Source: an optimization exercise on an open RTL-to-GDS flow (aim: small area, a short achievable clock period and few clock cycles per item). Production flows keep margins and buffers that such runs may drop.
The RTL was checked by simulation tests, not by an equivalence proof against the original design.
The series may have gaps, and a smaller design here may also do less where the tests do not look.

===== design.v =====
module SORT_IP #(parameter IP_WIDTH = 8) (
    IN_character, IN_weight,
    OUT_character
);
input [IP_WIDTH*4-1:0]  IN_character;
input [IP_WIDTH*5-1:0]  IN_weight;
output reg [IP_WIDTH*4-1:0] OUT_character;
reg [8:0] ch_wei [0:7];
integer i,j,k;
generate
    always @(*) begin
        for (k = IP_WIDTH - 1;k >= 0;k = k - 1 ) begin 
                ch_wei[IP_WIDTH - 1 - k] = {IN_character[4*k+:4],IN_weight[5*k+:5]};
        end
        for (i = 0 ; i < IP_WIDTH - 1 ; i = i + 1 ) begin 
            for (j = i ; j >= 0 ; j = j - 1 ) begin 
                if (ch_wei[j][4:0] < ch_wei[j+1][4:0]) begin
                    {ch_wei[j],ch_wei[j+1]} = {ch_wei[j+1],ch_wei[j]};
                end
            end
        end
    end
endgenerate
always @(*) begin
    case (IP_WIDTH)
        3: OUT_character = {ch_wei[0][8:5],ch_wei[1][8:5],ch_wei[2][8:5]};
        4: OUT_character = {ch_wei[0][8:5],ch_wei[1][8:5],ch_wei[2][8:5],ch_wei[3][8:5]};
        5: OUT_character = {ch_wei[0][8:5],ch_wei[1][8:5],ch_wei[2][8:5],ch_wei[3][8:5],ch_wei[4][8:5]};
        6: OUT_character = {ch_wei[0][8:5],ch_wei[1][8:5],ch_wei[2][8:5],ch_wei[3][8:5],ch_wei[4][8:5],ch_wei[5][8:5]};
        7: OUT_character = {ch_wei[0][8:5],ch_wei[1][8:5],ch_wei[2][8:5],ch_wei[3][8:5],ch_wei[4][8:5],ch_wei[5][8:5],ch_wei[6][8:5]};
        8: OUT_character = {ch_wei[0][8:5],ch_wei[1][8:5],ch_wei[2][8:5],ch_wei[3][8:5],ch_wei[4][8:5],ch_wei[5][8:5],ch_wei[6][8:5],ch_wei[7][8:5]};
        default: OUT_character = 'b0;
    endcase
end
endmodule
module HT_TOP(
    clk,
	rst_n,
	in_valid,
    in_weight, 
	out_mode,
    out_valid, 
	out_code
);
input clk, rst_n, in_valid, out_mode;
input [2:0] in_weight;
output reg out_valid, out_code;
parameter IDLE = 2'd0;
parameter INPUT = 2'd1;
parameter ENCODE = 2'd2;
parameter OUTPUT = 2'd3;
integer i;
reg [4:0] Weight [0:15]; 
reg [1:0] c_state, n_state;
reg [2:0] cnt_tree;  
reg [4:0] cnt_8;
reg [31:0] sort_in_tmp;
reg mode;
wire [39:0] sort_weight_in;
wire [31:0] sort_out_tmp;
wire [7:0] character;
reg [6:0] huffman [0:7];
reg [2:0] tree [0:7];
reg [7:0] subtree_char [0:15];
reg [3:0] subtree_num;
reg [2:0] out_char;  
reg [2:0] out_count;  
assign sort_weight_in = {Weight[sort_in_tmp[31:28]],Weight[sort_in_tmp[27:24]],Weight[sort_in_tmp[23:20]],Weight[sort_in_tmp[19:16]]
                        ,Weight[sort_in_tmp[15:12]],Weight[sort_in_tmp[11:8]],Weight[sort_in_tmp[7:4]],Weight[sort_in_tmp[3:0]]};
assign character = subtree_char[sort_out_tmp[7:4]] | subtree_char[sort_out_tmp[3:0]];                        
SORT_IP #(.IP_WIDTH(8)) sort_8 (.IN_character(sort_in_tmp),.IN_weight(sort_weight_in),.OUT_character(sort_out_tmp));
always @(posedge clk or negedge rst_n) begin  
    if (!rst_n) begin
        c_state <= IDLE;
    end else begin
        c_state <= n_state;
    end
end
always @(*) begin  
    case (c_state)
        IDLE: begin
            if (in_valid) begin
                n_state = INPUT;
            end else begin
                n_state = c_state;
            end
        end 
        INPUT: begin
            if (cnt_8 == 5'd7) begin
                n_state = ENCODE;
            end else begin
                n_state = c_state;
            end
        end 
        ENCODE:begin
            if (cnt_8 == 5'd6) begin
                n_state = OUTPUT;
            end else begin
                n_state = c_state;
            end
        end
        OUTPUT:begin
            if (cnt_tree == tree[out_char] -1'b1 && out_count == 3'd4) begin
                n_state = IDLE;
            end else begin
                n_state = c_state;
            end
        end
        default: n_state = c_state;
    endcase
end
always @(posedge clk or negedge rst_n) begin  
    if (!rst_n) begin
        Weight[15] <= 5'd31;
        for (i = 0;i < 15 ;i = i+1 ) begin
            Weight[i] <= 5'd0;
        end
    end else begin
        case (c_state)
            IDLE: begin
                if (in_valid)
                    Weight[14]  <=  in_weight;
            end
            INPUT: begin
                case (cnt_8)
                    0:begin Weight[14]   <=  in_weight; end 
                    1:begin Weight[13]   <=  in_weight; end 
                    2:begin Weight[12]   <=  in_weight; end 
                    3:begin Weight[11]   <=  in_weight; end 
                    4:begin Weight[10]   <=  in_weight; end 
                    5:begin Weight[9]    <=  in_weight; end 
                    6:begin Weight[8]    <=  in_weight; end  
                    7:begin Weight[7]    <=  in_weight; end 
                    default: Weight[0] <= Weight[0];
                endcase
            end
            ENCODE:begin
                case (cnt_8)
                    0,1,2,3,4,5,6: begin Weight[subtree_num] <= Weight[sort_out_tmp[7:4]] + Weight[sort_out_tmp[3:0]]; end 
                    default: begin end
                endcase
            end
            default: Weight[0] <= Weight[0];
        endcase
    end
end
always @(posedge clk or negedge rst_n) begin  
    if (!rst_n) begin
        sort_in_tmp <= 32'b0;
    end else begin
        case (c_state)
            IDLE: begin
                sort_in_tmp <= {4'd14,4'd13,4'd12,4'd11,4'd10,4'd9,4'd8,4'd7};
            end
            ENCODE:begin
                case (cnt_8)
                    0,1,2,3,4,5,6: begin
                        sort_in_tmp <= {4'd15,sort_out_tmp[31:8],subtree_num};
                    end
                    default: sort_in_tmp <= sort_in_tmp;
                endcase
            end
            default: sort_in_tmp <= sort_in_tmp;
        endcase
    end
end
always @(posedge clk or negedge rst_n) begin  
    if (!rst_n) begin
        mode <= 1'b0;
    end else begin
        if (c_state == IDLE && c_state != n_state)
            mode <= out_mode;
        else
            mode <= mode;    
    end
end
always @(*) begin  
    case ({mode,out_count})
        4'b0000: begin out_char = 3'd3;  end
        4'b0001: begin out_char = 3'd2;  end
        4'b0010: begin out_char = 3'd1;  end
        4'b0011: begin out_char = 3'd0;  end
        4'b0100: begin out_char = 3'd4;  end
        4'b1000: begin out_char = 3'd3;  end
        4'b1001: begin out_char = 3'd5;  end
        4'b1010: begin out_char = 3'd2;  end
        4'b1011: begin out_char = 3'd7;  end
        4'b1100: begin out_char = 3'd6;  end
        default: begin out_char = 3'd0;  end
    endcase
end
always @(posedge clk or negedge rst_n) begin  
    if (!rst_n) begin
        cnt_8 <= 3'd0;
    end else begin
        case (c_state)
            IDLE: begin
                if (in_valid)
                    cnt_8 <= cnt_8 + 1'b1;
                else 
                    cnt_8 <= 3'd0;    
            end
            INPUT: begin 
                if (c_state != n_state)
                    cnt_8 <= 3'd0;
                else
                    cnt_8 <= cnt_8 + 1'b1;    
            end
            ENCODE: begin
               if (cnt_8 == 5'd7) begin
                    cnt_8 <= 5'd0;
               end else begin
                    cnt_8 <= cnt_8 + 1'b1; 
               end      
            end
            OUTPUT: begin 
                cnt_8 <= cnt_8 + 1'b1; 
            end    
            default: cnt_8 <= 3'd0;
        endcase
    end
end
always @(posedge clk or negedge rst_n) begin  
    if (!rst_n) begin
        cnt_tree <= 3'd0;
    end else begin
        case (c_state)
            OUTPUT: begin 
                if (cnt_tree == tree[out_char] -1'b1) begin
                    cnt_tree <= 3'd0;
                end else begin
                    cnt_tree <= cnt_tree + 1'b1;
                end 
            end    
            default: cnt_tree <= 3'd0;
        endcase
    end
end
always @(posedge clk or negedge rst_n) begin  
    if (!rst_n) begin
        out_count <= 3'd0;
    end else begin
        case (c_state)
            OUTPUT: begin 
                if(cnt_tree == tree[out_char] -1'b1)
                    out_count <= out_count + 1'b1; 
                else 
                    out_count <= out_count;    
            end    
            default: out_count <= 3'd0;
        endcase
    end
end
always @(posedge clk or negedge rst_n) begin  
    if (!rst_n) begin
        for (i = 0;i < 8 ;i = i + 1 ) begin
            huffman[i] <= 7'b0;
        end
    end else begin
        case (c_state)
            IDLE:begin
                for (i = 0;i < 8 ;i = i + 1 ) begin
                    huffman[i] <= 7'b0;
                end
            end
            ENCODE: begin
                case (cnt_8)
                    0,1,2,3,4,5,6: begin
                        if (subtree_char[sort_out_tmp[7:4]][7] == 1'b1)      begin  huffman[7] <= {huffman[7][5:0],1'b0}; end 
                        else if (subtree_char[sort_out_tmp[3:0]][7] == 1'b1) begin  huffman[7] <= {huffman[7][5:0],1'b1}; end
                        else begin huffman[7] <= huffman[7];end
                        if (subtree_char[sort_out_tmp[7:4]][6] == 1'b1)      begin  huffman[6] <= {huffman[6][5:0],1'b0}; end 
                        else if (subtree_char[sort_out_tmp[3:0]][6] == 1'b1) begin  huffman[6] <= {huffman[6][5:0],1'b1}; end
                        else begin huffman[6] <= huffman[6];end
                        if (subtree_char[sort_out_tmp[7:4]][5] == 1'b1)      begin  huffman[5] <= {huffman[5][5:0],1'b0}; end 
                        else if (subtree_char[sort_out_tmp[3:0]][5] == 1'b1) begin  huffman[5] <= {huffman[5][5:0],1'b1}; end
                        else begin huffman[5] <= huffman[5];end
                        if (subtree_char[sort_out_tmp[7:4]][4] == 1'b1)      begin  huffman[4] <= {huffman[4][5:0],1'b0}; end 
                        else if (subtree_char[sort_out_tmp[3:0]][4] == 1'b1) begin  huffman[4] <= {huffman[4][5:0],1'b1}; end
                        else begin huffman[4] <= huffman[4];end
                        if (subtree_char[sort_out_tmp[7:4]][3] == 1'b1)      begin  huffman[3] <= {huffman[3][5:0],1'b0}; end 
                        else if (subtree_char[sort_out_tmp[3:0]][3] == 1'b1) begin  huffman[3] <= {huffman[3][5:0],1'b1}; end
                        else begin huffman[3] <= huffman[3];end
                        if (subtree_char[sort_out_tmp[7:4]][2] == 1'b1)      begin  huffman[2] <= {huffman[2][5:0],1'b0}; end 
                        else if (subtree_char[sort_out_tmp[3:0]][2] == 1'b1) begin  huffman[2] <= {huffman[2][5:0],1'b1}; end
                        else begin huffman[2] <= huffman[2];end
                        if (subtree_char[sort_out_tmp[7:4]][1] == 1'b1)      begin  huffman[1] <= {huffman[1][5:0],1'b0}; end 
                        else if (subtree_char[sort_out_tmp[3:0]][1] == 1'b1) begin  huffman[1] <= {huffman[1][5:0],1'b1}; end
                        else begin huffman[1] <= huffman[1];end
                        if (subtree_char[sort_out_tmp[7:4]][0] == 1'b1)      begin  huffman[0] <= {huffman[0][5:0],1'b0}; end 
                        else if (subtree_char[sort_out_tmp[3:0]][0] == 1'b1) begin  huffman[0] <= {huffman[0][5:0],1'b1}; end
                        else begin huffman[0] <= huffman[0];end
                    end
                    default: begin end
                endcase
            end
            default: begin end
        endcase
    end
end
always @(posedge clk or negedge rst_n) begin  
    if (!rst_n) begin
        for (i = 0;i < 8 ;i = i + 1 ) begin
            tree[i] <= 3'b0;
        end
    end else begin
        case (c_state)
            IDLE:begin
                for (i = 0;i < 8 ;i = i + 1 ) begin
                    tree[i] <= 3'b0;
                end 
            end
            ENCODE: begin
                case (cnt_8)
                    0,1,2,3,4,5,6: begin
                        if (subtree_char[sort_out_tmp[7:4]][7] == 1'b1)      begin  tree[7] <= tree[7] + 1'b1; end 
                        else if (subtree_char[sort_out_tmp[3:0]][7] == 1'b1) begin  tree[7] <= tree[7] + 1'b1; end
                        else begin tree[7] <= tree[7];end
                        if (subtree_char[sort_out_tmp[7:4]][6] == 1'b1)      begin  tree[6] <= tree[6] + 1'b1; end 
                        else if (subtree_char[sort_out_tmp[3:0]][6] == 1'b1) begin  tree[6] <= tree[6] + 1'b1; end
                        else begin tree[6] <= tree[6];end
                        if (subtree_char[sort_out_tmp[7:4]][5] == 1'b1)      begin  tree[5] <= tree[5] + 1'b1; end 
                        else if (subtree_char[sort_out_tmp[3:0]][5] == 1'b1) begin  tree[5] <= tree[5] + 1'b1; end
                        else begin tree[5] <= tree[5];end
                        if (subtree_char[sort_out_tmp[7:4]][4] == 1'b1)      begin  tree[4] <= tree[4] + 1'b1; end 
                        else if (subtree_char[sort_out_tmp[3:0]][4] == 1'b1) begin  tree[4] <= tree[4] + 1'b1; end
                        else begin tree[4] <= tree[4];end
                        if (subtree_char[sort_out_tmp[7:4]][3] == 1'b1)      begin  tree[3] <= tree[3] + 1'b1; end 
                        else if (subtree_char[sort_out_tmp[3:0]][3] == 1'b1) begin  tree[3] <= tree[3] + 1'b1; end
                        else begin tree[3] <= tree[3];end
                        if (subtree_char[sort_out_tmp[7:4]][2] == 1'b1)      begin  tree[2] <= tree[2] + 1'b1; end 
                        else if (subtree_char[sort_out_tmp[3:0]][2] == 1'b1) begin  tree[2] <= tree[2] + 1'b1; end
                        else begin tree[2] <= tree[2];end
                        if (subtree_char[sort_out_tmp[7:4]][1] == 1'b1)      begin  tree[1] <= tree[1] + 1'b1; end 
                        else if (subtree_char[sort_out_tmp[3:0]][1] == 1'b1) begin  tree[1] <= tree[1] + 1'b1; end
                        else begin tree[1] <= tree[1];end
                        if (subtree_char[sort_out_tmp[7:4]][0] == 1'b1)      begin  tree[0] <= tree[0] + 1'b1; end 
                        else if (subtree_char[sort_out_tmp[3:0]][0] == 1'b1) begin  tree[0] <= tree[0] + 1'b1; end
                        else begin tree[0] <= tree[0];end
                    end
                    default: begin end
                endcase
            end
            default: begin end
        endcase
    end
end
always @(posedge clk or negedge rst_n) begin  
    if (!rst_n) begin
        subtree_char[15] <= 8'b0;
        subtree_char[14] <= 8'b1000_0000;
        subtree_char[13] <= 8'b0100_0000;
        subtree_char[12] <= 8'b0010_0000;
        subtree_char[11] <= 8'b0001_0000;
        subtree_char[10] <= 8'b0000_1000;
        subtree_char[9]  <= 8'b0000_0100;
        subtree_char[8]  <= 8'b0000_0010;
        subtree_char[7]  <= 8'b0000_0001;
        for (i = 0;i < 7 ;i = i + 1 ) begin
            subtree_char[i] <= 8'b0;
        end
    end else begin
        case (c_state)
            IDLE:begin
                subtree_char[15] <= 8'b0;
                subtree_char[14] <= 8'b1000_0000;
                subtree_char[13] <= 8'b0100_0000;
                subtree_char[12] <= 8'b0010_0000;
                subtree_char[11] <= 8'b0001_0000;
                subtree_char[10] <= 8'b0000_1000;
                subtree_char[9]  <= 8'b0000_0100;
                subtree_char[8]  <= 8'b0000_0010;
                subtree_char[7]  <= 8'b0000_0001;
                for (i = 0;i < 7 ;i = i + 1 ) begin
                    subtree_char[i] <= 8'b0;
                end
            end
            ENCODE: begin
                case (cnt_8)
                    0: begin subtree_char[6] <= character; end
                    1: begin subtree_char[5] <= character; end
                    2: begin subtree_char[4] <= character; end
                    3: begin subtree_char[3] <= character; end
                    4: begin subtree_char[2] <= character; end
                    5: begin subtree_char[1] <= character; end
                    6: begin subtree_char[0] <= character; end
                    default: begin end
                endcase
            end
            default: begin end
        endcase
    end
end
always @(*) begin  
    case (c_state)
        ENCODE: begin
            case (cnt_8)
                0: subtree_num = 3'd6;
                1: subtree_num = 3'd5;
                2: subtree_num = 3'd4;
                3: subtree_num = 3'd3;
                4: subtree_num = 3'd2;
                5: subtree_num = 3'd1;
                6: subtree_num = 3'd0;
                default: subtree_num = 3'd0;
            endcase
        end
        default: subtree_num = 3'd0;
    endcase
end
always @(*) begin  
    if (!rst_n) begin
        out_valid = 1'b0;
    end else begin
        if (c_state == OUTPUT) begin
            out_valid = 1'b1;
        end else begin
            out_valid = 1'b0;
        end
    end
end
always @(*) begin  
    if (!rst_n) begin
        out_code = 1'b0;
    end else begin
        if (c_state == OUTPUT) begin
            out_code = huffman[out_char][cnt_tree];
        end else begin
            out_code = 1'b0;
        end
    end
end
endmodule

===== run.sh =====
#!/bin/bash
# synth_recipe.tcl (not shown) runs the flow's synth.tcl, then flattens the netlist and writes it again
# the make line also repeats each setting of config.mk as NAME=value (left out here)
make -C /OpenROAD-flow-scripts/flow DESIGN_CONFIG=/design/flow/config.mk WORK_HOME=/design/flow/orfs CLKGATE_MAP_FILE= SYNTH_SCRIPT=/design/flow/synth_recipe.tcl finish

===== config.mk =====
export PLATFORM = sky130hd
export DESIGN_NAME = HT_TOP
export DESIGN_NICKNAME = HT_TOP
export VERILOG_FILES = /design/flow/design.v
export SDC_FILE = /design/flow/constraint.sdc
export NUM_CORES = 4
export LEC_CHECK = 0
export CAP_MARGIN = 20
export CORE_MARGIN = 2
export CORE_UTILIZATION = 40
export SLEW_MARGIN = 20

===== constraint.sdc =====
create_clock -name core_clock -period 26.0 [get_ports {clk}]
set_input_delay 5.2000 -clock core_clock [delete_from_list [all_inputs] [get_ports {clk}]]
set_output_delay 5.2000 -clock core_clock [all_outputs]
set_load 0.01 [all_outputs]

==> flow_metrics.env, run 1 <==
export IMPL_maxcap_viol_count=0
export IMPL_multi_input_cells=2695
export IMPL_ys_seq_area_share_pct=23.0
export IMPL_final_signal_inverter_count=142
export IMPL_die_h_um=259
export IMPL_critical_path_top_cell_by_count="sky130_fd_sc_hd__a21o_1"
export IMPL_clk_pin_slew_ns=0.06
export IMPL_grt_pass1_vias=24773
export IMPL_bufAreaShareNonClock_pct=3.16
export IMPL_floorplan_die_area_sq_um=67200
export IMPL_multi_input_comb_area_sq_um=18700
export IMPL_ctsLongestPathBuffers=3
export IMPL_design_final_nets=3334
export IMPL_clock_buffer_count=35
export IMPL_worstSkewPairLatency_ns=0.57
export IMPL_first_iter_violations=3605
export IMPL_io_buffer_count=8
export IMPL_initial_utilization_pct=40.4
export IMPL_relSlewSlack_pct=23.5
export IMPL_worstPathRequired_ns=26.44
export IMPL_max_stage_delay_cell_worst_path="sky130_fd_sc_hd__a2111o_2"
export IMPL_boundaryPins=9
export IMPL_postSynthRegisterBits=240
export IMPL_number_of_enable_type_register_cells_in_the_synthesized_netlist=0
export IMPL_grt_ovfl_total=0
export IMPL_yosys_warnings=7
export IMPL_route_detailed_drc=0
export IMPL_synthDistinctLibCells=114
export IMPL_detail_route_vias_per_cell=6.60
export IMPL_area_growth_pct=7.98
export IMPL_setup_viol=0
export IMPL_crit_path_max_incr_delay_ns=0.64
export IMPL_hold_viol_final=0
export IMPL_final_max_slew_violation_count=0
export IMPL_clock_tree_from_tritoncts="built"
export IMPL_crit_reg2reg_launch="sort_in_tmp[26]"
export IMPL_reg2reg_to="sort_in_tmp[27]"
export IMPL_cts_setup_buffers=0
export IMPL_worst_r2r_path_depth=98
export IMPL_dominant_class_by_area="multi-input gates"
export IMPL_run_status="timing/DRC/antenna clean"
export IMPL_fmax_ghz=0.0409
export IMPL_worstSetupStartpoint="sort_in_tmp[26]"
export IMPL_grt_antenna_before_repair=4
export IMPL_clk_root_buffer_cell="sky130_fd_sc_hd__clkbuf_16"
export IMPL_area_sequential_sq_um=6010
export IMPL_worstSetupEndpointType="flip-flop"
export IMPL_worst_ep_arrival_time_ns=24.87
export IMPL_fin_worst_skew_ns=0.0163
export IMPL_grt_pass1_wl_um=154000
export IMPL_groute_usage_overall_pct=29.2
export IMPL_number_of_rows_in_the_core_area=93
export IMPL_final_min_period_over_clock_period_pct=94.0
export IMPL_grt_start_max_net_pins=68
export IMPL_synthesis_area_per_instance_sq_um=7.85
export IMPL_drtAntennaViolNets=0
export IMPL_ys_flop_type="sky130_fd_sc_hd__dfrtp_1"
export IMPL_tightest_slew_ns=1.14
export IMPL_critical_path_startpoint_type="flip-flop"
export IMPL_hold_crit_class="flip-flop to flip-flop"
export IMPL_cts_hold_buf=0
export IMPL_cp_endpoint="sort_in_tmp[27]"
export IMPL_postLayoutCoreUtil_pct=43.7
export IMPL_synthesis_instances=3320
export IMPL_drt_first_pass_iters=9
export IMPL_timing_critical_path_fanout_max=24
export IMPL_cp_num_buf_inv=8
export IMPL_buffers_excl_clock=114
export IMPL_clockNetworkAreaShare_pct=3.25
export IMPL_min_period_ns=24.43
export IMPL_synth_async_reset_ratio_pct=100
export IMPL_path_delay_family="compound AO/OA/AOI/OAI gates"
export IMPL_cts_resizes=0
export IMPL_seq_area_share_pct=21.4
export IMPL_well_tap_count=855
export IMPL_fillers=6568
export IMPL_regToRegSetupSlack_ns=1.57
export IMPL_place_gp_congestion=1.02
export IMPL_layout_drive_gt1_share_pct=12.1
export IMPL_hpwl_after_dpl_um=74200
export IMPL_insertedDiodeCount=2
export IMPL_drt_wirelength_per_cell_um=24.8
export IMPL_multi_input_area_share_pct=66.5
export IMPL_syn_cell_area_sq_um=26100
export IMPL_design_core_area_sq_um=64500
export IMPL_timing_setup_critical_path_class="flip-flop to flip-flop"
export IMPL_die_w_um=259
export IMPL_crit_cells=98
Testbench counts for the RTL of run 1, summed over its fixed seeds: cycles 80,215, items 2,400.
[run 1: worst min-delay path by stage]
stage / from / endpoint / slack, ns / depth (start not counted)
after floorplan: huffman[1][6] / huffman[1][6] / 0.47 / 1
after global placement: huffman[1][6] / huffman[1][6] / 0.49 / 1
after detailed placement: huffman[7][6] / huffman[7][6] / 0.49 / 1
after CTS: huffman[7][6] / huffman[7][6] / 0.51 / 1
after global routing: huffman[7][6] / huffman[7][6] / 0.52 / 1
final: huffman[7][6] / huffman[7][6] / 0.51 / 1
[run 1: synth_stat cells (48+ instances only)]
| cell type | count | area [sq um] |
|---|---|---|
| sky130_fd_sc_hd__ha_1 | 106 | 1330 |
| sky130_fd_sc_hd__mux2i_1 | 207 | 2070 |
| sky130_fd_sc_hd__dfrtp_1 | 240 | 6010 |
| sky130_fd_sc_hd__o22ai_1 | 59 | 369 |
| sky130_fd_sc_hd__clkbuf_1 | 190 | 713 |
| sky130_fd_sc_hd__o21ai_0 | 254 | 1270 |
| sky130_fd_sc_hd__a22o_1 | 166 | 1450 |
| sky130_fd_sc_hd__nand3_1 | 70 | 350 |
| sky130_fd_sc_hd__mux2_2 | 119 | 1340 |
| sky130_fd_sc_hd__a21o_1 | 48 | 360 |
| sky130_fd_sc_hd__nand2_1 | 314 | 1180 |
| sky130_fd_sc_hd__nor2_1 | 306 | 1150 |
| sky130_fd_sc_hd__a31oi_1 | 51 | 319 |
| sky130_fd_sc_hd__inv_1 | 138 | 518 |
| sky130_fd_sc_hd__a22oi_1 | 78 | 586 |
| sky130_fd_sc_hd__a21oi_1 | 248 | 1240 |
[run 1: flip-flops by register name (all words and copies together) (netlist names)]
signal        count
Weight           61
c_state           2
cnt_8             5
cnt_tree          3
huffman          56
mode              1
out_count         3
sort_in_tmp      29
subtree_char     56
tree             24
[run 1: placed cells by master (no fill, tap or decap), types with 26 or more instances in the layout]
cell type | netlist | final
sky130_fd_sc_hd__buf_4 | 4 | 105
sky130_fd_sc_hd__ha_1 | 106 | 106
sky130_fd_sc_hd__and3_1 | 26 | 26
sky130_fd_sc_hd__inv_1 | 138 | 138
sky130_fd_sc_hd__clkbuf_16 | 0 | 27
sky130_fd_sc_hd__nor2_1 | 306 | 304
sky130_fd_sc_hd__mux2_2 | 119 | 119
sky130_fd_sc_hd__a21o_1 | 48 | 48
sky130_fd_sc_hd__a221oi_1 | 31 | 28
sky130_fd_sc_hd__a22o_1 | 166 | 166
sky130_fd_sc_hd__a21oi_1 | 248 | 247
sky130_fd_sc_hd__nand2_1 | 314 | 313
sky130_fd_sc_hd__nor3_1 | 41 | 41
sky130_fd_sc_hd__o21ai_0 | 254 | 248
sky130_fd_sc_hd__or2_2 | 28 | 28
sky130_fd_sc_hd__a22oi_1 | 78 | 78
sky130_fd_sc_hd__a31oi_1 | 51 | 51
sky130_fd_sc_hd__dfrtp_1 | 240 | 236
sky130_fd_sc_hd__o21a_1 | 37 | 37
sky130_fd_sc_hd__o22ai_1 | 59 | 59
sky130_fd_sc_hd__nand3_1 | 70 | 70
sky130_fd_sc_hd__mux2i_1 | 207 | 207
[run 1: logic make-up after synthesis]
group | count (synthesis) | share of synthesized area, %
xor gates and xnor gates | 24 | 0.806
buffers and inverters | 386 | 5.72
AOI/OAI and AO/OA | 1267 | 34.1
DFF | 240 | 23.0
adders and majority gates | 116 | 5.52
muxes | 344 | 14.3
and+or+nand+nor | 943 | 16.6
[run 1: metrics by stage]
step / hold slack, ns / TNS (ns) / cell area [sq um] / instances / setup WS, ns
3_3_place_gp: 0.491 / 0 / 27100 / 4039 / 0.854
2_1_floorplan: 0.468 / 0 / 26100 / 3320 / 0.989
6_report: 0.510 / 0 / 28100 / 4095 / 1.57
3_5_place_dp: 0.493 / 0 / 27100 / 4039 / 0.159
5_1_grt: 0.523 / -0.0981 / 28100 / 4093 / -0.0447
4_1_cts: 0.512 / 0 / 28000 / 4086 / 0.105
[run 1: routing by layer]
layer  vias to the layer above  track usage [%]  wire length, um
met5                         -                0               13
met3                       350             6.76            10000
li1                      12365                -                -
met1                     12890             39.8            43000
met4                         2             12.9             5330
met2                      1417             44.1            43300
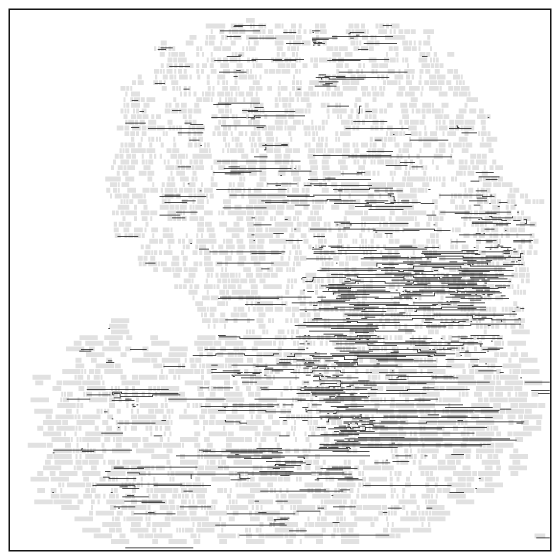
Fig. 1. M3 wires (run 1).
share of all routed wire = 9.8%
nets with wire on the layer = 422
longest straight run = 92.9 um

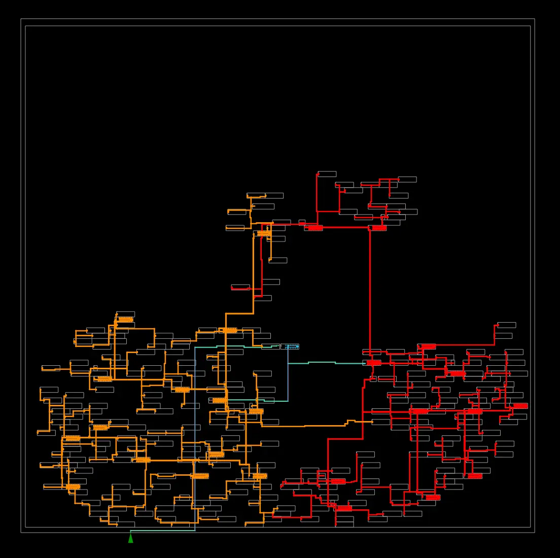
Fig. 2. The clock tree on the layout (run 1).
number of levels the H-tree was split into: 1
num sequential: 240
clock buffer count from CTS: 27
clock sink count: 240

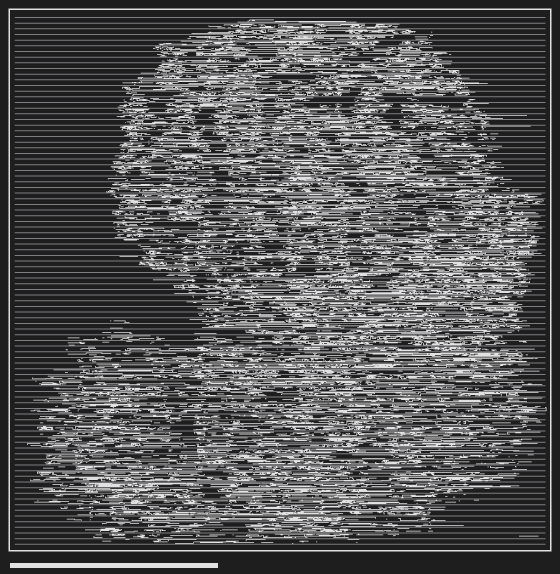
Fig. 3. Met1 routing (run 1).
The bar under the picture is 100 um long. Supply wires on this layer in gray.
longest straight run = 88.3 um
wire length on this layer = 43.0 mm
total wire length after detailed routing: 102,000 um
met1 GRT Util: 39.8%
total via count in the routed design: 27,024

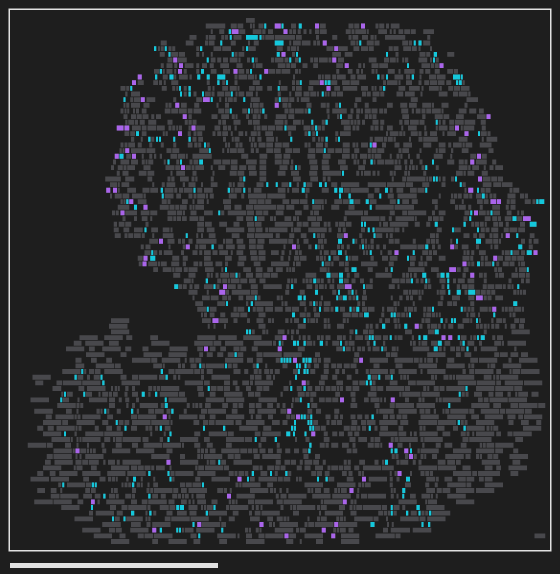
Fig. 4. Selected gate families (run 1).
The bar under the picture is 100 um long.
cyan -> nor cells  # cells 385
purple -> and/or cells  # cells 104, where all over the die

--- run 2 (changed files replaced; the others as in run 1) ---
==> design.v <==
module SORT_IP #(parameter IP_WIDTH = 8) (
    IN_character, IN_weight,
    OUT_character
);
input [IP_WIDTH*4-1:0]  IN_character;
input [IP_WIDTH*5-1:0]  IN_weight;
output reg [IP_WIDTH*4-1:0] OUT_character;
reg [8:0] ch_wei [0:7];
integer i,j,k;
generate
    always @(*) begin
        for (k = IP_WIDTH - 1;k >= 0;k = k - 1 ) begin 
                ch_wei[IP_WIDTH - 1 - k] = {IN_character[4*k+:4],IN_weight[5*k+:5]};
        end
        for (i = 0 ; i < IP_WIDTH - 1 ; i = i + 1 ) begin 
            for (j = i ; j >= 0 ; j = j - 1 ) begin 
                if (ch_wei[j][4:0] < ch_wei[j+1][4:0]) begin
                    {ch_wei[j],ch_wei[j+1]} = {ch_wei[j+1],ch_wei[j]};
                end
            end
        end
    end
endgenerate
always @(*) begin
    case (IP_WIDTH)
        3: OUT_character = {ch_wei[0][8:5],ch_wei[1][8:5],ch_wei[2][8:5]};
        4: OUT_character = {ch_wei[0][8:5],ch_wei[1][8:5],ch_wei[2][8:5],ch_wei[3][8:5]};
        5: OUT_character = {ch_wei[0][8:5],ch_wei[1][8:5],ch_wei[2][8:5],ch_wei[3][8:5],ch_wei[4][8:5]};
        6: OUT_character = {ch_wei[0][8:5],ch_wei[1][8:5],ch_wei[2][8:5],ch_wei[3][8:5],ch_wei[4][8:5],ch_wei[5][8:5]};
        7: OUT_character = {ch_wei[0][8:5],ch_wei[1][8:5],ch_wei[2][8:5],ch_wei[3][8:5],ch_wei[4][8:5],ch_wei[5][8:5],ch_wei[6][8:5]};
        8: OUT_character = {ch_wei[0][8:5],ch_wei[1][8:5],ch_wei[2][8:5],ch_wei[3][8:5],ch_wei[4][8:5],ch_wei[5][8:5],ch_wei[6][8:5],ch_wei[7][8:5]};
        default: OUT_character = 'b0;
    endcase
end
endmodule
module HT_TOP(
    clk,
    rst_n,
    in_valid,
    in_weight,
    out_mode,
    out_valid,
    out_code
);
input clk, rst_n, in_valid, out_mode;
input [2:0] in_weight;
output reg out_valid, out_code;
localparam IDLE = 2'd0, INPUT = 2'd1, MERGE = 2'd2, OUTPUT = 2'd3;
reg [1:0] st;
reg [2:0] cnt;
reg       mode;
reg [5:0] W [0:7];    
reg [2:0] P [0:4];    
reg [7:0] C [0:4];    
integer j, s;
wire        ins  = (st != MERGE);
wire        modx = (st == IDLE) ? out_mode : mode;
wire [5:0]  S    = W[0] + W[1];
reg  [9:0]  keep;      
reg  [9:0]  lt;        
reg  [7:0]  isnew;     
reg  [2:0]  np;        
reg  [5:0]  Wn [0:7];
reg  [5:0]  Wx [0:9];
always @(*) begin
    for (j = 0; j < 8; j = j + 1) Wx[j] = W[j];
    Wx[8] = 6'h3f; Wx[9] = 6'h3f;
    keep[9] = 1'b1; keep[8] = 1'b1;
    for (j = 0; j < 8; j = j + 1)
        keep[j] = (j >= 8 - cnt) && (W[j][2:0] >= in_weight);
    lt[0] = 1'b1; lt[1] = 1'b1; lt[8] = 1'b0; lt[9] = 1'b0;
    for (j = 2; j < 8; j = j + 1)
        lt[j] = W[j] < S;
    np = 3'd0;
    for (j = 0; j < 8; j = j + 1) begin
        if (ins) begin
            isnew[j] = !keep[j] && keep[j+1];
            if (keep[j])       Wn[j] = W[j];
            else if (keep[j+1]) Wn[j] = {3'b000, in_weight};
            else               Wn[j] = Wx[j+1];
        end else begin
            isnew[j] = lt[j+1] && !lt[j+2];
            if (lt[j+2])       Wn[j] = Wx[j+2];
            else if (lt[j+1])  Wn[j] = S;
            else               Wn[j] = Wx[j+1];
        end
        if (isnew[j]) np = np | j[2:0];
    end
end
function [2:0] leaf;    
    input       m;
    input [2:0] k;
    begin
        case ({m, k})
            4'b0_000: leaf = 3'd4;
            4'b0_001: leaf = 3'd5;
            4'b0_010: leaf = 3'd6;
            4'b0_011: leaf = 3'd7;
            4'b0_100: leaf = 3'd3;
            4'b1_000: leaf = 3'd4;
            4'b1_001: leaf = 3'd2;
            4'b1_010: leaf = 3'd5;
            4'b1_011: leaf = 3'd0;
            default:  leaf = 3'd1;
        endcase
    end
endfunction
reg [2:0] Pn [0:4];
always @(*) begin
    for (s = 0; s < 5; s = s + 1) begin
        if (ins) begin
            if (cnt == leaf(modx, s[2:0])) Pn[s] = np;
            else                          Pn[s] = P[s] - {2'b00, !keep[P[s]]};
        end else begin
            if (P[s] <= 3'd1)             Pn[s] = np;
            else                          Pn[s] = P[s] - (lt[P[s]] ? 3'd2 : 3'd1);
        end
    end
end
wire last = (st == MERGE) && (cnt == 3'd5);    
wire rS   = !lt[2];                             
always @(posedge clk or negedge rst_n) begin
    if (!rst_n) begin
        st  <= IDLE;
        cnt <= 3'd0;
    end else begin
        case (st)
            IDLE:   if (in_valid) begin st <= INPUT; cnt <= 3'd1; end
            INPUT:  begin
                        cnt <= cnt + 3'd1;
                        if (cnt == 3'd7) st <= MERGE;
                    end
            MERGE:  begin
                        cnt <= cnt + 3'd1;
                        if (last) st <= OUTPUT;
                    end
            OUTPUT: if (C[0] == 8'd0) begin st <= IDLE; cnt <= 3'd0; end
        endcase
    end
end
always @(posedge clk) begin
    if (st == IDLE) mode <= out_mode;
    for (j = 0; j < 8; j = j + 1) W[j] <= Wn[j];
    for (s = 0; s < 5; s = s + 1) P[s] <= Pn[s];
end
wire c0_one  = (C[0][7:1] == 7'd1);            
wire c0_skip = last && (P[0] == 3'd2) && (C[0] == 8'd1);
always @(posedge clk) begin
    case (st)
        IDLE, INPUT: for (s = 0; s < 5; s = s + 1) C[s] <= 8'd1;
        MERGE: begin
            if (!last) begin
                for (s = 0; s < 5; s = s + 1)
                    if (P[s] <= 3'd1) C[s] <= {C[s][6:0], P[s] == 3'd0};
            end else begin
                for (s = 1; s < 5; s = s + 1)
                    if (P[s] <= 3'd1) C[s] <= {C[s][5:0], P[s] == 3'd0, rS};
                    else              C[s] <= {C[s][6:0], !rS};
                if (P[0] <= 3'd1)  C[0] <= {C[0][6:0], P[0] == 3'd0};
                else if (c0_skip)  C[0] <= {C[0][6:0], !rS};
            end
        end
        OUTPUT: begin
            if (c0_one) begin
                C[0] <= C[1]; C[1] <= C[2]; C[2] <= C[3]; C[3] <= C[4]; C[4] <= 8'd0;
            end else begin
                C[0] <= {1'b0, C[0][7:1]};
            end
        end
    endcase
end
always @(posedge clk or negedge rst_n) begin
    if (!rst_n) begin
        out_valid <= 1'b0;
        out_code  <= 1'b0;
    end else if (last) begin
        out_valid <= !c0_skip;
        out_code  <= !c0_skip && ((P[0] <= 3'd1) ? rS : !rS);
    end else if (st == OUTPUT && C[0] != 8'd0) begin
        out_valid <= 1'b1;
        out_code  <= C[0][0];
    end else begin
        out_valid <= 1'b0;
        out_code  <= 1'b0;
    end
end
endmodule
==> run 2 against run 1 <==
Compared with the run above:
- still clean on timing, DRC and antenna
- clock skew is 0.00060 ns lower
- critical path depth is 86 lower
- synthesized cell count is 68% lower
- cell area is 65% lower
- critical path type is now input port to flip-flop
- critical endpoint is now P[0][2]
==> flow_metrics.env, run 2 <==
export IMPL_grt_start_max_net_pins=70
export IMPL_setup_tns_final_ns=0
export IMPL_place_gp_congestion=0.904
export IMPL_final_min_period_over_clock_period_pct=34.3
export IMPL_initial_utilization_pct=41.0
export IMPL_grt_ovfl_total=0
export IMPL_htree_levels=3
export IMPL_design_core_area_sq_um=22700
export IMPL_area_growth_pct=5.78
export IMPL_register_ranked_first_by_flip_flop_count="W"
export IMPL_synthDistinctLibCells=84
export IMPL_synthesis_area_per_instance_sq_um=8.64
export IMPL_fin_ws_ns=17.09
export IMPL_number_of_enable_type_register_cells_in_the_synthesized_netlist=82
export IMPL_run_status="timing/DRC/antenna clean"
export IMPL_route_detailed_drc=0
export IMPL_worstSkewPairLatency_ns=0.37
export IMPL_final_max_slew_violation_count=0
export IMPL_grt_pass1_wl_um=46300
export IMPL_die_h_um=157
export IMPL_cts_setup_buffers=0
export IMPL_maxcap_viol_count=0
export IMPL_insertedDiodeCount=0
export IMPL_relSlewSlack_pct=30.1
export IMPL_cts_resizes=0
export IMPL_yosys_area_top_type_share_pct=26.5
export IMPL_tritoncts_num_buffers=9
export IMPL_synth_common_cells="sky130_fd_sc_hd__nand2_1 (144), sky130_fd_sc_hd__nor2_1 (98), sky130_fd_sc_hd__o21ai_0 (88)"
export IMPL_drt_wirelength_per_cell_um=21.8
export IMPL_detail_route_vias_per_cell=6.45
export IMPL_critical_path_startpoint_type="input port"
export IMPL_yosysTopAreaCell="sky130_fd_sc_hd__edfxtp_1"
export IMPL_path_delay_family="buffers and inverters"
export IMPL_tightest_slew_ns=1.04
export IMPL_clock_sinks=109
export IMPL_io_buffer_count=8
export IMPL_drt_first_pass_iters=5
export IMPL_ys_flop_type="sky130_fd_sc_hd__edfxtp_1"
export IMPL_mostFrequentLayoutCells="sky130_fd_sc_hd__nand2_1 (144), sky130_fd_sc_hd__nor2_1 (98), sky130_fd_sc_hd__o21ai_0 (88)"
export IMPL_groute_usage_overall_pct=24.3
export IMPL_postSynthRegisterBits=109
export IMPL_hpwl_after_dpl_um=20200
export IMPL_timing_critical_path_fanout_max=16
export IMPL_fmax_ghz=0.112
export IMPL_grt_antenna_before_repair=0
export IMPL_post_synth_top_count_cell="sky130_fd_sc_hd__nand2_1"
export IMPL_critical_path_top_cell_by_count="sky130_fd_sc_hd__ha_1"
export IMPL_synth_async_reset_ratio_pct=6.42
export IMPL_hold_crit_class="flip-flop to flip-flop"
export IMPL_drtAntennaViolNets=0
export IMPL_crit_path_max_incr_delay_ns=1.05
export IMPL_die_w_um=157
export IMPL_clk_pin_slew_ns=0.07
export IMPL_ctsLongestPathBuffers=2
export IMPL_ys_seq_area_share_pct=32.7
export IMPL_worst_ep_arrival_time_ns=9.19
export IMPL_cts_hold_buf=0
export IMPL_number_of_rows_in_the_core_area=55
export IMPL_fin_worst_skew_ns=0.0157
export IMPL_synth_top_cells_by_area="sky130_fd_sc_hd__edfxtp_1 (26%), sky130_fd_sc_hd__ha_1 (11%), sky130_fd_sc_hd__nand2_1 (5.8%)"
export IMPL_min_period_ns=8.91
export IMPL_hold_viol_final=0
export IMPL_final_common_cell="sky130_fd_sc_hd__nand2_1"
export IMPL_layout_drive_gt1_share_pct=6.92
export IMPL_setup_viol=0
export IMPL_max_stage_delay_cell_worst_path="sky130_fd_sc_hd__clkdlybuf4s50_1"
export IMPL_largest_reg_flops=46
export IMPL_floorplan_die_area_sq_um=24500
export IMPL_boundaryPins=9
export IMPL_cp_num_buf_inv=1
export IMPL_worstPathRequired_ns=26.29
export IMPL_synthesis_instances=1077
export IMPL_yosys_warnings=7
export IMPL_syn_cell_area_sq_um=9300
export IMPL_worstSetupEndpointType="flip-flop"
export IMPL_first_iter_violations=1008
export IMPL_detailedPlace_worstSlack_ns=16.78
export IMPL_timing_setup_critical_path_class="input port to flip-flop"
Testbench counts for the RTL of run 2, summed over its fixed seeds: cycles 77,829, items 2,400.
-- run 2: cell count changes after synthesis, sizes merged, moves of 135 or more --
cell	change
dfrtp	-233
nor2	-208
mux2i	-191
a21oi	-184
nand2	-170
o21ai	-170
a22o	-160
clkbuf	-135
-- run 2: metal layers --
layer / global-route usage, % / routed length, um
met3: 4.21 / 2470
met4: 5.90 / 479
met5: 0 / 0
met1: 35.9 / 13200
met2: 36.9 / 12700
-- run 2: logic make-up after synthesis --
family / Yosys count / share of synthesized area, %
AOI/OAI and AO/OA: 370 / 27.5
and+or+nand+nor: 348 / 16.9
buffers and inverters: 118 / 4.98
DFF: 109 / 32.7
adders and majority gates: 82 / 11.1
muxes: 36 / 5.43
xor gates and xnor gates: 14 / 1.40
-- run 2: area by class of cell --
cell class,count,area (sq um)
fillers,2252,12900
multi-input cells,850,5830
flip-flops and latches,109,3040
well taps,285,357
clock buffers,10,229
repair buffers,20,170
inverters,45,169
clock inverters,6,52.6
-- run 2: through the flow --
step / util (%) / instances / instance area [sq um] / hold WS, ns
final: 43.3 / 1325 / 9840 / 0.540
after global routing: 43.3 / 1325 / 9840 / 0.588
after CTS: 43.3 / 1325 / 9840 / 0.540
after detailed placement: 42.1 / 1309 / 9560 / 0.529
after global placement: 42.1 / 1309 / 9560 / 0.536
after floorplan: - / 1077 / 9300 / 0.478
-- run 2: worst paths after layout --
kind / start / endpoint / slack (ns) / cells past startpoint
max: in_weight[0] / P[0][2] / 17.09 / 12
min: W[7][0] / W[7][0] / 0.54 / 2
max reg2reg: W[0][2] / P[1][2] / 20.00 / 19
min reg2reg: W[7][0] / W[7][0] / 0.54 / 2
max in group asynchronous: rst_n / cnt[1] / 20.55 / 1
min in group asynchronous: rst_n / out_valid / 5.14 / 1
-- run 2: worst reg2reg max path: stages, from the launching register on --
cell and delay, ns:
sky130_fd_sc_hd__edfxtp_1 0.47, sky130_fd_sc_hd__ha_1 0.42, sky130_fd_sc_hd__o21ai_0 0.11, sky130_fd_sc_hd__nor2_1 0.34, sky130_fd_sc_hd__mux2i_1 0.17, sky130_fd_sc_hd__nor2_1 0.50
sky130_fd_sc_hd__inv_1 0.39, sky130_fd_sc_hd__ha_1 0.42, sky130_fd_sc_hd__o21ai_0 0.14, sky130_fd_sc_hd__a2111oi_1 0.69, sky130_fd_sc_hd__nor3_2 0.09, sky130_fd_sc_hd__buf_4 0.25
sky130_fd_sc_hd__mux4_2 0.46, sky130_fd_sc_hd__nand2b_1 0.18, sky130_fd_sc_hd__mux2_1 0.33, sky130_fd_sc_hd__ha_1 0.22, sky130_fd_sc_hd__or3_1 0.33, sky130_fd_sc_hd__o221ai_1 0.19
sky130_fd_sc_hd__a21oi_1 0.05, sky130_fd_sc_hd__o21ai_0 0.16
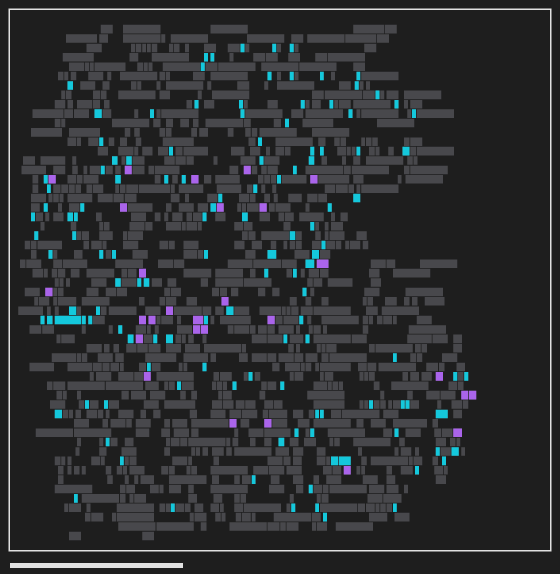
Fig. 5. Selected gate families (run 2).
The bar under the picture is 50 um long.
cyan -> nor cells  # cells 127
purple -> and/or cells  # cells 28

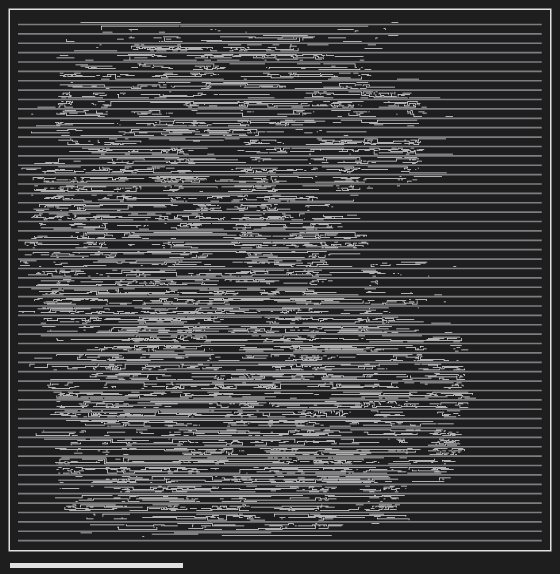
Fig. 6. Met1 routing (run 2).
The bar under the picture is 50 um long. Supply wires on this layer in gray.
longest straight run = 54.3 um
share of all routed wire = 46%
nets with wire on the layer = 1,063
main direction = horizontal
total via count in the routed design: 8,549
total wire length after detailed routing: 28,900 um
met1 GRT Util: 35.9%

==> run 3: a larger rewrite; changed files in full <==
==> design.v <==
module SORT_IP #(parameter IP_WIDTH = 8) (
    IN_character, IN_weight,
    OUT_character
);
input [IP_WIDTH*4-1:0]  IN_character;
input [IP_WIDTH*5-1:0]  IN_weight;
output reg [IP_WIDTH*4-1:0] OUT_character;
reg [8:0] ch_wei [0:7];
integer i,j,k;
generate
    always @(*) begin
        for (k = IP_WIDTH - 1;k >= 0;k = k - 1 ) begin 
                ch_wei[IP_WIDTH - 1 - k] = {IN_character[4*k+:4],IN_weight[5*k+:5]};
        end
        for (i = 0 ; i < IP_WIDTH - 1 ; i = i + 1 ) begin 
            for (j = i ; j >= 0 ; j = j - 1 ) begin 
                if (ch_wei[j][4:0] < ch_wei[j+1][4:0]) begin
                    {ch_wei[j],ch_wei[j+1]} = {ch_wei[j+1],ch_wei[j]};
                end
            end
        end
    end
endgenerate
always @(*) begin
    case (IP_WIDTH)
        3: OUT_character = {ch_wei[0][8:5],ch_wei[1][8:5],ch_wei[2][8:5]};
        4: OUT_character = {ch_wei[0][8:5],ch_wei[1][8:5],ch_wei[2][8:5],ch_wei[3][8:5]};
        5: OUT_character = {ch_wei[0][8:5],ch_wei[1][8:5],ch_wei[2][8:5],ch_wei[3][8:5],ch_wei[4][8:5]};
        6: OUT_character = {ch_wei[0][8:5],ch_wei[1][8:5],ch_wei[2][8:5],ch_wei[3][8:5],ch_wei[4][8:5],ch_wei[5][8:5]};
        7: OUT_character = {ch_wei[0][8:5],ch_wei[1][8:5],ch_wei[2][8:5],ch_wei[3][8:5],ch_wei[4][8:5],ch_wei[5][8:5],ch_wei[6][8:5]};
        8: OUT_character = {ch_wei[0][8:5],ch_wei[1][8:5],ch_wei[2][8:5],ch_wei[3][8:5],ch_wei[4][8:5],ch_wei[5][8:5],ch_wei[6][8:5],ch_wei[7][8:5]};
        default: OUT_character = 'b0;
    endcase
end
endmodule
module HT_TOP(
    clk,
    rst_n,
    in_valid,
    in_weight,
    out_mode,
    out_valid,
    out_code
);
input clk, rst_n, in_valid, out_mode;
input [2:0] in_weight;
output reg out_valid, out_code;
localparam IDLE = 2'd0, INPUT = 2'd1, MERGE = 2'd2, OUTPUT = 2'd3;
reg [1:0] st;
reg       vin;        
reg [2:0] win;
reg       min;
reg [2:0] cnt;
reg       mode;
reg [5:0] W [0:7];    
reg [2:0] P [0:4];    
reg [2:0] NP0, NP1, NP2;
reg [1:0] NP3, NP4;
reg       NP5;        
reg [2:0] k;          
reg [2:0] t;          
integer j, s;
function ge3;           
    input [2:0] a, b;
    integer i;
    reg c;
    begin
        c = 1'b1;
        for (i = 0; i < 3; i = i + 1)
            c = (a[i] & ~b[i]) | (a[i] & c) | (~b[i] & c);
        ge3 = c;
    end
endfunction
function ge6;           
    input [5:0] a, b;
    integer i;
    reg c;
    begin
        c = 1'b1;
        for (i = 0; i < 6; i = i + 1)
            c = (a[i] & ~b[i]) | (a[i] & c) | (~b[i] & c);
        ge6 = c;
    end
endfunction
wire        ins  = (st != MERGE);
wire        modx = (st == IDLE) ? min : mode;
wire [5:0]  S    = W[0] + W[1];
wire [5:0]  NEWW = ins ? {3'b000, win} : S;
reg  [8:0]  keep;      
reg  [9:0]  lt;        
reg  [7:0]  selN, selA, selC;
reg  [2:0]  np;        
reg  [5:0]  Wn [0:7];
reg  [5:0]  Wx [0:9];
always @(*) begin
    for (j = 0; j < 8; j = j + 1) Wx[j] = W[j];
    Wx[8] = 6'd0; Wx[9] = 6'd0;
    keep[8] = 1'b1;
    for (j = 0; j < 8; j = j + 1)
        keep[j] = (j >= 8 - cnt) && ge3(W[j][2:0], win);
    lt[0] = 1'b1; lt[1] = 1'b1; lt[8] = 1'b0; lt[9] = 1'b0;
    for (j = 2; j < 8; j = j + 1)
        lt[j] = (j < 8 - cnt) && !ge6(W[j], S);
    np = 3'd0;
    for (j = 0; j < 8; j = j + 1) begin
        selA[j] = ins && keep[j];
        selC[j] = !ins && lt[j+2];
        selN[j] = ins ? (!keep[j] && keep[j+1]) : (lt[j+1] && !lt[j+2]);
        Wn[j] = selA[j] ? Wx[j] : selC[j] ? Wx[j+2] : selN[j] ? NEWW : Wx[j+1];
        if (selN[j]) np = np | j[2:0];
    end
end
function [2:0] leaf;    
    input       m;
    input [2:0] kk;
    begin
        case ({m, kk})
            4'b0_000: leaf = 3'd4;
            4'b0_001: leaf = 3'd5;
            4'b0_010: leaf = 3'd6;
            4'b0_011: leaf = 3'd7;
            4'b0_100: leaf = 3'd3;
            4'b1_000: leaf = 3'd4;
            4'b1_001: leaf = 3'd2;
            4'b1_010: leaf = 3'd5;
            4'b1_011: leaf = 3'd0;
            default:  leaf = 3'd1;
        endcase
    end
endfunction
wire last = (st == MERGE) && (cnt == 3'd5);    
always @(posedge clk or negedge rst_n) begin
    if (!rst_n) begin
        st  <= IDLE;
        cnt <= 3'd0;
    end else begin
        case (st)
            IDLE:   if (vin) begin st <= INPUT; cnt <= 3'd1; end
            INPUT:  begin
                        cnt <= cnt + 3'd1;
                        if (cnt == 3'd7) st <= MERGE;
                    end
            MERGE:  begin
                        cnt <= cnt + 3'd1;
                        if (last) st <= OUTPUT;
                    end
            OUTPUT: if (k == 3'd5) begin st <= IDLE; cnt <= 3'd0; end
        endcase
    end
end
always @(posedge clk or negedge rst_n) begin
    if (!rst_n) vin <= 1'b0;
    else        vin <= in_valid;
end
always @(posedge clk) begin
    win <= in_weight;
    min <= out_mode;
end
always @(posedge clk) begin
    if (st == IDLE) mode <= min;
    for (j = 0; j < 4; j = j + 1) W[j] <= Wn[j];
    W[4] <= {1'b0, Wn[4][4:0]};
    W[5] <= {1'b0, Wn[5][4:0]};
    W[6] <= {2'b0, Wn[6][3:0]};
    W[7] <= {3'b0, Wn[7][2:0]};
    if (st == IDLE || st == INPUT)
        for (s = 0; s < 5; s = s + 1) begin
            if (cnt == leaf(modx, s[2:0])) P[s] <= np;
            else if (ge3(np, P[s]))       P[s] <= P[s] - 3'd1;
        end
    if (st == MERGE)
        case (cnt)
            3'd0: NP0 <= np;
            3'd1: NP1 <= np;
            3'd2: NP2 <= np;
            3'd3: NP3 <= np[1:0];
            3'd4: NP4 <= np[1:0];
            default: NP5 <= np[0];
        endcase
end
function [2:0] move;
    input [2:0] p;
    input [2:0] n;
    begin
        if (p <= 3'd1)          move = n;
        else if (!ge3(p - 3'd2, n)) move = p - 3'd2;
        else                    move = p - 3'd1;
    end
endfunction
wire       np5 = last ? np[0] : NP5;
reg  [2:0] pp [0:6];
reg  [6:0] inv, cb, below;
reg  [2:0] m;
reg        rest;
always @(*) begin
    case (k)
        3'd0: pp[0] = P[0];
        3'd1: pp[0] = P[1];
        3'd2: pp[0] = P[2];
        3'd3: pp[0] = P[3];
        default: pp[0] = P[4];
    endcase
    pp[1] = move(pp[0], NP0);
    pp[2] = move(pp[1], NP1);
    pp[3] = move(pp[2], NP2);
    pp[4] = move(pp[3], {1'b0, NP3});
    pp[5] = move(pp[4], {1'b0, NP4});
    pp[6] = move(pp[5], {2'b00, np5});
    for (j = 0; j < 7; j = j + 1) begin
        inv[j] = (pp[j] <= 3'd1);
        cb[j]  = (pp[j] == 3'd0);
    end
    inv[6] = 1'b1;
    m = 3'd0;
    for (j = 0; j < 7; j = j + 1)
        if (inv[j] && j <= t) m = j[2:0];
    rest = 1'b0;
    for (j = 0; j < 7; j = j + 1)
        if (inv[j] && j < m) rest = 1'b1;
end
always @(posedge clk or negedge rst_n) begin
    if (!rst_n) begin
        out_valid <= 1'b0;
        out_code  <= 1'b0;
        k <= 3'd0;
        t <= 3'd6;
    end else if (last || (st == OUTPUT && k != 3'd5)) begin
        out_valid <= 1'b1;
        out_code  <= cb[m];
        if (rest) t <= m - 3'd1;
        else begin t <= 3'd6; k <= k + 3'd1; end
    end else begin
        out_valid <= 1'b0;
        out_code  <= 1'b0;
        k <= 3'd0;
        t <= 3'd6;
    end
end
endmodule
==> run 3 against run 2 <==
Compared with the run above:
- clock skew increased by 0.00069 ns
- largest cell class unchanged
- global-route usage down 5.3 points
- critical endpoint is now out_code
- routed wire length shrank 36%
- first-iteration DRC count decreased by 59%
- flip-flop and latch count is 20 lower
- still clean
==> flow_metrics.env, run 3 <==
export IMPL_crit_reg2reg_launch="k[2]"
export IMPL_timing_setup_critical_path_class="flip-flop to flip-flop"
export IMPL_yosys_area_top_type_share_pct=28.8
export IMPL_unrepaired_setup_endpoints_after_global_routing="false"
export IMPL_gr_busiest_metal="met2"
export IMPL_area_growth_pct=8.15
export IMPL_reg2reg_to="out_code"
export IMPL_insertedDiodeCount=0
export IMPL_clock_sinks=89
export IMPL_fin_ws_ns=15.75
export IMPL_grt_pass1_wl_um=29900
export IMPL_io_buffer_count=8
export IMPL_grt_antenna_before_repair=0
export IMPL_initial_utilization_pct=40.7
export IMPL_register_ranked_first_by_flip_flop_count="W"
export IMPL_first_iter_violations=409
export IMPL_design_final_nets=843
export IMPL_clk_pin_slew_ns=0.06
export IMPL_worstSetupEndpointType="flip-flop"
export IMPL_hold_crit_class="flip-flop to flip-flop"
export IMPL_regToRegSetupSlack_ns=15.75
export IMPL_mostFrequentLayoutCells="sky130_fd_sc_hd__nand2_1 (79), sky130_fd_sc_hd__edfxtp_1 (70), sky130_fd_sc_hd__a21oi_1 (63)"
export IMPL_final_min_period_over_clock_period_pct=39.4
export IMPL_grt_ovfl_total=0
export IMPL_tritoncts_num_buffers=9
export IMPL_setup_tns_final_ns=0
export IMPL_number_of_enable_type_register_cells_in_the_synthesized_netlist=70
export IMPL_final_common_cell="sky130_fd_sc_hd__nand2_1"
export IMPL_tightest_slew_ns=0.903
export IMPL_yosys_warnings=6
export IMPL_ys_seq_area_share_pct=35.0
export IMPL_max_stage_delay_cell_worst_path="sky130_fd_sc_hd__dfrtp_1"
export IMPL_worst_ep_arrival_time_ns=10.47
export IMPL_holdCritStartpoint="st[1]"
export IMPL_hpwl_after_dpl_um=13900
export IMPL_clk_root_buffer_cell="sky130_fd_sc_hd__clkbuf_16"
export IMPL_worstSkewPairLatency_ns=0.36
export IMPL_maxcap_viol_count=0
export IMPL_timing_critical_path_fanout_max=17
export IMPL_cts_hold_buf=0
export IMPL_floorplan_die_area_sq_um=19300
export IMPL_number_of_rows_in_the_core_area=49
export IMPL_drt_first_pass_iters=7
export IMPL_cts_setup_buffers=0
export IMPL_setup_viol=0
export IMPL_groute_usage_overall_pct=19.0
export IMPL_critical_path_top_cell_by_count="sky130_fd_sc_hd__ha_1"
export IMPL_ctsLongestPathBuffers=2
export IMPL_dpl_cell_count=1007
export IMPL_synthDistinctLibCells=101
export IMPL_synth_async_reset_ratio_pct=15.7
export IMPL_detailedPlace_worstSlack_ns=15.91
export IMPL_postSynthRegisterBits=89
export IMPL_fin_worst_skew_ns=0.0164
export IMPL_die_h_um=139
export IMPL_boundaryPins=9
export IMPL_run_status="timing/DRC/antenna clean"
export IMPL_ys_flop_type="sky130_fd_sc_hd__edfxtp_1"
export IMPL_routed_wl_um=18400
export IMPL_cts_resizes=0
export IMPL_die_w_um=139
export IMPL_final_max_slew_violation_count=0
export IMPL_drt_wirelength_per_cell_um=18.0
export IMPL_htree_levels=3
export IMPL_critical_path_startpoint_type="flip-flop"
export IMPL_grt_pass1_vias=5704
export IMPL_place_gp_congestion=0.910
export IMPL_design_core_area_sq_um=17900
export IMPL_syn_cell_area_sq_um=7290
export IMPL_worstPathRequired_ns=26.22
export IMPL_grt_start_max_net_pins=28
export IMPL_detail_route_vias_per_cell=5.82
export IMPL_synthesis_instances=792
export IMPL_synthesis_area_per_instance_sq_um=9.21
export IMPL_crit_path_max_incr_delay_ns=0.52
export IMPL_relSlewSlack_pct=39.8
export IMPL_synth_common_cells="sky130_fd_sc_hd__nand2_1 (79), sky130_fd_sc_hd__edfxtp_1 (70), sky130_fd_sc_hd__a21oi_1 (63)"
export IMPL_min_to="st[1]"
export IMPL_largest_reg_flops=41
export IMPL_route_vias_total=5952
export IMPL_yosysTopAreaCell="sky130_fd_sc_hd__edfxtp_1"
export IMPL_global_route_usage_met1_pct=26.2
export IMPL_hold_viol_final=0
export IMPL_fmax_ghz=0.0976
export IMPL_drtAntennaViolNets=0
export IMPL_worst_r2r_path_depth=43
export IMPL_reg_largest_list="W: 41 flops, P: 15 flops"
export IMPL_clock_tree_from_tritoncts="built"
export IMPL_holdWs_ns=0.574
export IMPL_grt_use_met2_pct=31.3
export IMPL_globalRouteMet3Util_pct=2.87
export IMPL_timing_hold_worst_path_depth=2
export IMPL_synth_top_cells_by_area="sky130_fd_sc_hd__edfxtp_1 (29%), sky130_fd_sc_hd__ha_1 (7.9%), sky130_fd_sc_hd__mux2i_1 (6.0%)"
export IMPL_route_detailed_drc=0
export IMPL_min_period_ns=10.25
export IMPL_post_synth_top_count_cell="sky130_fd_sc_hd__nand2_1"
export IMPL_layout_drive_gt1_share_pct=8.56
Testbench counts for the RTL of run 3, summed over its fixed seeds: cycles 80,215, items 2,400.
## run 3: layer usage
layer | share of wire (%) | up-vias
met3 | 4.0 | 19
met2 | 48 | 148
met1 | 47 | 2840
met5 | 0 | -
li1 | - | 2945
met4 | 1.2 | 0
## run 3: area by class of cell
type / count / area (sq um)
multi-input combinational: 611 / 4380
sequential: 89 / 2550
inverter: 65 / 249
timing repair buffer: 13 / 118
clock buffer: 10 / 229
tap: 229 / 287
fill: 1764 / 10000
clock inverter: 6 / 72.6
## run 3: worst max-delay path by stage
stage          startpoint        to  cells after the start
2_1_floorplan        k[0]      t[2]                     46
3_3_place_gp         k[2]      t[2]                     44
3_5_place_dp         k[2]  out_code                     43
4_1_cts              k[2]  out_code                     43
5_1_grt              k[2]  out_code                     43
6_report             k[2]  out_code                     43
## run 3: worst max-delay path, delay by kind of cell (launching register included)
| kind | cells | cell delay, ns |
|---|---|---|
| AO/OA/AOI/OAI | 19 | 4.13 |
| buffers and inverters | 4 | 0.47 |
| AND/OR/NAND/NOR | 12 | 2.11 |
| adder cells (fa/ha/maj) | 7 | 2.45 |
| multiplexers | 1 | 0.40 |
| flip-flops | 1 | 0.52 |
## run 3: kinds of logic after synthesis
logic type      Yosys count  share of synthesized area, %
simple gates            229                          15.7
flops                    89                          35.0
fa+ha+maj                80                          12.7
compound gates          236                          22.6
buf+inv                  92                          5.06
mux                      50                          6.97
xor+xnor                 16                          1.92
## run 3: stage by stage
step / util, % / area [sq um]
after global placement: 42.3 / 7570
final: 44.0 / 7890
after CTS: 44.0 / 7880
after floorplan: - / 7290
after global routing: 44.0 / 7890
after detailed placement: 42.3 / 7570
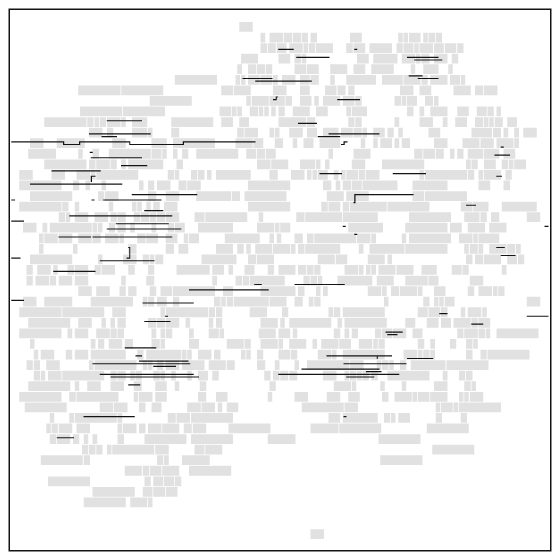
Fig. 7. M3 wires (run 3).
share of all routed wire = 4.0%
nets with wire on the layer = 61

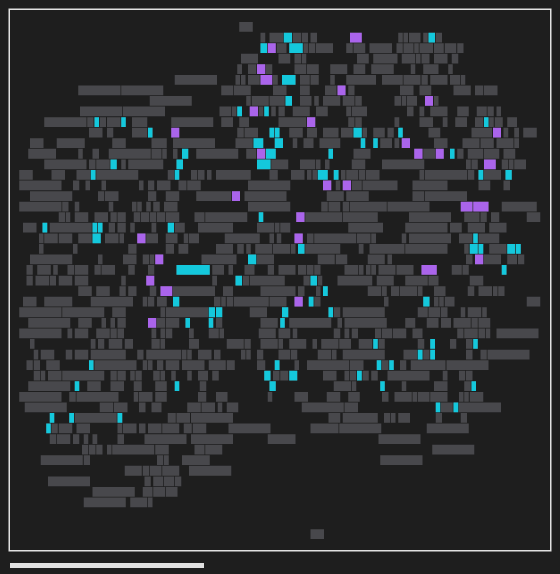
Fig. 8. Selected gate families (run 3).
The bar under the picture is 50 um long.
purple -> and/or cells  # cells 30
cyan -> nor cells  # cells 84
final std cells w/o fill: 1,023
share of the final layout cell area in multi-input gates: 55.5%

==> run 4: changes to the inputs <==
--- a/design.v
+++ b/design.v
@@ -86,6 +86,7 @@
 wire        modx = (st == IDLE) ? min : mode;
 wire [5:0]  S    = W[0] + W[1];
 wire [5:0]  NEWW = ins ? {3'b000, win} : S;
+reg  [9:0]  g;         
 reg  [8:0]  keep;      
 reg  [9:0]  lt;        
 reg  [7:0]  selN, selA, selC;
@@ -95,12 +96,16 @@
 always @(*) begin
     for (j = 0; j < 8; j = j + 1) Wx[j] = W[j];
     Wx[8] = 6'd0; Wx[9] = 6'd0;
+    g[0] = ge3(W[0][2:0], win);
+    g[1] = ge3(W[1][2:0], win);
+    for (j = 2; j < 8; j = j + 1)
+        g[j] = ge6(W[j], NEWW);
     keep[8] = 1'b1;
     for (j = 0; j < 8; j = j + 1)
-        keep[j] = (j >= 8 - cnt) && ge3(W[j][2:0], win);
+        keep[j] = (j >= 8 - cnt) && g[j];
     lt[0] = 1'b1; lt[1] = 1'b1; lt[8] = 1'b0; lt[9] = 1'b0;
     for (j = 2; j < 8; j = j + 1)
-        lt[j] = (j < 8 - cnt) && !ge6(W[j], S);
+        lt[j] = (j < 8 - cnt) && !g[j];
     np = 3'd0;
     for (j = 0; j < 8; j = j + 1) begin
         selA[j] = ins && keep[j];
@@ -178,37 +183,45 @@
             default: NP5 <= np[0];
         endcase
 end
-function [2:0] move;
-    input [2:0] p;
-    input [2:0] n;
-    begin
-        if (p <= 3'd1)          move = n;
-        else if (!ge3(p - 3'd2, n)) move = p - 3'd2;
-        else                    move = p - 3'd1;
+function [7:0] mv;
+    input [7:0] h;
+    input [2:0] q;
+    integer i;
+    reg [8:0] a;
+    begin
+        for (i = 0; i < 9; i = i + 1) a[i] = (i <= q + 1);    
+        mv = 8'd0;
+        for (i = 0; i < 8; i = i + 1) begin
+            if (i + 2 < 8) mv[i] = mv[i] | (h[i+2] & a[i+2]);
+            if (i + 1 < 8 && i + 1 >= 2) mv[i] = mv[i] | (h[i+1] & !a[i+1]);
+            if (i == q) mv[i] = mv[i] | h[0] | h[1];
+        end
     end
 endfunction
 wire       np5 = last ? np[0] : NP5;
-reg  [2:0] pp [0:6];
-reg  [6:0] inv, cb, below;
+reg  [2:0] p0;
+reg  [7:0] h [0:6];
+reg  [6:0] inv, cb;
 reg  [2:0] m;
 reg        rest;
 always @(*) begin
     case (k)
-        3'd0: pp[0] = P[0];
-        3'd1: pp[0] = P[1];
-        3'd2: pp[0] = P[2];
-        3'd3: pp[0] = P[3];
-        default: pp[0] = P[4];
+        3'd0: p0 = P[0];
+        3'd1: p0 = P[1];
+        3'd2: p0 = P[2];
+        3'd3: p0 = P[3];
+        default: p0 = P[4];
     endcase
-    pp[1] = move(pp[0], NP0);
-    pp[2] = move(pp[1], NP1);
-    pp[3] = move(pp[2], NP2);
-    pp[4] = move(pp[3], {1'b0, NP3});
-    pp[5] = move(pp[4], {1'b0, NP4});
-    pp[6] = move(pp[5], {2'b00, np5});
+    h[0] = 8'd1 << p0;
+    h[1] = mv(h[0], NP0) & 8'h7f;
+    h[2] = mv(h[1], NP1) & 8'h3f;
+    h[3] = mv(h[2], NP2) & 8'h1f;
+    h[4] = mv(h[3], {1'b0, NP3}) & 8'h0f;
+    h[5] = mv(h[4], {1'b0, NP4}) & 8'h07;
+    h[6] = mv(h[5], {2'b00, np5}) & 8'h03;
     for (j = 0; j < 7; j = j + 1) begin
-        inv[j] = (pp[j] <= 3'd1);
-        cb[j]  = (pp[j] == 3'd0);
+        inv[j] = h[j][0] | h[j][1];
+        cb[j]  = h[j][0];
     end
     inv[6] = 1'b1;
     m = 3'd0;
--- a/config.mk
+++ b/config.mk
@@ -5,6 +5,7 @@
 export SDC_FILE = /design/flow/constraint.sdc
 export NUM_CORES = 4
 export LEC_CHECK = 0
+export ABC_AREA = 1
 export CAP_MARGIN = 20
 export CORE_MARGIN = 2
 export CORE_UTILIZATION = 40
==> run 4 against run 3 <==
Compared with the run above:
- worst hold slack better by 0.026 ns
- sequential share of layout area up 1.9 points
- critical endpoint is now out_code
- cell count up 13%
- global-route usage down 0.37 points
- cell area down 5.4%
==> flow_metrics.env, run 4 <==
export IMPL_hold_crit_class="flip-flop to flip-flop"
export IMPL_register_ranked_first_by_flip_flop_count="W"
export IMPL_global_route_usage_met1_pct=27.3
export IMPL_synth_common_cells="sky130_fd_sc_hd__nand2_1 (228), sky130_fd_sc_hd__inv_1 (143), sky130_fd_sc_hd__o21ai_0 (91)"
export IMPL_area_growth_pct=9.20
export IMPL_grt_ovfl_total=0
export IMPL_timing_critical_path_fanout_max=1
export IMPL_timing_setup_critical_path_class="flip-flop to output port"
export IMPL_synthesis_instances=922
export IMPL_dpl_cell_count=1140
export IMPL_syn_cell_area_sq_um=6830
export IMPL_drt_first_pass_iters=5
export IMPL_groute_usage_overall_pct=18.6
export IMPL_io_buffer_count=8
export IMPL_final_max_slew_violation_count=0
export IMPL_final_min_period_over_clock_period_pct=24.6
export IMPL_run_status="timing/DRC/antenna clean"
export IMPL_ys_seq_area_share_pct=37.4
export IMPL_crit_path_max_incr_delay_ns=0.52
export IMPL_critical_path_startpoint_type="flip-flop"
export IMPL_floorplan_die_area_sq_um=18100
export IMPL_ys_flop_type="sky130_fd_sc_hd__edfxtp_1"
export IMPL_routed_wl_um=16100
export IMPL_grt_antenna_before_repair=0
export IMPL_synth_async_reset_ratio_pct=15.7
export IMPL_layout_drive_gt1_share_pct=7.59
export IMPL_gr_busiest_metal="met2"
export IMPL_worstSkewPairLatency_ns=0.36
export IMPL_cts_hold_buf=0
export IMPL_route_vias_total=5891
export IMPL_unrepaired_setup_endpoints_after_global_routing="false"
export IMPL_setup_tns_final_ns=0
export IMPL_mostFrequentLayoutCells="sky130_fd_sc_hd__nand2_1 (228), sky130_fd_sc_hd__inv_1 (143), sky130_fd_sc_hd__o21ai_0 (91)"
export IMPL_synthesis_area_per_instance_sq_um=7.41
export IMPL_worstSetupEndpointType="output port"
export IMPL_worstSetupStartpoint="out_code"
export IMPL_final_common_cell="sky130_fd_sc_hd__nand2_1"
export IMPL_number_of_rows_in_the_core_area=47
export IMPL_synth_top_cells_by_area="sky130_fd_sc_hd__edfxtp_1 (31%), sky130_fd_sc_hd__nand2_1 (13%), sky130_fd_sc_hd__ha_1 (9.0%)"
export IMPL_cp_num_buf_inv=1
export IMPL_synthDistinctLibCells=46
export IMPL_max_stage_delay_cell_worst_path="sky130_fd_sc_hd__clkdlybuf4s50_1"
export IMPL_die_w_um=135
export IMPL_clock_tree_from_tritoncts="built"
export IMPL_yosys_area_top_type_share_pct=30.8
export IMPL_worstPathRequired_ns=20.80
export IMPL_grt_use_met2_pct=28.7
export IMPL_postSynthRegisterBits=89
export IMPL_final_cell_count_no_fill=1156
export IMPL_place_gp_congestion=0.827
export IMPL_design_core_area_sq_um=16600
export IMPL_worst_ep_arrival_time_ns=1.19
export IMPL_cts_resizes=0
export IMPL_relSlewSlack_pct=50.2
export IMPL_clk_pin_slew_ns=0.07
export IMPL_globalRouteMet3Util_pct=2.78
export IMPL_design_final_nets=988
export IMPL_critical_path_cell_chain="clkdlybuf4s50_1"
export IMPL_path_delay_family="buffers and inverters"
export IMPL_initial_utilization_pct=41.0
export IMPL_ctsLongestPathBuffers=2
export IMPL_insertedDiodeCount=0
export IMPL_number_of_enable_type_register_cells_in_the_synthesized_netlist=70
export IMPL_route_detailed_drc=0
export IMPL_first_iter_violations=502
export IMPL_yosys_warnings=6
export IMPL_post_synth_top_count_cell="sky130_fd_sc_hd__nand2_1"
export IMPL_hpwl_after_dpl_um=12500
export IMPL_tritoncts_num_buffers=9
export IMPL_maxcap_viol_count=0
export IMPL_yosysTopAreaCell="sky130_fd_sc_hd__edfxtp_1"
export IMPL_clock_sinks=89
export IMPL_grt_pass1_wl_um=27000
export IMPL_reg_largest_list="W: 41 flops, P: 15 flops"
export IMPL_tightest_slew_ns=0.742
export IMPL_drtAntennaViolNets=0
export IMPL_die_h_um=135
export IMPL_boundaryPins=9
export IMPL_grt_start_max_net_pins=24
export IMPL_detail_route_vias_per_cell=5.10
export IMPL_hold_viol_final=0
export IMPL_drt_wirelength_per_cell_um=13.9
export IMPL_fmax_ghz=0.156
export IMPL_fin_worst_skew_ns=0.00943
export IMPL_holdCritStartpoint="P[4][0]"
export IMPL_largest_reg_flops=41
export IMPL_min_period_ns=6.39
export IMPL_cts_setup_buffers=0
export IMPL_grt_pass1_vias=5455
export IMPL_setup_viol=0
export IMPL_crit_reg2reg_launch="st[0]"
Testbench counts for the RTL of run 4, summed over its fixed seeds: cycles 80,215, items 2,400.
==> run 4: changes by cell type after synthesis, sizes merged, moves of 23 or more <==
| cell | previous run | this run |
|---|---|---|
| nor2 | 51 | 74 |
| inv | 62 | 153 |
| mux2i | 44 | 0 |
| nand3 | 17 | 60 |
| maj3 | 33 | 1 |
| nand2 | 80 | 244 |
| o21ai | 61 | 102 |
==> run 4: layout make-up <==
type                            count  area (sq um)
Fill cell                        1691          9180
Timing Repair Buffer               10          95.1
Multi-Input combinational cell    667          3640
Clock inverter                      6          73.8
Sequential cell                    89          2550
Tap cell                          220           275
Inverter                          154           578
Clock buffer                       10           239
==> run 4: final timing paths <==
check	end	slack (ns)	cells after the start
hold / removal	P[4][0]	0.60	1
hold reg to reg	P[4][0]	0.60	1
max in group asynchronous	k[2]	20.27	1
setup / recovery	out_code	19.61	1
min in group asynchronous	out_valid	5.27	1
setup reg to reg	P[2][1]	20.48	20
==> run 4: cell families after synthesis <==
| family | share of synthesized area [%] |
|---|---|
| DFF | 37.4 |
| buffers and inverters | 9.27 |
| adders and majority gates | 9.42 |
| xor gates and xnor gates | 1.03 |
| AOI/OAI and AO/OA | 16.0 |
| and+or+nand+nor | 26.9 |
==> run 4: layer usage <==
layer  up-vias  share of wire, %
li1       3079                 -
met5         -                 0
met1      2716                52
met3        11               3.0
met2        85                44
met4         0               1.0
==> run 4: per-stage QoR <==
step	hold slack [ns]	utilization (%)	area [sq um]	worst slack [ns]
finish	0.600	44.8	7460	19.61
global route	0.651	44.8	7460	19.56
CTS	0.600	44.8	7460	19.60
detailed placement	0.587	42.9	7150	19.85
global placement	0.584	42.9	7150	19.86
floorplan	0.527	-	6830	20.42
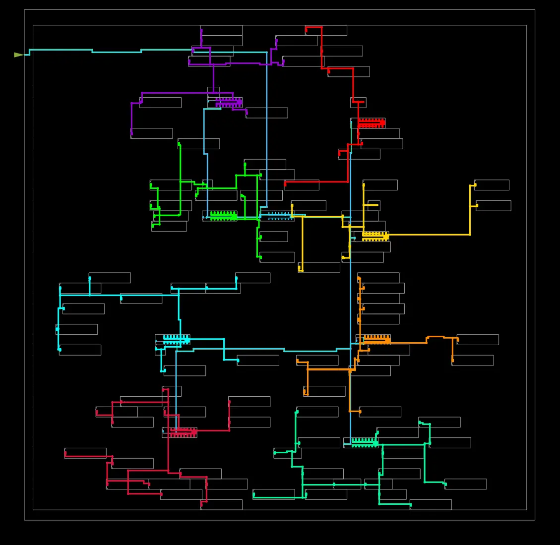
Fig. 9. The clock tree on the layout (run 4).
num sequential: 89
CTS root buf: sky130_fd_sc_hd__clkbuf_16
number of levels the H-tree was split into: 3

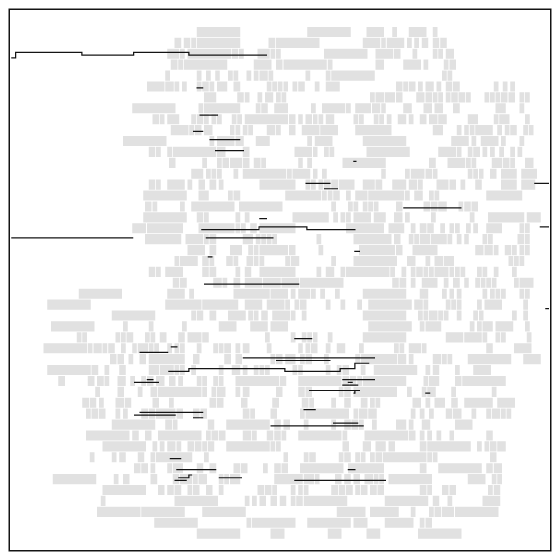
Fig. 10. M3 wires (run 4).
share of all routed wire = 3.0%
wire length on this layer = 486 um
nets with wire on the layer = 34
main direction = horizontal
longest straight run = 32.7 um

## Run 5: files that changed since run 4, shown whole
==> design.v <==
module SORT_IP #(parameter IP_WIDTH = 8) (
    IN_character, IN_weight,
    OUT_character
);
input [IP_WIDTH*4-1:0]  IN_character;
input [IP_WIDTH*5-1:0]  IN_weight;
output reg [IP_WIDTH*4-1:0] OUT_character;
reg [8:0] ch_wei [0:7];
integer i,j,k;
generate
    always @(*) begin
        for (k = IP_WIDTH - 1;k >= 0;k = k - 1 ) begin 
                ch_wei[IP_WIDTH - 1 - k] = {IN_character[4*k+:4],IN_weight[5*k+:5]};
        end
        for (i = 0 ; i < IP_WIDTH - 1 ; i = i + 1 ) begin 
            for (j = i ; j >= 0 ; j = j - 1 ) begin 
                if (ch_wei[j][4:0] < ch_wei[j+1][4:0]) begin
                    {ch_wei[j],ch_wei[j+1]} = {ch_wei[j+1],ch_wei[j]};
                end
            end
        end
    end
endgenerate
always @(*) begin
    case (IP_WIDTH)
        3: OUT_character = {ch_wei[0][8:5],ch_wei[1][8:5],ch_wei[2][8:5]};
        4: OUT_character = {ch_wei[0][8:5],ch_wei[1][8:5],ch_wei[2][8:5],ch_wei[3][8:5]};
        5: OUT_character = {ch_wei[0][8:5],ch_wei[1][8:5],ch_wei[2][8:5],ch_wei[3][8:5],ch_wei[4][8:5]};
        6: OUT_character = {ch_wei[0][8:5],ch_wei[1][8:5],ch_wei[2][8:5],ch_wei[3][8:5],ch_wei[4][8:5],ch_wei[5][8:5]};
        7: OUT_character = {ch_wei[0][8:5],ch_wei[1][8:5],ch_wei[2][8:5],ch_wei[3][8:5],ch_wei[4][8:5],ch_wei[5][8:5],ch_wei[6][8:5]};
        8: OUT_character = {ch_wei[0][8:5],ch_wei[1][8:5],ch_wei[2][8:5],ch_wei[3][8:5],ch_wei[4][8:5],ch_wei[5][8:5],ch_wei[6][8:5],ch_wei[7][8:5]};
        default: OUT_character = 'b0;
    endcase
end
endmodule
module HT_TOP(
    clk,
    rst_n,
    in_valid,
    in_weight,
    out_mode,
    out_valid,
    out_code
);
input clk, rst_n, in_valid, out_mode;
input [2:0] in_weight;
output reg out_valid, out_code;
localparam IDLE = 2'd0, INPUT = 2'd1, MERGE = 2'd3, OUTPUT = 2'd2;    
reg [1:0] st;
reg       vin;        
reg [2:0] win;
reg [3:0] cnt;        
wire [7:0] c;         
reg       mode;
reg [5:0] W [0:7];    
reg [2:0] P [0:4];    
reg [2:0] NP0, NP1, NP2;
reg [1:0] NP3, NP4;
reg       NP5;        
reg [2:0] k;          
reg [2:0] t;          
integer j, s;
assign c[0] = !cnt[3] && !cnt[0];
assign c[1] =  cnt[0] && !cnt[1];
assign c[2] =  cnt[1] && !cnt[2];
assign c[3] =  cnt[2] && !cnt[3];
assign c[4] =  cnt[3] &&  cnt[0];
assign c[5] = !cnt[0] &&  cnt[1];
assign c[6] = !cnt[1] &&  cnt[2];
assign c[7] = !cnt[2] &&  cnt[3];
wire [3:0] cnt_inc = {cnt[2:0], !cnt[3]};
wire [5:0] kd;        
assign kd[0] = !k[2] && !k[0];
assign kd[1] =  k[0] && !k[1];
assign kd[2] =  k[1] && !k[2];
assign kd[3] =  k[2] &&  k[0];
assign kd[4] = !k[0] &&  k[1];
assign kd[5] = !k[1] &&  k[2];
wire [2:0] k_inc = {k[1:0], !k[2]};
function ge3;           
    input [2:0] a, b;
    integer i;
    reg c;
    begin
        c = 1'b1;
        for (i = 0; i < 3; i = i + 1)
            c = (a[i] & ~b[i]) | (a[i] & c) | (~b[i] & c);
        ge3 = c;
    end
endfunction
function ge6;           
    input [5:0] a, b;
    integer i;
    reg c;
    begin
        c = 1'b1;
        for (i = 0; i < 6; i = i + 1)
            c = (a[i] & ~b[i]) | (a[i] & c) | (~b[i] & c);
        ge6 = c;
    end
endfunction
wire        ins  = (st != MERGE);
wire [5:0]  S    = W[0] + W[1];
wire [5:0]  NEWW = ins ? {3'b000, win} : S;
reg  [9:0]  g;         
reg  [7:0]  below;     
always @(*)
    for (j = 0; j < 8; j = j + 1) begin
        below[j] = 1'b0;
        for (s = 0; s < 8 - j; s = s + 1) below[j] = below[j] | c[s];
    end
reg  [8:0]  keep;      
reg  [9:0]  lt;        
reg  [7:0]  selN, selA, selC;
reg  [2:0]  np;        
reg  [5:0]  Wn [0:7];
reg  [5:0]  Wx [0:9];
always @(*) begin
    for (j = 0; j < 8; j = j + 1) Wx[j] = W[j];
    Wx[8] = 6'd0; Wx[9] = 6'd0;
    g[0] = ge3(W[0][2:0], win);
    g[1] = ge3(W[1][2:0], win);
    for (j = 2; j < 8; j = j + 1)
        g[j] = ge6(W[j], NEWW);
    keep[8] = 1'b1;
    for (j = 0; j < 8; j = j + 1)
        keep[j] = !below[j] && g[j];
    lt[0] = 1'b1; lt[1] = 1'b1; lt[8] = 1'b0; lt[9] = 1'b0;
    for (j = 2; j < 8; j = j + 1)
        lt[j] = below[j] && !g[j];
    np = 3'd0;
    for (j = 0; j < 8; j = j + 1) begin
        selA[j] = ins && keep[j];
        selC[j] = !ins && lt[j+2];
        selN[j] = ins ? (!keep[j] && keep[j+1]) : (lt[j+1] && !lt[j+2]);
        Wn[j] = selA[j] ? Wx[j] : selC[j] ? Wx[j+2] : selN[j] ? NEWW : Wx[j+1];
        if (selN[j]) np = np | j[2:0];
    end
end
function isleaf;        
    input       m;
    input [7:0] cd;
    input [2:0] kk;
    begin
        case ({m, kk})
            4'b0_000: isleaf = cd[4];
            4'b0_001: isleaf = cd[5];
            4'b0_010: isleaf = cd[6];
            4'b0_011: isleaf = cd[7];
            4'b0_100: isleaf = cd[3];
            4'b1_000: isleaf = cd[4];
            4'b1_001: isleaf = cd[2];
            4'b1_010: isleaf = cd[5];
            4'b1_011: isleaf = cd[0];
            default:  isleaf = cd[1];
        endcase
    end
endfunction
wire last = (st == MERGE) && c[5];    
always @(posedge clk or negedge rst_n) begin
    if (!rst_n) begin
        st  <= IDLE;
        cnt <= 4'd0;
    end else begin
        case (st)
            IDLE:   if (vin) begin st <= INPUT; cnt <= cnt_inc; end
            INPUT:  begin
                        cnt <= cnt_inc;
                        if (c[7]) st <= MERGE;
                    end
            MERGE:  begin
                        cnt <= cnt_inc;
                        if (last) st <= OUTPUT;
                    end
            OUTPUT: begin
                        cnt <= 4'd0;
                        if (kd[5]) st <= IDLE;
                    end
        endcase
    end
end
always @(posedge clk or negedge rst_n) begin
    if (!rst_n) vin <= 1'b0;
    else        vin <= in_valid;
end
always @(posedge clk) begin
    win <= in_weight;
end
always @(posedge clk) begin
    if (st == IDLE && !vin) mode <= out_mode;    
    for (j = 0; j < 4; j = j + 1) W[j] <= Wn[j];
    W[4] <= {1'b0, Wn[4][4:0]};
    W[5] <= {1'b0, Wn[5][4:0]};
    W[6] <= {2'b0, Wn[6][3:0]};
    W[7] <= {3'b0, Wn[7][2:0]};
    if (st == IDLE || st == INPUT)
        for (s = 0; s < 5; s = s + 1) begin
            if (isleaf(mode, c, s))      P[s] <= np;
            else if (ge3(np, P[s]))       P[s] <= P[s] - 3'd1;
        end
    if (st == MERGE)
    begin
        if (c[0]) NP0 <= np;
        if (c[1]) NP1 <= np;
        if (c[2]) NP2 <= np;
        if (c[3]) NP3 <= np[1:0];
        if (c[4]) NP4 <= np[1:0];
        if (c[5]) NP5 <= np[0];
    end
end
function [7:0] mv;
    input [7:0] h;
    input [2:0] q;
    integer i;
    reg [8:0] a;
    begin
        case (q)                                   
            3'd0: a = 9'b0_0000_0011;
            3'd1: a = 9'b0_0000_0111;
            3'd2: a = 9'b0_0000_1111;
            3'd3: a = 9'b0_0001_1111;
            3'd4: a = 9'b0_0011_1111;
            3'd5: a = 9'b0_0111_1111;
            3'd6: a = 9'b0_1111_1111;
            default: a = 9'b1_1111_1111;
        endcase
        mv = 8'd0;
        for (i = 0; i < 8; i = i + 1) begin
            if (i + 2 < 8) mv[i] = mv[i] | (h[i+2] & a[i+2]);
            if (i + 1 < 8 && i + 1 >= 2) mv[i] = mv[i] | (h[i+1] & !a[i+1]);
            if (i == q) mv[i] = mv[i] | h[0] | h[1];
        end
    end
endfunction
wire       np5 = last ? np[0] : NP5;
reg  [2:0] p0;
reg  [7:0] h [0:6];
reg  [6:0] inv, cb, upto;
reg  [2:0] m;
reg        rest;
always @(*) begin
    p0 = kd[0] ? P[0] : kd[1] ? P[1] : kd[2] ? P[2] : kd[3] ? P[3] : P[4];
    h[0] = 8'd1 << p0;
    h[1] = mv(h[0], NP0) & 8'h7f;
    h[2] = mv(h[1], NP1) & 8'h3f;
    h[3] = mv(h[2], NP2) & 8'h1f;
    h[4] = mv(h[3], {1'b0, NP3}) & 8'h0f;
    h[5] = mv(h[4], {1'b0, NP4}) & 8'h07;
    h[6] = mv(h[5], {2'b00, np5}) & 8'h03;
    for (j = 0; j < 7; j = j + 1) begin
        inv[j] = h[j][0] | h[j][1];
        cb[j]  = h[j][0];
    end
    inv[6] = 1'b1;
    case (t)
        3'd0: upto = 7'b000_0001;
        3'd1: upto = 7'b000_0011;
        3'd2: upto = 7'b000_0111;
        3'd3: upto = 7'b000_1111;
        3'd4: upto = 7'b001_1111;
        3'd5: upto = 7'b011_1111;
        default: upto = 7'b111_1111;
    endcase
    m = 3'd0;
    for (j = 0; j < 7; j = j + 1)
        if (inv[j] && upto[j]) m = j[2:0];
    rest = 1'b0;
    for (j = 0; j < 7; j = j + 1)
        if (inv[j] && j < m) rest = 1'b1;
end
always @(posedge clk or negedge rst_n) begin
    if (!rst_n) begin
        out_valid <= 1'b0;
        out_code  <= 1'b0;
        k <= 3'd0;
        t <= 3'd6;
    end else if (last || (st == OUTPUT && !kd[5])) begin
        out_valid <= 1'b1;
        out_code  <= cb[m];
        if (rest) t <= m - 3'd1;
        else begin t <= 3'd6; k <= k_inc; end
    end else begin
        out_valid <= 1'b0;
        out_code  <= 1'b0;
        k <= 3'd0;
        t <= 3'd6;
    end
end
endmodule
==> run 5 against run 4 <==
Compared with the run above:
- sequential share of layout area increased by 2.7 points
- synthesized cell count decreased by 6.9%
- utilization decreased by 0.77 points
- critical path type unchanged
- critical path depth unchanged
- still clean
- largest cell class unchanged
==> flow_metrics.env, run 5 <==
export IMPL_worstPathRequired_ns=20.80
export IMPL_postSynthRegisterBits=89
export IMPL_drt_wirelength_per_cell_um=14.1
export IMPL_routed_wl_um=15300
export IMPL_groute_usage_overall_pct=18.8
export IMPL_synth_async_reset_ratio_pct=16.9
export IMPL_clock_tree_from_tritoncts="built"
export IMPL_unrepaired_setup_endpoints_after_global_routing="false"
export IMPL_number_of_rows_in_the_core_area=46
export IMPL_reg2reg_to="P[3][0]"
export IMPL_grt_pass1_vias=4899
export IMPL_largest_reg_flops=41
export IMPL_die_h_um=130
export IMPL_grt_antenna_before_repair=0
export IMPL_fin_worst_skew_ns=0.0108
export IMPL_synth_top_cells_by_area="sky130_fd_sc_hd__edfxtp_1 (33%), sky130_fd_sc_hd__nand2_1 (11%), sky130_fd_sc_hd__inv_1 (7.3%)"
export IMPL_synthesis_area_per_instance_sq_um=7.46
export IMPL_grt_ovfl_total=0
export IMPL_reg_largest_list="W: 41 flops, P: 15 flops, cnt: 4 flops"
export IMPL_ctsLongestPathBuffers=2
export IMPL_clk_root_buffer_cell="sky130_fd_sc_hd__clkbuf_16"
export IMPL_synthesis_instances=858
export IMPL_detail_route_vias_per_cell=5.08
export IMPL_critical_path_startpoint_type="flip-flop"
export IMPL_boundaryPins=9
export IMPL_setup_tns_final_ns=0
export IMPL_post_synth_top_count_cell="sky130_fd_sc_hd__nand2_1"
export IMPL_timing_hold_worst_path_depth=2
export IMPL_place_gp_congestion=0.849
export IMPL_holdCritStartpoint="st[0]"
export IMPL_area_growth_pct=8.59
export IMPL_critical_path_cell_chain="clkdlybuf4s50_1"
export IMPL_relSlewSlack_pct=35.9
export IMPL_fmax_ghz=0.156
export IMPL_insertedDiodeCount=0
export IMPL_run_status="timing/DRC/antenna clean"
export IMPL_die_w_um=130
export IMPL_max_stage_delay_cell_worst_path="sky130_fd_sc_hd__clkdlybuf4s50_1"
export IMPL_route_vias_total=5520
export IMPL_hpwl_after_dpl_um=11600
export IMPL_crit_reg2reg_launch="st[1]"
export IMPL_tightest_slew_ns=0.956
export IMPL_worstSkewPairLatency_ns=0.35
export IMPL_drtAntennaViolNets=0
export IMPL_path_delay_family="buffers and inverters"
export IMPL_floorplan_die_area_sq_um=17000
export IMPL_io_buffer_count=8
export IMPL_cts_hold_buf=0
export IMPL_cp_num_buf_inv=1
export IMPL_worst_r2r_path_depth=19
export IMPL_cts_resizes=0
export IMPL_min_to="st[0]"
export IMPL_hold_viol_final=0
export IMPL_final_min_period_over_clock_period_pct=24.6
export IMPL_register_ranked_first_by_flip_flop_count="W"
export IMPL_drt_first_pass_iters=5
export IMPL_syn_cell_area_sq_um=6400
export IMPL_yosysTopAreaCell="sky130_fd_sc_hd__edfxtp_1"
export IMPL_setup_viol=0
export IMPL_first_iter_violations=311
export IMPL_regToRegSetupSlack_ns=20.75
export IMPL_worst_ep_arrival_time_ns=1.21
export IMPL_timing_critical_path_fanout_max=1
export IMPL_mostFrequentLayoutCells="sky130_fd_sc_hd__nand2_1 (190), sky130_fd_sc_hd__inv_1 (125), sky130_fd_sc_hd__o21ai_0 (84)"
export IMPL_synthDistinctLibCells=52
export IMPL_number_of_enable_type_register_cells_in_the_synthesized_netlist=71
export IMPL_yosys_warnings=6
export IMPL_layout_drive_gt1_share_pct=8.04
export IMPL_grt_pass1_wl_um=24700
export IMPL_synth_common_cells="sky130_fd_sc_hd__nand2_1 (190), sky130_fd_sc_hd__inv_1 (125), sky130_fd_sc_hd__o21ai_0 (84)"
export IMPL_ys_seq_area_share_pct=40.2
export IMPL_maxcap_viol_count=0
export IMPL_route_detailed_drc=0
export IMPL_min_period_ns=6.41
export IMPL_clk_pin_slew_ns=0.06
export IMPL_final_max_slew_violation_count=0
export IMPL_yosys_area_top_type_share_pct=33.3
export IMPL_crit_path_max_incr_delay_ns=0.53
export IMPL_design_final_nets=893
export IMPL_ys_flop_type="sky130_fd_sc_hd__edfxtp_1"
export IMPL_grt_start_max_net_pins=30
export IMPL_hold_crit_class="flip-flop to flip-flop"
export IMPL_worstSetupEndpointType="output port"
export IMPL_cts_setup_buffers=0
export IMPL_htree_levels=3
export IMPL_final_common_cell="sky130_fd_sc_hd__nand2_1"
export IMPL_timing_setup_critical_path_class="flip-flop to output port"
Testbench counts for the RTL of run 5, summed over its fixed seeds: cycles 80,215, items 2,400.
[run 5: kinds of logic (layout without fill, tap and decap cells)]
| family | count (synthesis) | after routing | share of synthesized area, % |
|---|---|---|---|
| AO/OA/AOI/OAI | 192 | 192 | 16.2 |
| buffers and inverters | 154 | 162 | 9.68 |
| other | 1 | 6 | 0.0586 |
| flip-flops | 89 | 89 | 40.2 |
| AND/OR/NAND/NOR | 387 | 387 | 27.6 |
| adder cells (fa/ha/maj) | 27 | 27 | 5.22 |
| XOR/XNOR | 8 | 8 | 1.10 |
[run 5: final cells by class]
class / count / area (sq um)
Timing Repair Buffer: 9 / 87.6
Sequential cell: 89 / 2570
Clock inverter: 3 / 16.3
Multi-Input combinational cell: 620 / 3230
Fill cell: 1646 / 8820
Clock buffer: 13 / 262
Tap cell: 216 / 270
Inverter: 137 / 514
[run 5: worst reg2reg max path, stage by stage, from the launching register on]
cell and delay [ns]:
sky130_fd_sc_hd__dfrtp_1 0.44, sky130_fd_sc_hd__ha_1 0.35, sky130_fd_sc_hd__inv_2 0.48, sky130_fd_sc_hd__a21oi_1 0.08, sky130_fd_sc_hd__o21ai_1 0.11, sky130_fd_sc_hd__o21a_1 0.48
sky130_fd_sc_hd__inv_2 0.23, sky130_fd_sc_hd__nor2_1 0.14, sky130_fd_sc_hd__a21oi_1 0.05, sky130_fd_sc_hd__maj3_2 0.29, sky130_fd_sc_hd__o21ai_1 0.08, sky130_fd_sc_hd__o211ai_1 0.12
sky130_fd_sc_hd__or2_1 0.24, sky130_fd_sc_hd__nand3_1 0.07, sky130_fd_sc_hd__nand2_1 0.23, sky130_fd_sc_hd__nor3_2 0.86, sky130_fd_sc_hd__nand2_1 0.14, sky130_fd_sc_hd__maj3_2 0.32
sky130_fd_sc_hd__o21ai_0 0.07, sky130_fd_sc_hd__a21oi_1 0.17
[run 5: how the worst max path moves through the flow]
stage / startpoint / to / slack [ns] / cells after the start
floorplan: out_code / out_code / 20.42 / 0
global placement: rst_n / cnt[0] / 19.82 / 1
detailed placement: rst_n / cnt[1] / 19.84 / 1
CTS: out_code / out_code / 19.58 / 1
global route: out_code / out_code / 19.54 / 1
finish: out_code / out_code / 19.59 / 1
[run 5: per-layer routing]
metal  wire [um]  track usage (%)
met1        7300             25.1
met3         509             2.44
met4         264             6.82
met5           0                0
met2        7260             31.7
[run 5: per-stage QoR]
stage	util, %	cells	hold slack (ns)	setup WS [ns]	area [sq um]
6_report	44.0	1087	0.579	19.59	6950
5_1_grt	44.0	1087	0.601	19.54	6950
4_1_cts	44.0	1087	0.582	19.58	6950
3_5_place_dp	42.3	1071	0.569	19.84	6670
3_3_place_gp	42.3	1071	0.541	19.82	6670
2_1_floorplan	-	863	0.507	20.42	6420
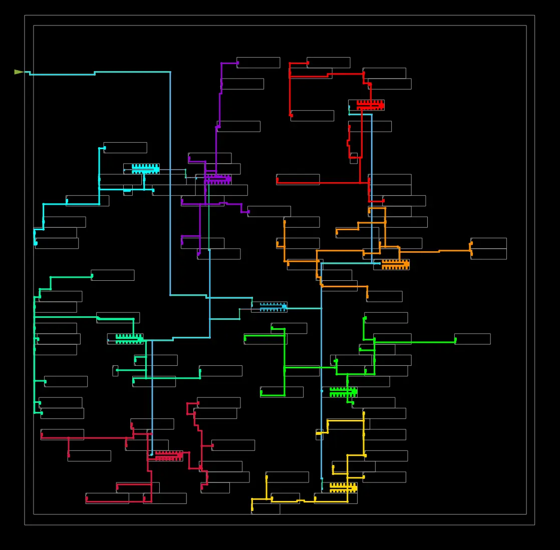
Fig. 11. The clock tree on the layout (run 5).
clock buffer count from CTS: 9
clock sink count: 89

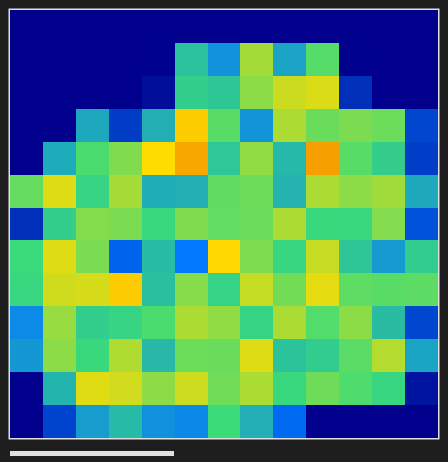
Fig. 12. Cell density map (run 5).
The bar under the picture is 50 um long. 13 x 13 tiles, from dark blue (low) to red (high), 0 to 100% covered.
nearly empty tiles = 21%
emptiest ninth of the die = top left
fullest tile = 82%
tiles over 75% full = 3.0%
mean over tiles = 39%
floorplan core area: 15,800 sq um
fin util: 44.0%
initial cell density of the core: 40.6%

==> run 6: changes to the inputs <==
==> flow/run.sh (new file) <==
#!/bin/bash
# The standard layout, with plain buffers (buf_2) on the ports in place of the
# delay-cell buffers the port buffering picks by default.
set -euo pipefail
bash standard.sh BUFFER_PORTS_ARGS="-buffer_cell sky130_fd_sc_hd__buf_2" finish > flow_make.log 2>&1
==> standard.sh (new file) <==
#!/bin/bash
# synth_recipe.tcl (not shown) runs the flow's synth.tcl, then flattens the netlist and writes it again
# the make line also repeats each setting of config.mk as NAME=value (left out here)
make -C /OpenROAD-flow-scripts/flow DESIGN_CONFIG=/design/flow/config.mk WORK_HOME=/design/flow/orfs CLKGATE_MAP_FILE= SYNTH_SCRIPT=/design/flow/synth_recipe.tcl "${@:-finish}"
removed: run.sh
==> run 6 against run 5 <==
Compared with the run above:
- utilization down 0.071 points
- non-clock buffer count stayed put
- cell area is 0.16% lower
- largest cell class unchanged
==> flow_metrics.env, run 6 <==
export IMPL_run_status="timing/DRC/antenna clean"
export IMPL_dpl_cell_count=1071
export IMPL_setup_viol=0
export IMPL_tightest_slew_ns=1.02
export IMPL_cts_hold_buf=0
export IMPL_route_detailed_drc=0
export IMPL_synth_top_cells_by_area="sky130_fd_sc_hd__edfxtp_1 (33%), sky130_fd_sc_hd__nand2_1 (11%), sky130_fd_sc_hd__inv_1 (7.3%)"
export IMPL_layout_drive_gt1_share_pct=9.18
export IMPL_worstSetupEndpointType="output port"
export IMPL_reg_largest_list="W: 41 flops, P: 15 flops, cnt: 4 flops"
export IMPL_clock_sinks=89
export IMPL_grt_antenna_before_repair=0
export IMPL_place_gp_congestion=0.878
export IMPL_design_core_area_sq_um=15800
export IMPL_timing_setup_critical_path_class="flip-flop to output port"
export IMPL_ys_flop_type="sky130_fd_sc_hd__edfxtp_1"
export IMPL_worstSkewPairLatency_ns=0.35
export IMPL_yosys_area_top_type_share_pct=33.3
export IMPL_final_min_period_over_clock_period_pct=23.2
export IMPL_first_iter_violations=359
export IMPL_critical_path_startpoint_type="flip-flop"
export IMPL_routed_wl_um=15300
export IMPL_yosys_warnings=6
export IMPL_grt_pass1_vias=5097
export IMPL_initial_utilization_pct=40.6
export IMPL_groute_usage_overall_pct=19.0
export IMPL_htree_levels=3
export IMPL_area_growth_pct=8.41
export IMPL_unrepaired_setup_endpoints_after_global_routing="false"
export IMPL_detail_route_vias_per_cell=5.04
export IMPL_min_period_ns=6.04
export IMPL_insertedDiodeCount=0
export IMPL_grt_start_max_net_pins=30
export IMPL_synth_async_reset_ratio_pct=16.9
export IMPL_drt_wirelength_per_cell_um=14.1
export IMPL_setup_tns_final_ns=0
export IMPL_floorplan_die_area_sq_um=17000
export IMPL_holdWs_ns=0.557
export IMPL_yosysTopAreaCell="sky130_fd_sc_hd__edfxtp_1"
export IMPL_number_of_enable_type_register_cells_in_the_synthesized_netlist=71
export IMPL_post_synth_top_count_cell="sky130_fd_sc_hd__nand2_1"
export IMPL_register_ranked_first_by_flip_flop_count="W"
export IMPL_mostFrequentLayoutCells="sky130_fd_sc_hd__nand2_1 (190), sky130_fd_sc_hd__inv_1 (125), sky130_fd_sc_hd__o21ai_0 (84)"
export IMPL_clk_root_buffer_cell="sky130_fd_sc_hd__clkbuf_16"
export IMPL_worstPathRequired_ns=20.80
export IMPL_path_delay_family="flip-flops"
export IMPL_timing_critical_path_fanout_max=1
export IMPL_multi_input_comb_area_sq_um=3230
export IMPL_clock_tree_from_tritoncts="built"
export IMPL_die_h_um=130
export IMPL_number_of_rows_in_the_core_area=46
export IMPL_ys_seq_area_share_pct=40.2
export IMPL_final_max_slew_violation_count=0
export IMPL_worst_ep_arrival_time_ns=0.84
export IMPL_io_buffer_count=8
export IMPL_postSynthRegisterBits=89
export IMPL_area_sequential_sq_um=2570
export IMPL_synthesis_instances=858
export IMPL_cp_num_buf_inv=1
export IMPL_maxcap_viol_count=0
export IMPL_boundaryPins=9
export IMPL_synth_common_cells="sky130_fd_sc_hd__nand2_1 (190), sky130_fd_sc_hd__inv_1 (125), sky130_fd_sc_hd__o21ai_0 (84)"
export IMPL_cts_resizes=0
export IMPL_design_final_nets=893
export IMPL_syn_cell_area_sq_um=6400
export IMPL_hold_crit_class="flip-flop to flip-flop"
export IMPL_hold_viol_final=0
export IMPL_tritoncts_num_buffers=9
export IMPL_postLayoutCoreUtil_pct=44.0
export IMPL_drtAntennaViolNets=0
export IMPL_relSlewSlack_pct=31.9
export IMPL_grt_ovfl_total=0
export IMPL_max_stage_delay_cell_worst_path="sky130_fd_sc_hd__dfrtp_1"
export IMPL_fmax_ghz=0.166
export IMPL_fillers=1617
export IMPL_die_w_um=130
export IMPL_drt_first_pass_iters=5
export IMPL_grt_pass1_wl_um=25000
export IMPL_fin_worst_skew_ns=0.0107
export IMPL_synthDistinctLibCells=52
export IMPL_hpwl_after_dpl_um=11600
export IMPL_critical_path_cell_chain="buf_2"
export IMPL_largest_reg_flops=41
export IMPL_clk_pin_slew_ns=0.07
export IMPL_route_vias_total=5475
export IMPL_synthesis_area_per_instance_sq_um=7.46
export IMPL_ctsLongestPathBuffers=2
export IMPL_cts_setup_buffers=0
export IMPL_crit_path_max_incr_delay_ns=0.36
[run 6: final cells by class]
type	instances	share of cell area (%)
multi-input cells	620	46.5
flip-flops and latches	89	37.1
inverters	137	7.41
well taps	216	3.90
clock buffers	11	3.50
clock inverters	5	0.920
repair buffers	9	0.686
[run 6: kinds of logic after synthesis]
kind of cell,count (synthesis),share of synthesized area (%)
and+or+nand+nor,387,27.6
AOI/OAI and AO/OA,192,16.2
buffers and inverters,154,9.68
DFF,89,40.2
adders and majority gates,27,5.22
xor gates and xnor gates,8,1.10
other,1,0.0586
[run 6: final timing paths]
kind / start / to / slack (ns) / cells after the start
worst min register to register: st[0] / st[0] / 0.56 / 2
worst min-delay path: st[0] / st[0] / 0.56 / 2
max in group asynchronous: rst_n / t[2] / 20.90 / 1
worst max-delay path: out_code / out_code / 19.96 / 1
min in group asynchronous: rst_n / cnt[1] / 4.77 / 1
worst max register to register: st[1] / P[0][0] / 20.72 / 19
[run 6: stage by stage]
| stage | area [sq um] | setup WS (ns) |
|---|---|---|
| final | 6940 | 19.96 |
| after global routing | 6940 | 19.91 |
| after CTS | 6940 | 19.95 |
| after detailed placement | 6630 | 20.34 |
| after global placement | 6630 | 20.34 |
| after floorplan | 6420 | 20.42 |
[run 6: routing by layer]
metal / up-vias / wire (um) / part of all wire [%] / track usage [%]
met5: - / 0 / 0 / 0
met4: 0 / 371 / 2.4 / 6.95
met3: 24 / 537 / 3.5 / 3.05
met2: 117 / 7150 / 47 / 32.1
met1: 2462 / 7270 / 47 / 24.7
li1: 2872 / - / - / -
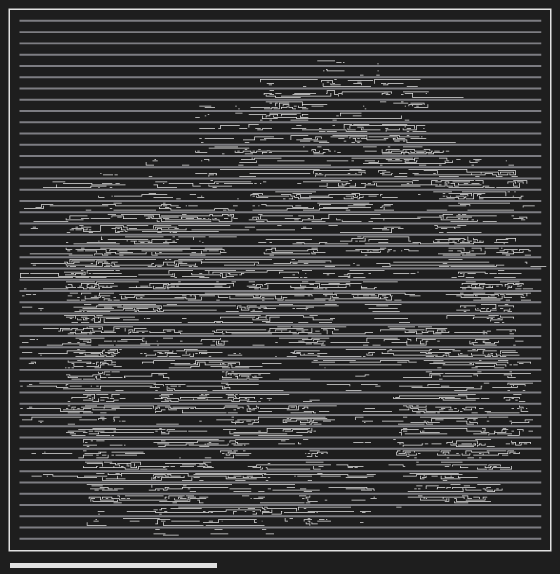
Fig. 13. Met1 routing (run 6).
The bar under the picture is 50 um long. Supply wires on this layer in gray.
main direction = horizontal
longest straight run = 46.5 um
nets with wire on the layer = 855
share of all routed wire = 47%

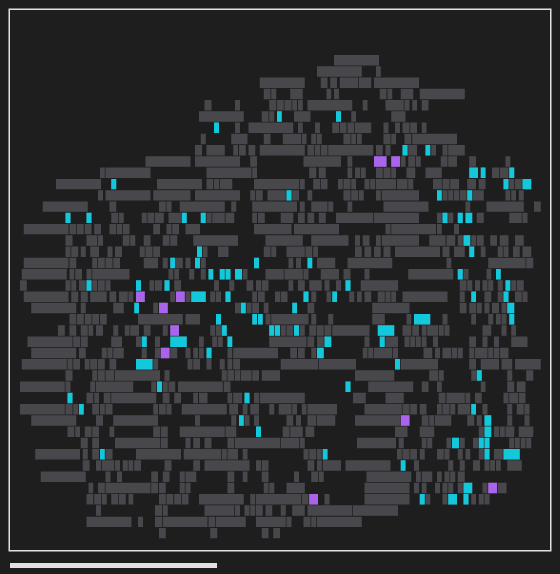
Fig. 14. Selected gate families (run 6).
The bar under the picture is 50 um long.
commonest non-fill, non-tap cell in the layout: sky130_fd_sc_hd__nand2_1
final std cells w/o fill: 1,087
share of the final layout cell area in multi-input gates: 46.5%

==> run 7: changes to the inputs <==
--- a/design.v
+++ b/design.v
@@ -52,7 +52,7 @@
 reg [3:0] cnt;        
 wire [7:0] c;         
 reg       mode;
-reg [5:0] W [0:7];    
+reg [4:0] W [0:7];    
 reg [2:0] P [0:4];    
 reg [2:0] NP0, NP1, NP2;
 reg [1:0] NP3, NP4;
@@ -88,20 +88,21 @@
         ge3 = c;
     end
 endfunction
-function ge6;           
-    input [5:0] a, b;
+function ge5;           
+    input [4:0] a, b;
     integer i;
     reg c;
     begin
         c = 1'b1;
-        for (i = 0; i < 6; i = i + 1)
+        for (i = 0; i < 5; i = i + 1)
             c = (a[i] & ~b[i]) | (a[i] & c) | (~b[i] & c);
-        ge6 = c;
+        ge5 = c;
     end
 endfunction
 wire        ins  = (st != MERGE);
-wire [5:0]  S    = W[0] + W[1];
-wire [5:0]  NEWW = ins ? {3'b000, win} : S;
+wire [5:0]  S6   = W[0] + W[1];
+wire [4:0]  S    = S6[5] ? 5'd31 : S6[4:0];
+wire [4:0]  NEWW = ins ? {2'b00, win} : S;
 reg  [9:0]  g;         
 reg  [7:0]  below;     
 always @(*)
@@ -113,15 +114,15 @@
 reg  [9:0]  lt;        
 reg  [7:0]  selN, selA, selC;
 reg  [2:0]  np;        
-reg  [5:0]  Wn [0:7];
-reg  [5:0]  Wx [0:9];
+reg  [4:0]  Wn [0:7];
+reg  [4:0]  Wx [0:9];
 always @(*) begin
     for (j = 0; j < 8; j = j + 1) Wx[j] = W[j];
-    Wx[8] = 6'd0; Wx[9] = 6'd0;
+    Wx[8] = 5'd0; Wx[9] = 5'd0;
     g[0] = ge3(W[0][2:0], win);
     g[1] = ge3(W[1][2:0], win);
     for (j = 2; j < 8; j = j + 1)
-        g[j] = ge6(W[j], NEWW);
+        g[j] = ge5(W[j], NEWW);
     keep[8] = 1'b1;
     for (j = 0; j < 8; j = j + 1)
         keep[j] = !below[j] && g[j];
@@ -188,11 +189,9 @@
 end
 always @(posedge clk) begin
     if (st == IDLE && !vin) mode <= out_mode;    
-    for (j = 0; j < 4; j = j + 1) W[j] <= Wn[j];
-    W[4] <= {1'b0, Wn[4][4:0]};
-    W[5] <= {1'b0, Wn[5][4:0]};
-    W[6] <= {2'b0, Wn[6][3:0]};
-    W[7] <= {3'b0, Wn[7][2:0]};
+    for (j = 0; j < 6; j = j + 1) W[j] <= Wn[j];
+    W[6] <= {1'b0, Wn[6][3:0]};     
+    W[7] <= {2'b0, Wn[7][2:0]};     
     if (st == IDLE || st == INPUT)
         for (s = 0; s < 5; s = s + 1) begin
             if (isleaf(mode, c, s))      P[s] <= np;
--- a/config.mk
+++ b/config.mk
@@ -9,4 +9,5 @@
 export CAP_MARGIN = 20
 export CORE_MARGIN = 2
 export CORE_UTILIZATION = 40
+export CTS_BUF_LIST = sky130_fd_sc_hd__clkbuf_8
 export SLEW_MARGIN = 20
==> run 7 against run 6 <==
Compared with the run above:
- cell area decreased by 4.7%
- die area decreased by 2.8%
- non-clock buffer count unchanged
- first-iteration DRC count unchanged
==> flow_metrics.env, run 7 <==
export IMPL_maxcap_viol_count=0
export IMPL_grt_start_max_net_pins=26
export IMPL_hold_viol_final=0
export IMPL_first_iter_violations=359
export IMPL_ys_flop_type="sky130_fd_sc_hd__edfxtp_1"
export IMPL_mostFrequentLayoutCells="sky130_fd_sc_hd__nand2_1 (219), sky130_fd_sc_hd__inv_1 (132), sky130_fd_sc_hd__o21ai_0 (75)"
export IMPL_path_delay_family="flip-flops"
export IMPL_worstPathRequired_ns=20.80
export IMPL_layout_drive_gt1_share_pct=8.82
export IMPL_htree_levels=3
export IMPL_synthDistinctLibCells=44
export IMPL_number_of_enable_type_register_cells_in_the_synthesized_netlist=67
export IMPL_clock_tree_from_tritoncts="built"
export IMPL_route_vias_total=5387
export IMPL_detail_route_vias_per_cell=5.08
export IMPL_yosys_area_top_type_share_pct=32.4
export IMPL_number_of_rows_in_the_core_area=45
export IMPL_design_core_area_sq_um=15200
export IMPL_routed_wl_um=14200
export IMPL_worst_ep_arrival_time_ns=0.86
export IMPL_drt_first_pass_iters=5
export IMPL_grt_ovfl_total=0
export IMPL_ctsLongestPathBuffers=2
export IMPL_drtAntennaViolNets=0
export IMPL_cp_num_buf_inv=1
export IMPL_floorplan_die_area_sq_um=16500
export IMPL_grt_pass1_wl_um=23800
export IMPL_dpl_cell_count=1045
export IMPL_fin_worst_skew_ns=0.0182
export IMPL_unrepaired_setup_endpoints_after_global_routing="false"
export IMPL_synth_async_reset_ratio_pct=17.6
export IMPL_grt_antenna_before_repair=0
export IMPL_crit_path_max_incr_delay_ns=0.36
export IMPL_ys_seq_area_share_pct=39.5
export IMPL_design_final_nets=895
export IMPL_final_max_slew_violation_count=0
export IMPL_clock_sinks=85
export IMPL_hold_crit_class="flip-flop to flip-flop"
export IMPL_synth_common_cells="sky130_fd_sc_hd__nand2_1 (219), sky130_fd_sc_hd__inv_1 (131), sky130_fd_sc_hd__o21ai_0 (75)"
export IMPL_final_cell_count_no_fill=1061
export IMPL_groute_usage_overall_pct=18.0
export IMPL_critical_path_cell_chain="buf_2"
export IMPL_final_common_cell="sky130_fd_sc_hd__nand2_1"
export IMPL_yosysTopAreaCell="sky130_fd_sc_hd__edfxtp_1"
export IMPL_io_buffer_count=8
export IMPL_route_detailed_drc=0
export IMPL_synthesis_instances=856
export IMPL_initial_utilization_pct=40.8
export IMPL_largest_reg_flops=37
export IMPL_worstSetupEndpointType="output port"
export IMPL_syn_cell_area_sq_um=6210
export IMPL_boundaryPins=9
export IMPL_critical_path_startpoint_type="flip-flop"
export IMPL_min_period_ns=6.06
export IMPL_area_growth_pct=6.45
export IMPL_tightest_slew_ns=0.840
export IMPL_synth_top_cells_by_area="sky130_fd_sc_hd__edfxtp_1 (32%), sky130_fd_sc_hd__nand2_1 (13%), sky130_fd_sc_hd__inv_1 (7.9%)"
export IMPL_drt_wirelength_per_cell_um=13.3
export IMPL_reg_largest_list="W: 37 flops, P: 15 flops, cnt: 4 flops"
export IMPL_insertedDiodeCount=0
export IMPL_postSynthRegisterBits=85
export IMPL_timing_setup_critical_path_class="flip-flop to output port"
export IMPL_clk_pin_slew_ns=0.09
export IMPL_run_status="timing/DRC/antenna clean"
export IMPL_relSlewSlack_pct=43.6
export IMPL_clk_root_buffer_cell="sky130_fd_sc_hd__clkbuf_8"
export IMPL_die_h_um=129
export IMPL_register_ranked_first_by_flip_flop_count="W"
export IMPL_cts_setup_buffers=0
export IMPL_cts_resizes=0
export IMPL_yosys_warnings=6
export IMPL_cts_hold_buf=0
export IMPL_max_stage_delay_cell_worst_path="sky130_fd_sc_hd__dfrtp_1"
export IMPL_tritoncts_num_buffers=9
export IMPL_synthesis_area_per_instance_sq_um=7.25
export IMPL_fmax_ghz=0.165
export IMPL_place_gp_congestion=0.837
export IMPL_post_synth_top_count_cell="sky130_fd_sc_hd__nand2_1"
export IMPL_postLayoutCoreUtil_pct=43.5
export IMPL_setup_viol=0
export IMPL_setup_tns_final_ns=0
export IMPL_worstSkewPairLatency_ns=0.37
export IMPL_die_w_um=129
export IMPL_final_min_period_over_clock_period_pct=23.3
export IMPL_grt_pass1_vias=4842
export IMPL_hpwl_after_dpl_um=11000
export IMPL_timing_critical_path_fanout_max=1
Testbench counts for the RTL of run 7, summed over its fixed seeds: cycles 80,215, items 2,400.
==> run 7: kinds of logic after synthesis <==
family / synth area share, %
XOR/XNOR: 1.27
buffers and inverters: 10.0
flip-flops: 39.5
other: 0.0604
adder cells (fa/ha/maj): 4.47
AO/OA/AOI/OAI: 14.7
AND/OR/NAND/NOR: 30.0
==> run 7: worst paths after layout <==
check | from | to | slack (ns) | cells after the start
min | st[0] | st[0] | 0.57 | 2
max in group asynchronous | rst_n | t[2] | 20.96 | 1
min in group asynchronous | rst_n | out_valid | 4.73 | 1
min reg2reg | st[0] | st[0] | 0.57 | 2
max | out_valid | out_valid | 19.94 | 1
max reg2reg | W[1][2] | P[1][2] | 21.27 | 23
==> run 7: cell type report <==
class	count	area, sq um
clock buffers	10	138
clock inverters	6	31.3
fillers	1581	8590
inverters	148	556
multi-input cells	615	3150
flip-flops and latches	85	2450
well taps	188	235
repair buffers	9	47.5
==> run 7: per-layer routing <==
| layer | part of all wire [%] | vias to the layer above | GRT usage [%] |
|---|---|---|---|
| met5 | 0 | - | 0 |
| met1 | 52 | 2455 | 26.1 |
| met4 | 1.0 | 0 | 4.60 |
| li1 | - | 2851 | - |
| met2 | 44 | 72 | 27.9 |
| met3 | 3.0 | 9 | 3.24 |
==> run 7: through the flow <==
step | setup WS, ns | hold slack (ns) | cell area (sq um)
finish | 19.94 | 0.569 | 6610
global route | 19.90 | 0.594 | 6610
CTS | 19.91 | 0.578 | 6610
detailed placement | 20.34 | 0.556 | 6440
global placement | 20.34 | 0.549 | 6440
floorplan | 20.42 | 0.507 | 6220
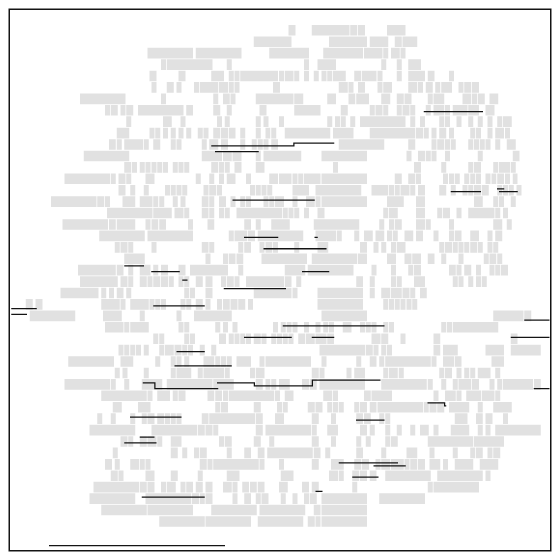
Fig. 15. M3 wires (run 7).
longest straight run = 41.6 um
main direction = horizontal
wire length on this layer = 418 um
nets with wire on the layer = 31

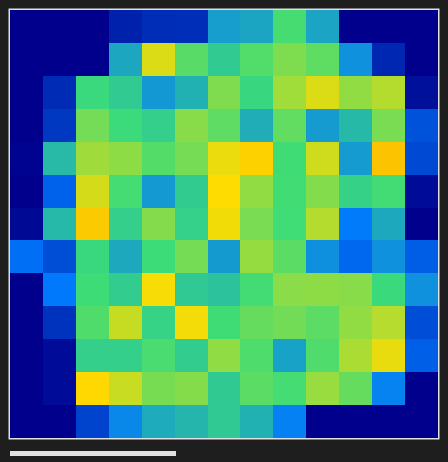
Fig. 16. Cell density map (run 7).
The bar under the picture is 50 um long. 13 x 13 tiles, from dark blue (low) to red (high), 0 to 100% covered.
mean over tiles = 39%
fullest tile = 78%
nearly empty tiles = 16%
emptiest ninth of the die = top left


==> layout pictures side by side <==
Selected gate families.
The bar under the picture is 50 um long.
shot_01.png
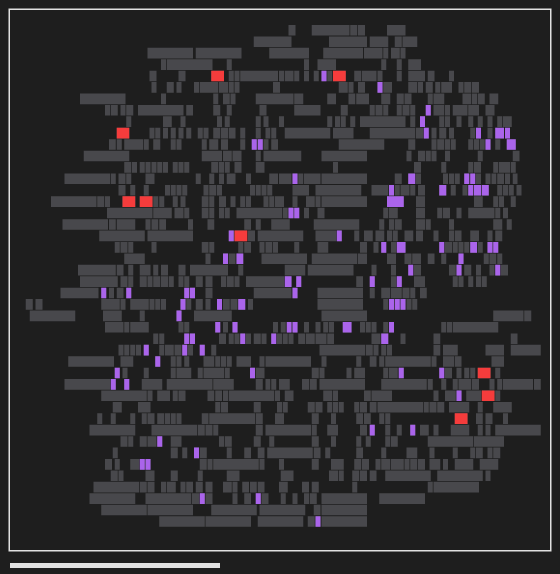
shot_02.png
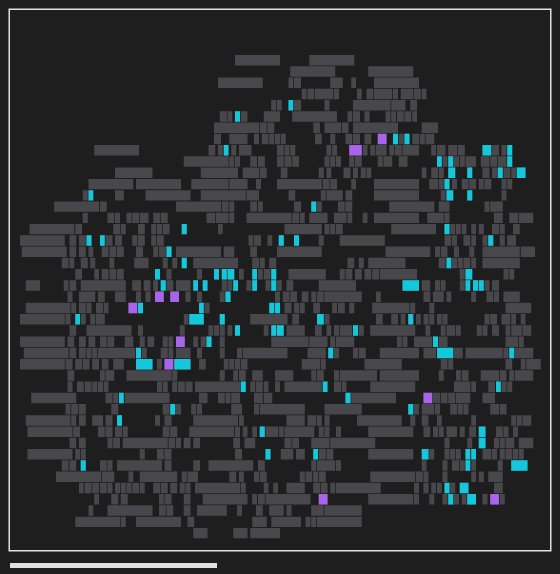
shot_03.png
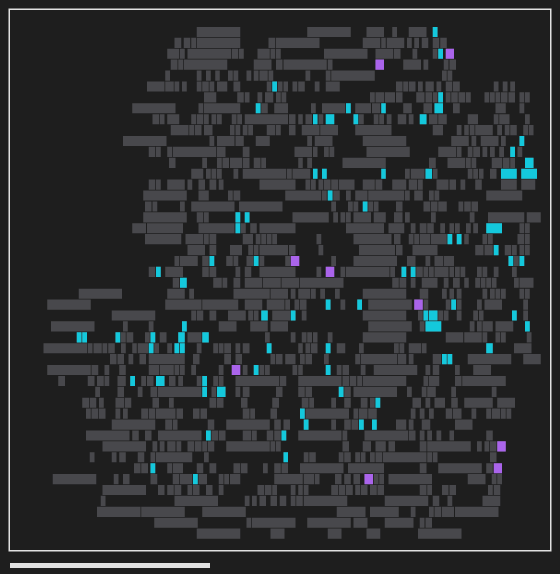
shot_02.png comes from run 5.
shot_03.png comes from run 4.
shot_01.png comes from run 7.

Key to shot_03.png:
purple -> and/or cells  # cells 9
cyan -> nor cells  # cells 81


## Gallery

Met1 routing.
The bar under the picture is 50 um long. Supply wires on this layer in gray.
picture 1
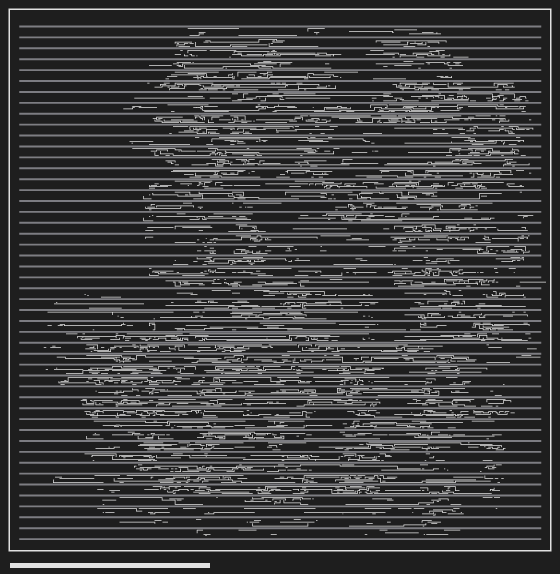
picture 2
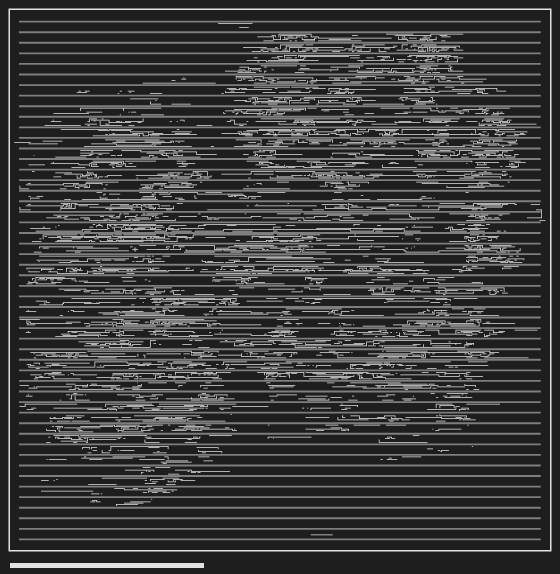
picture 3
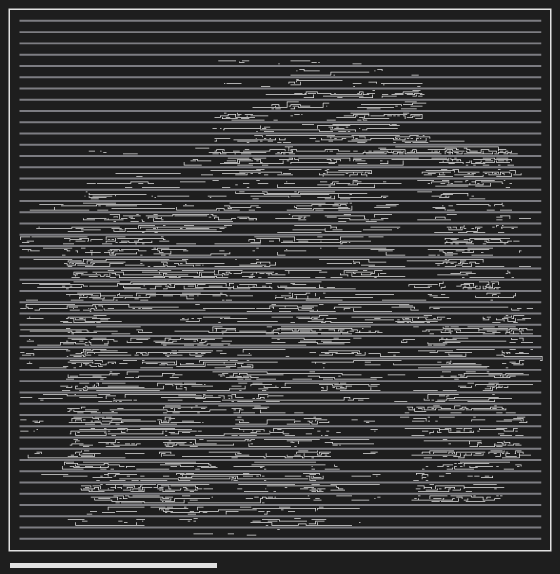
| picture | from |
|---|---|
| picture 1 | run 4 |
| picture 3 | run 5 |
| picture 2 | run 3 |

[what the ideal ports hide]
Ports are ideal in the flow. The routed layouts listed here were re-timed in OpenROAD.
Step 1: set_driving_cell puts a clkbuf_16 on clk and a buf_2 on each other input, an assumption about the parent block.
Step 2 also shifts input and output timing later by t, the mid clock arrival at the registers, as if the neighbouring blocks saw the same clock.
a / b / c = ideal ports / drivers / drivers and shift; a / b = the first two.
run | shift t [ns] | setup WS [ns] | slew at the worst register clock pin (ns)
run 1 | 0.612 | 1.570 / 1.570 / 1.570 | 0.07 / 0.07
run 2 | 0.409 | 17.094 / 17.120 / 16.711 | 0.08 / 0.08
run 3 | 0.388 | 15.752 / 15.752 / 15.752 | 0.08 / 0.08
run 4 | 0.395 | 19.606 / 19.566 / 19.888 | 0.07 / 0.07
run 5 | 0.388 | 19.593 / 19.553 / 19.875 | 0.07 / 0.07
run 6 | 0.385 | 19.962 / 19.924 / 20.309 | 0.07 / 0.07
run 7 | 0.398 | 19.941 / 19.904 / 20.302 | 0.09 / 0.09
After both steps every run listed still meets setup and hold. The setup slack of run 2, which loses most, moves by +0.026 ns with the drivers and by -0.383 ns with both steps. The worst setup slack also covers recovery checks on asynchronous resets.
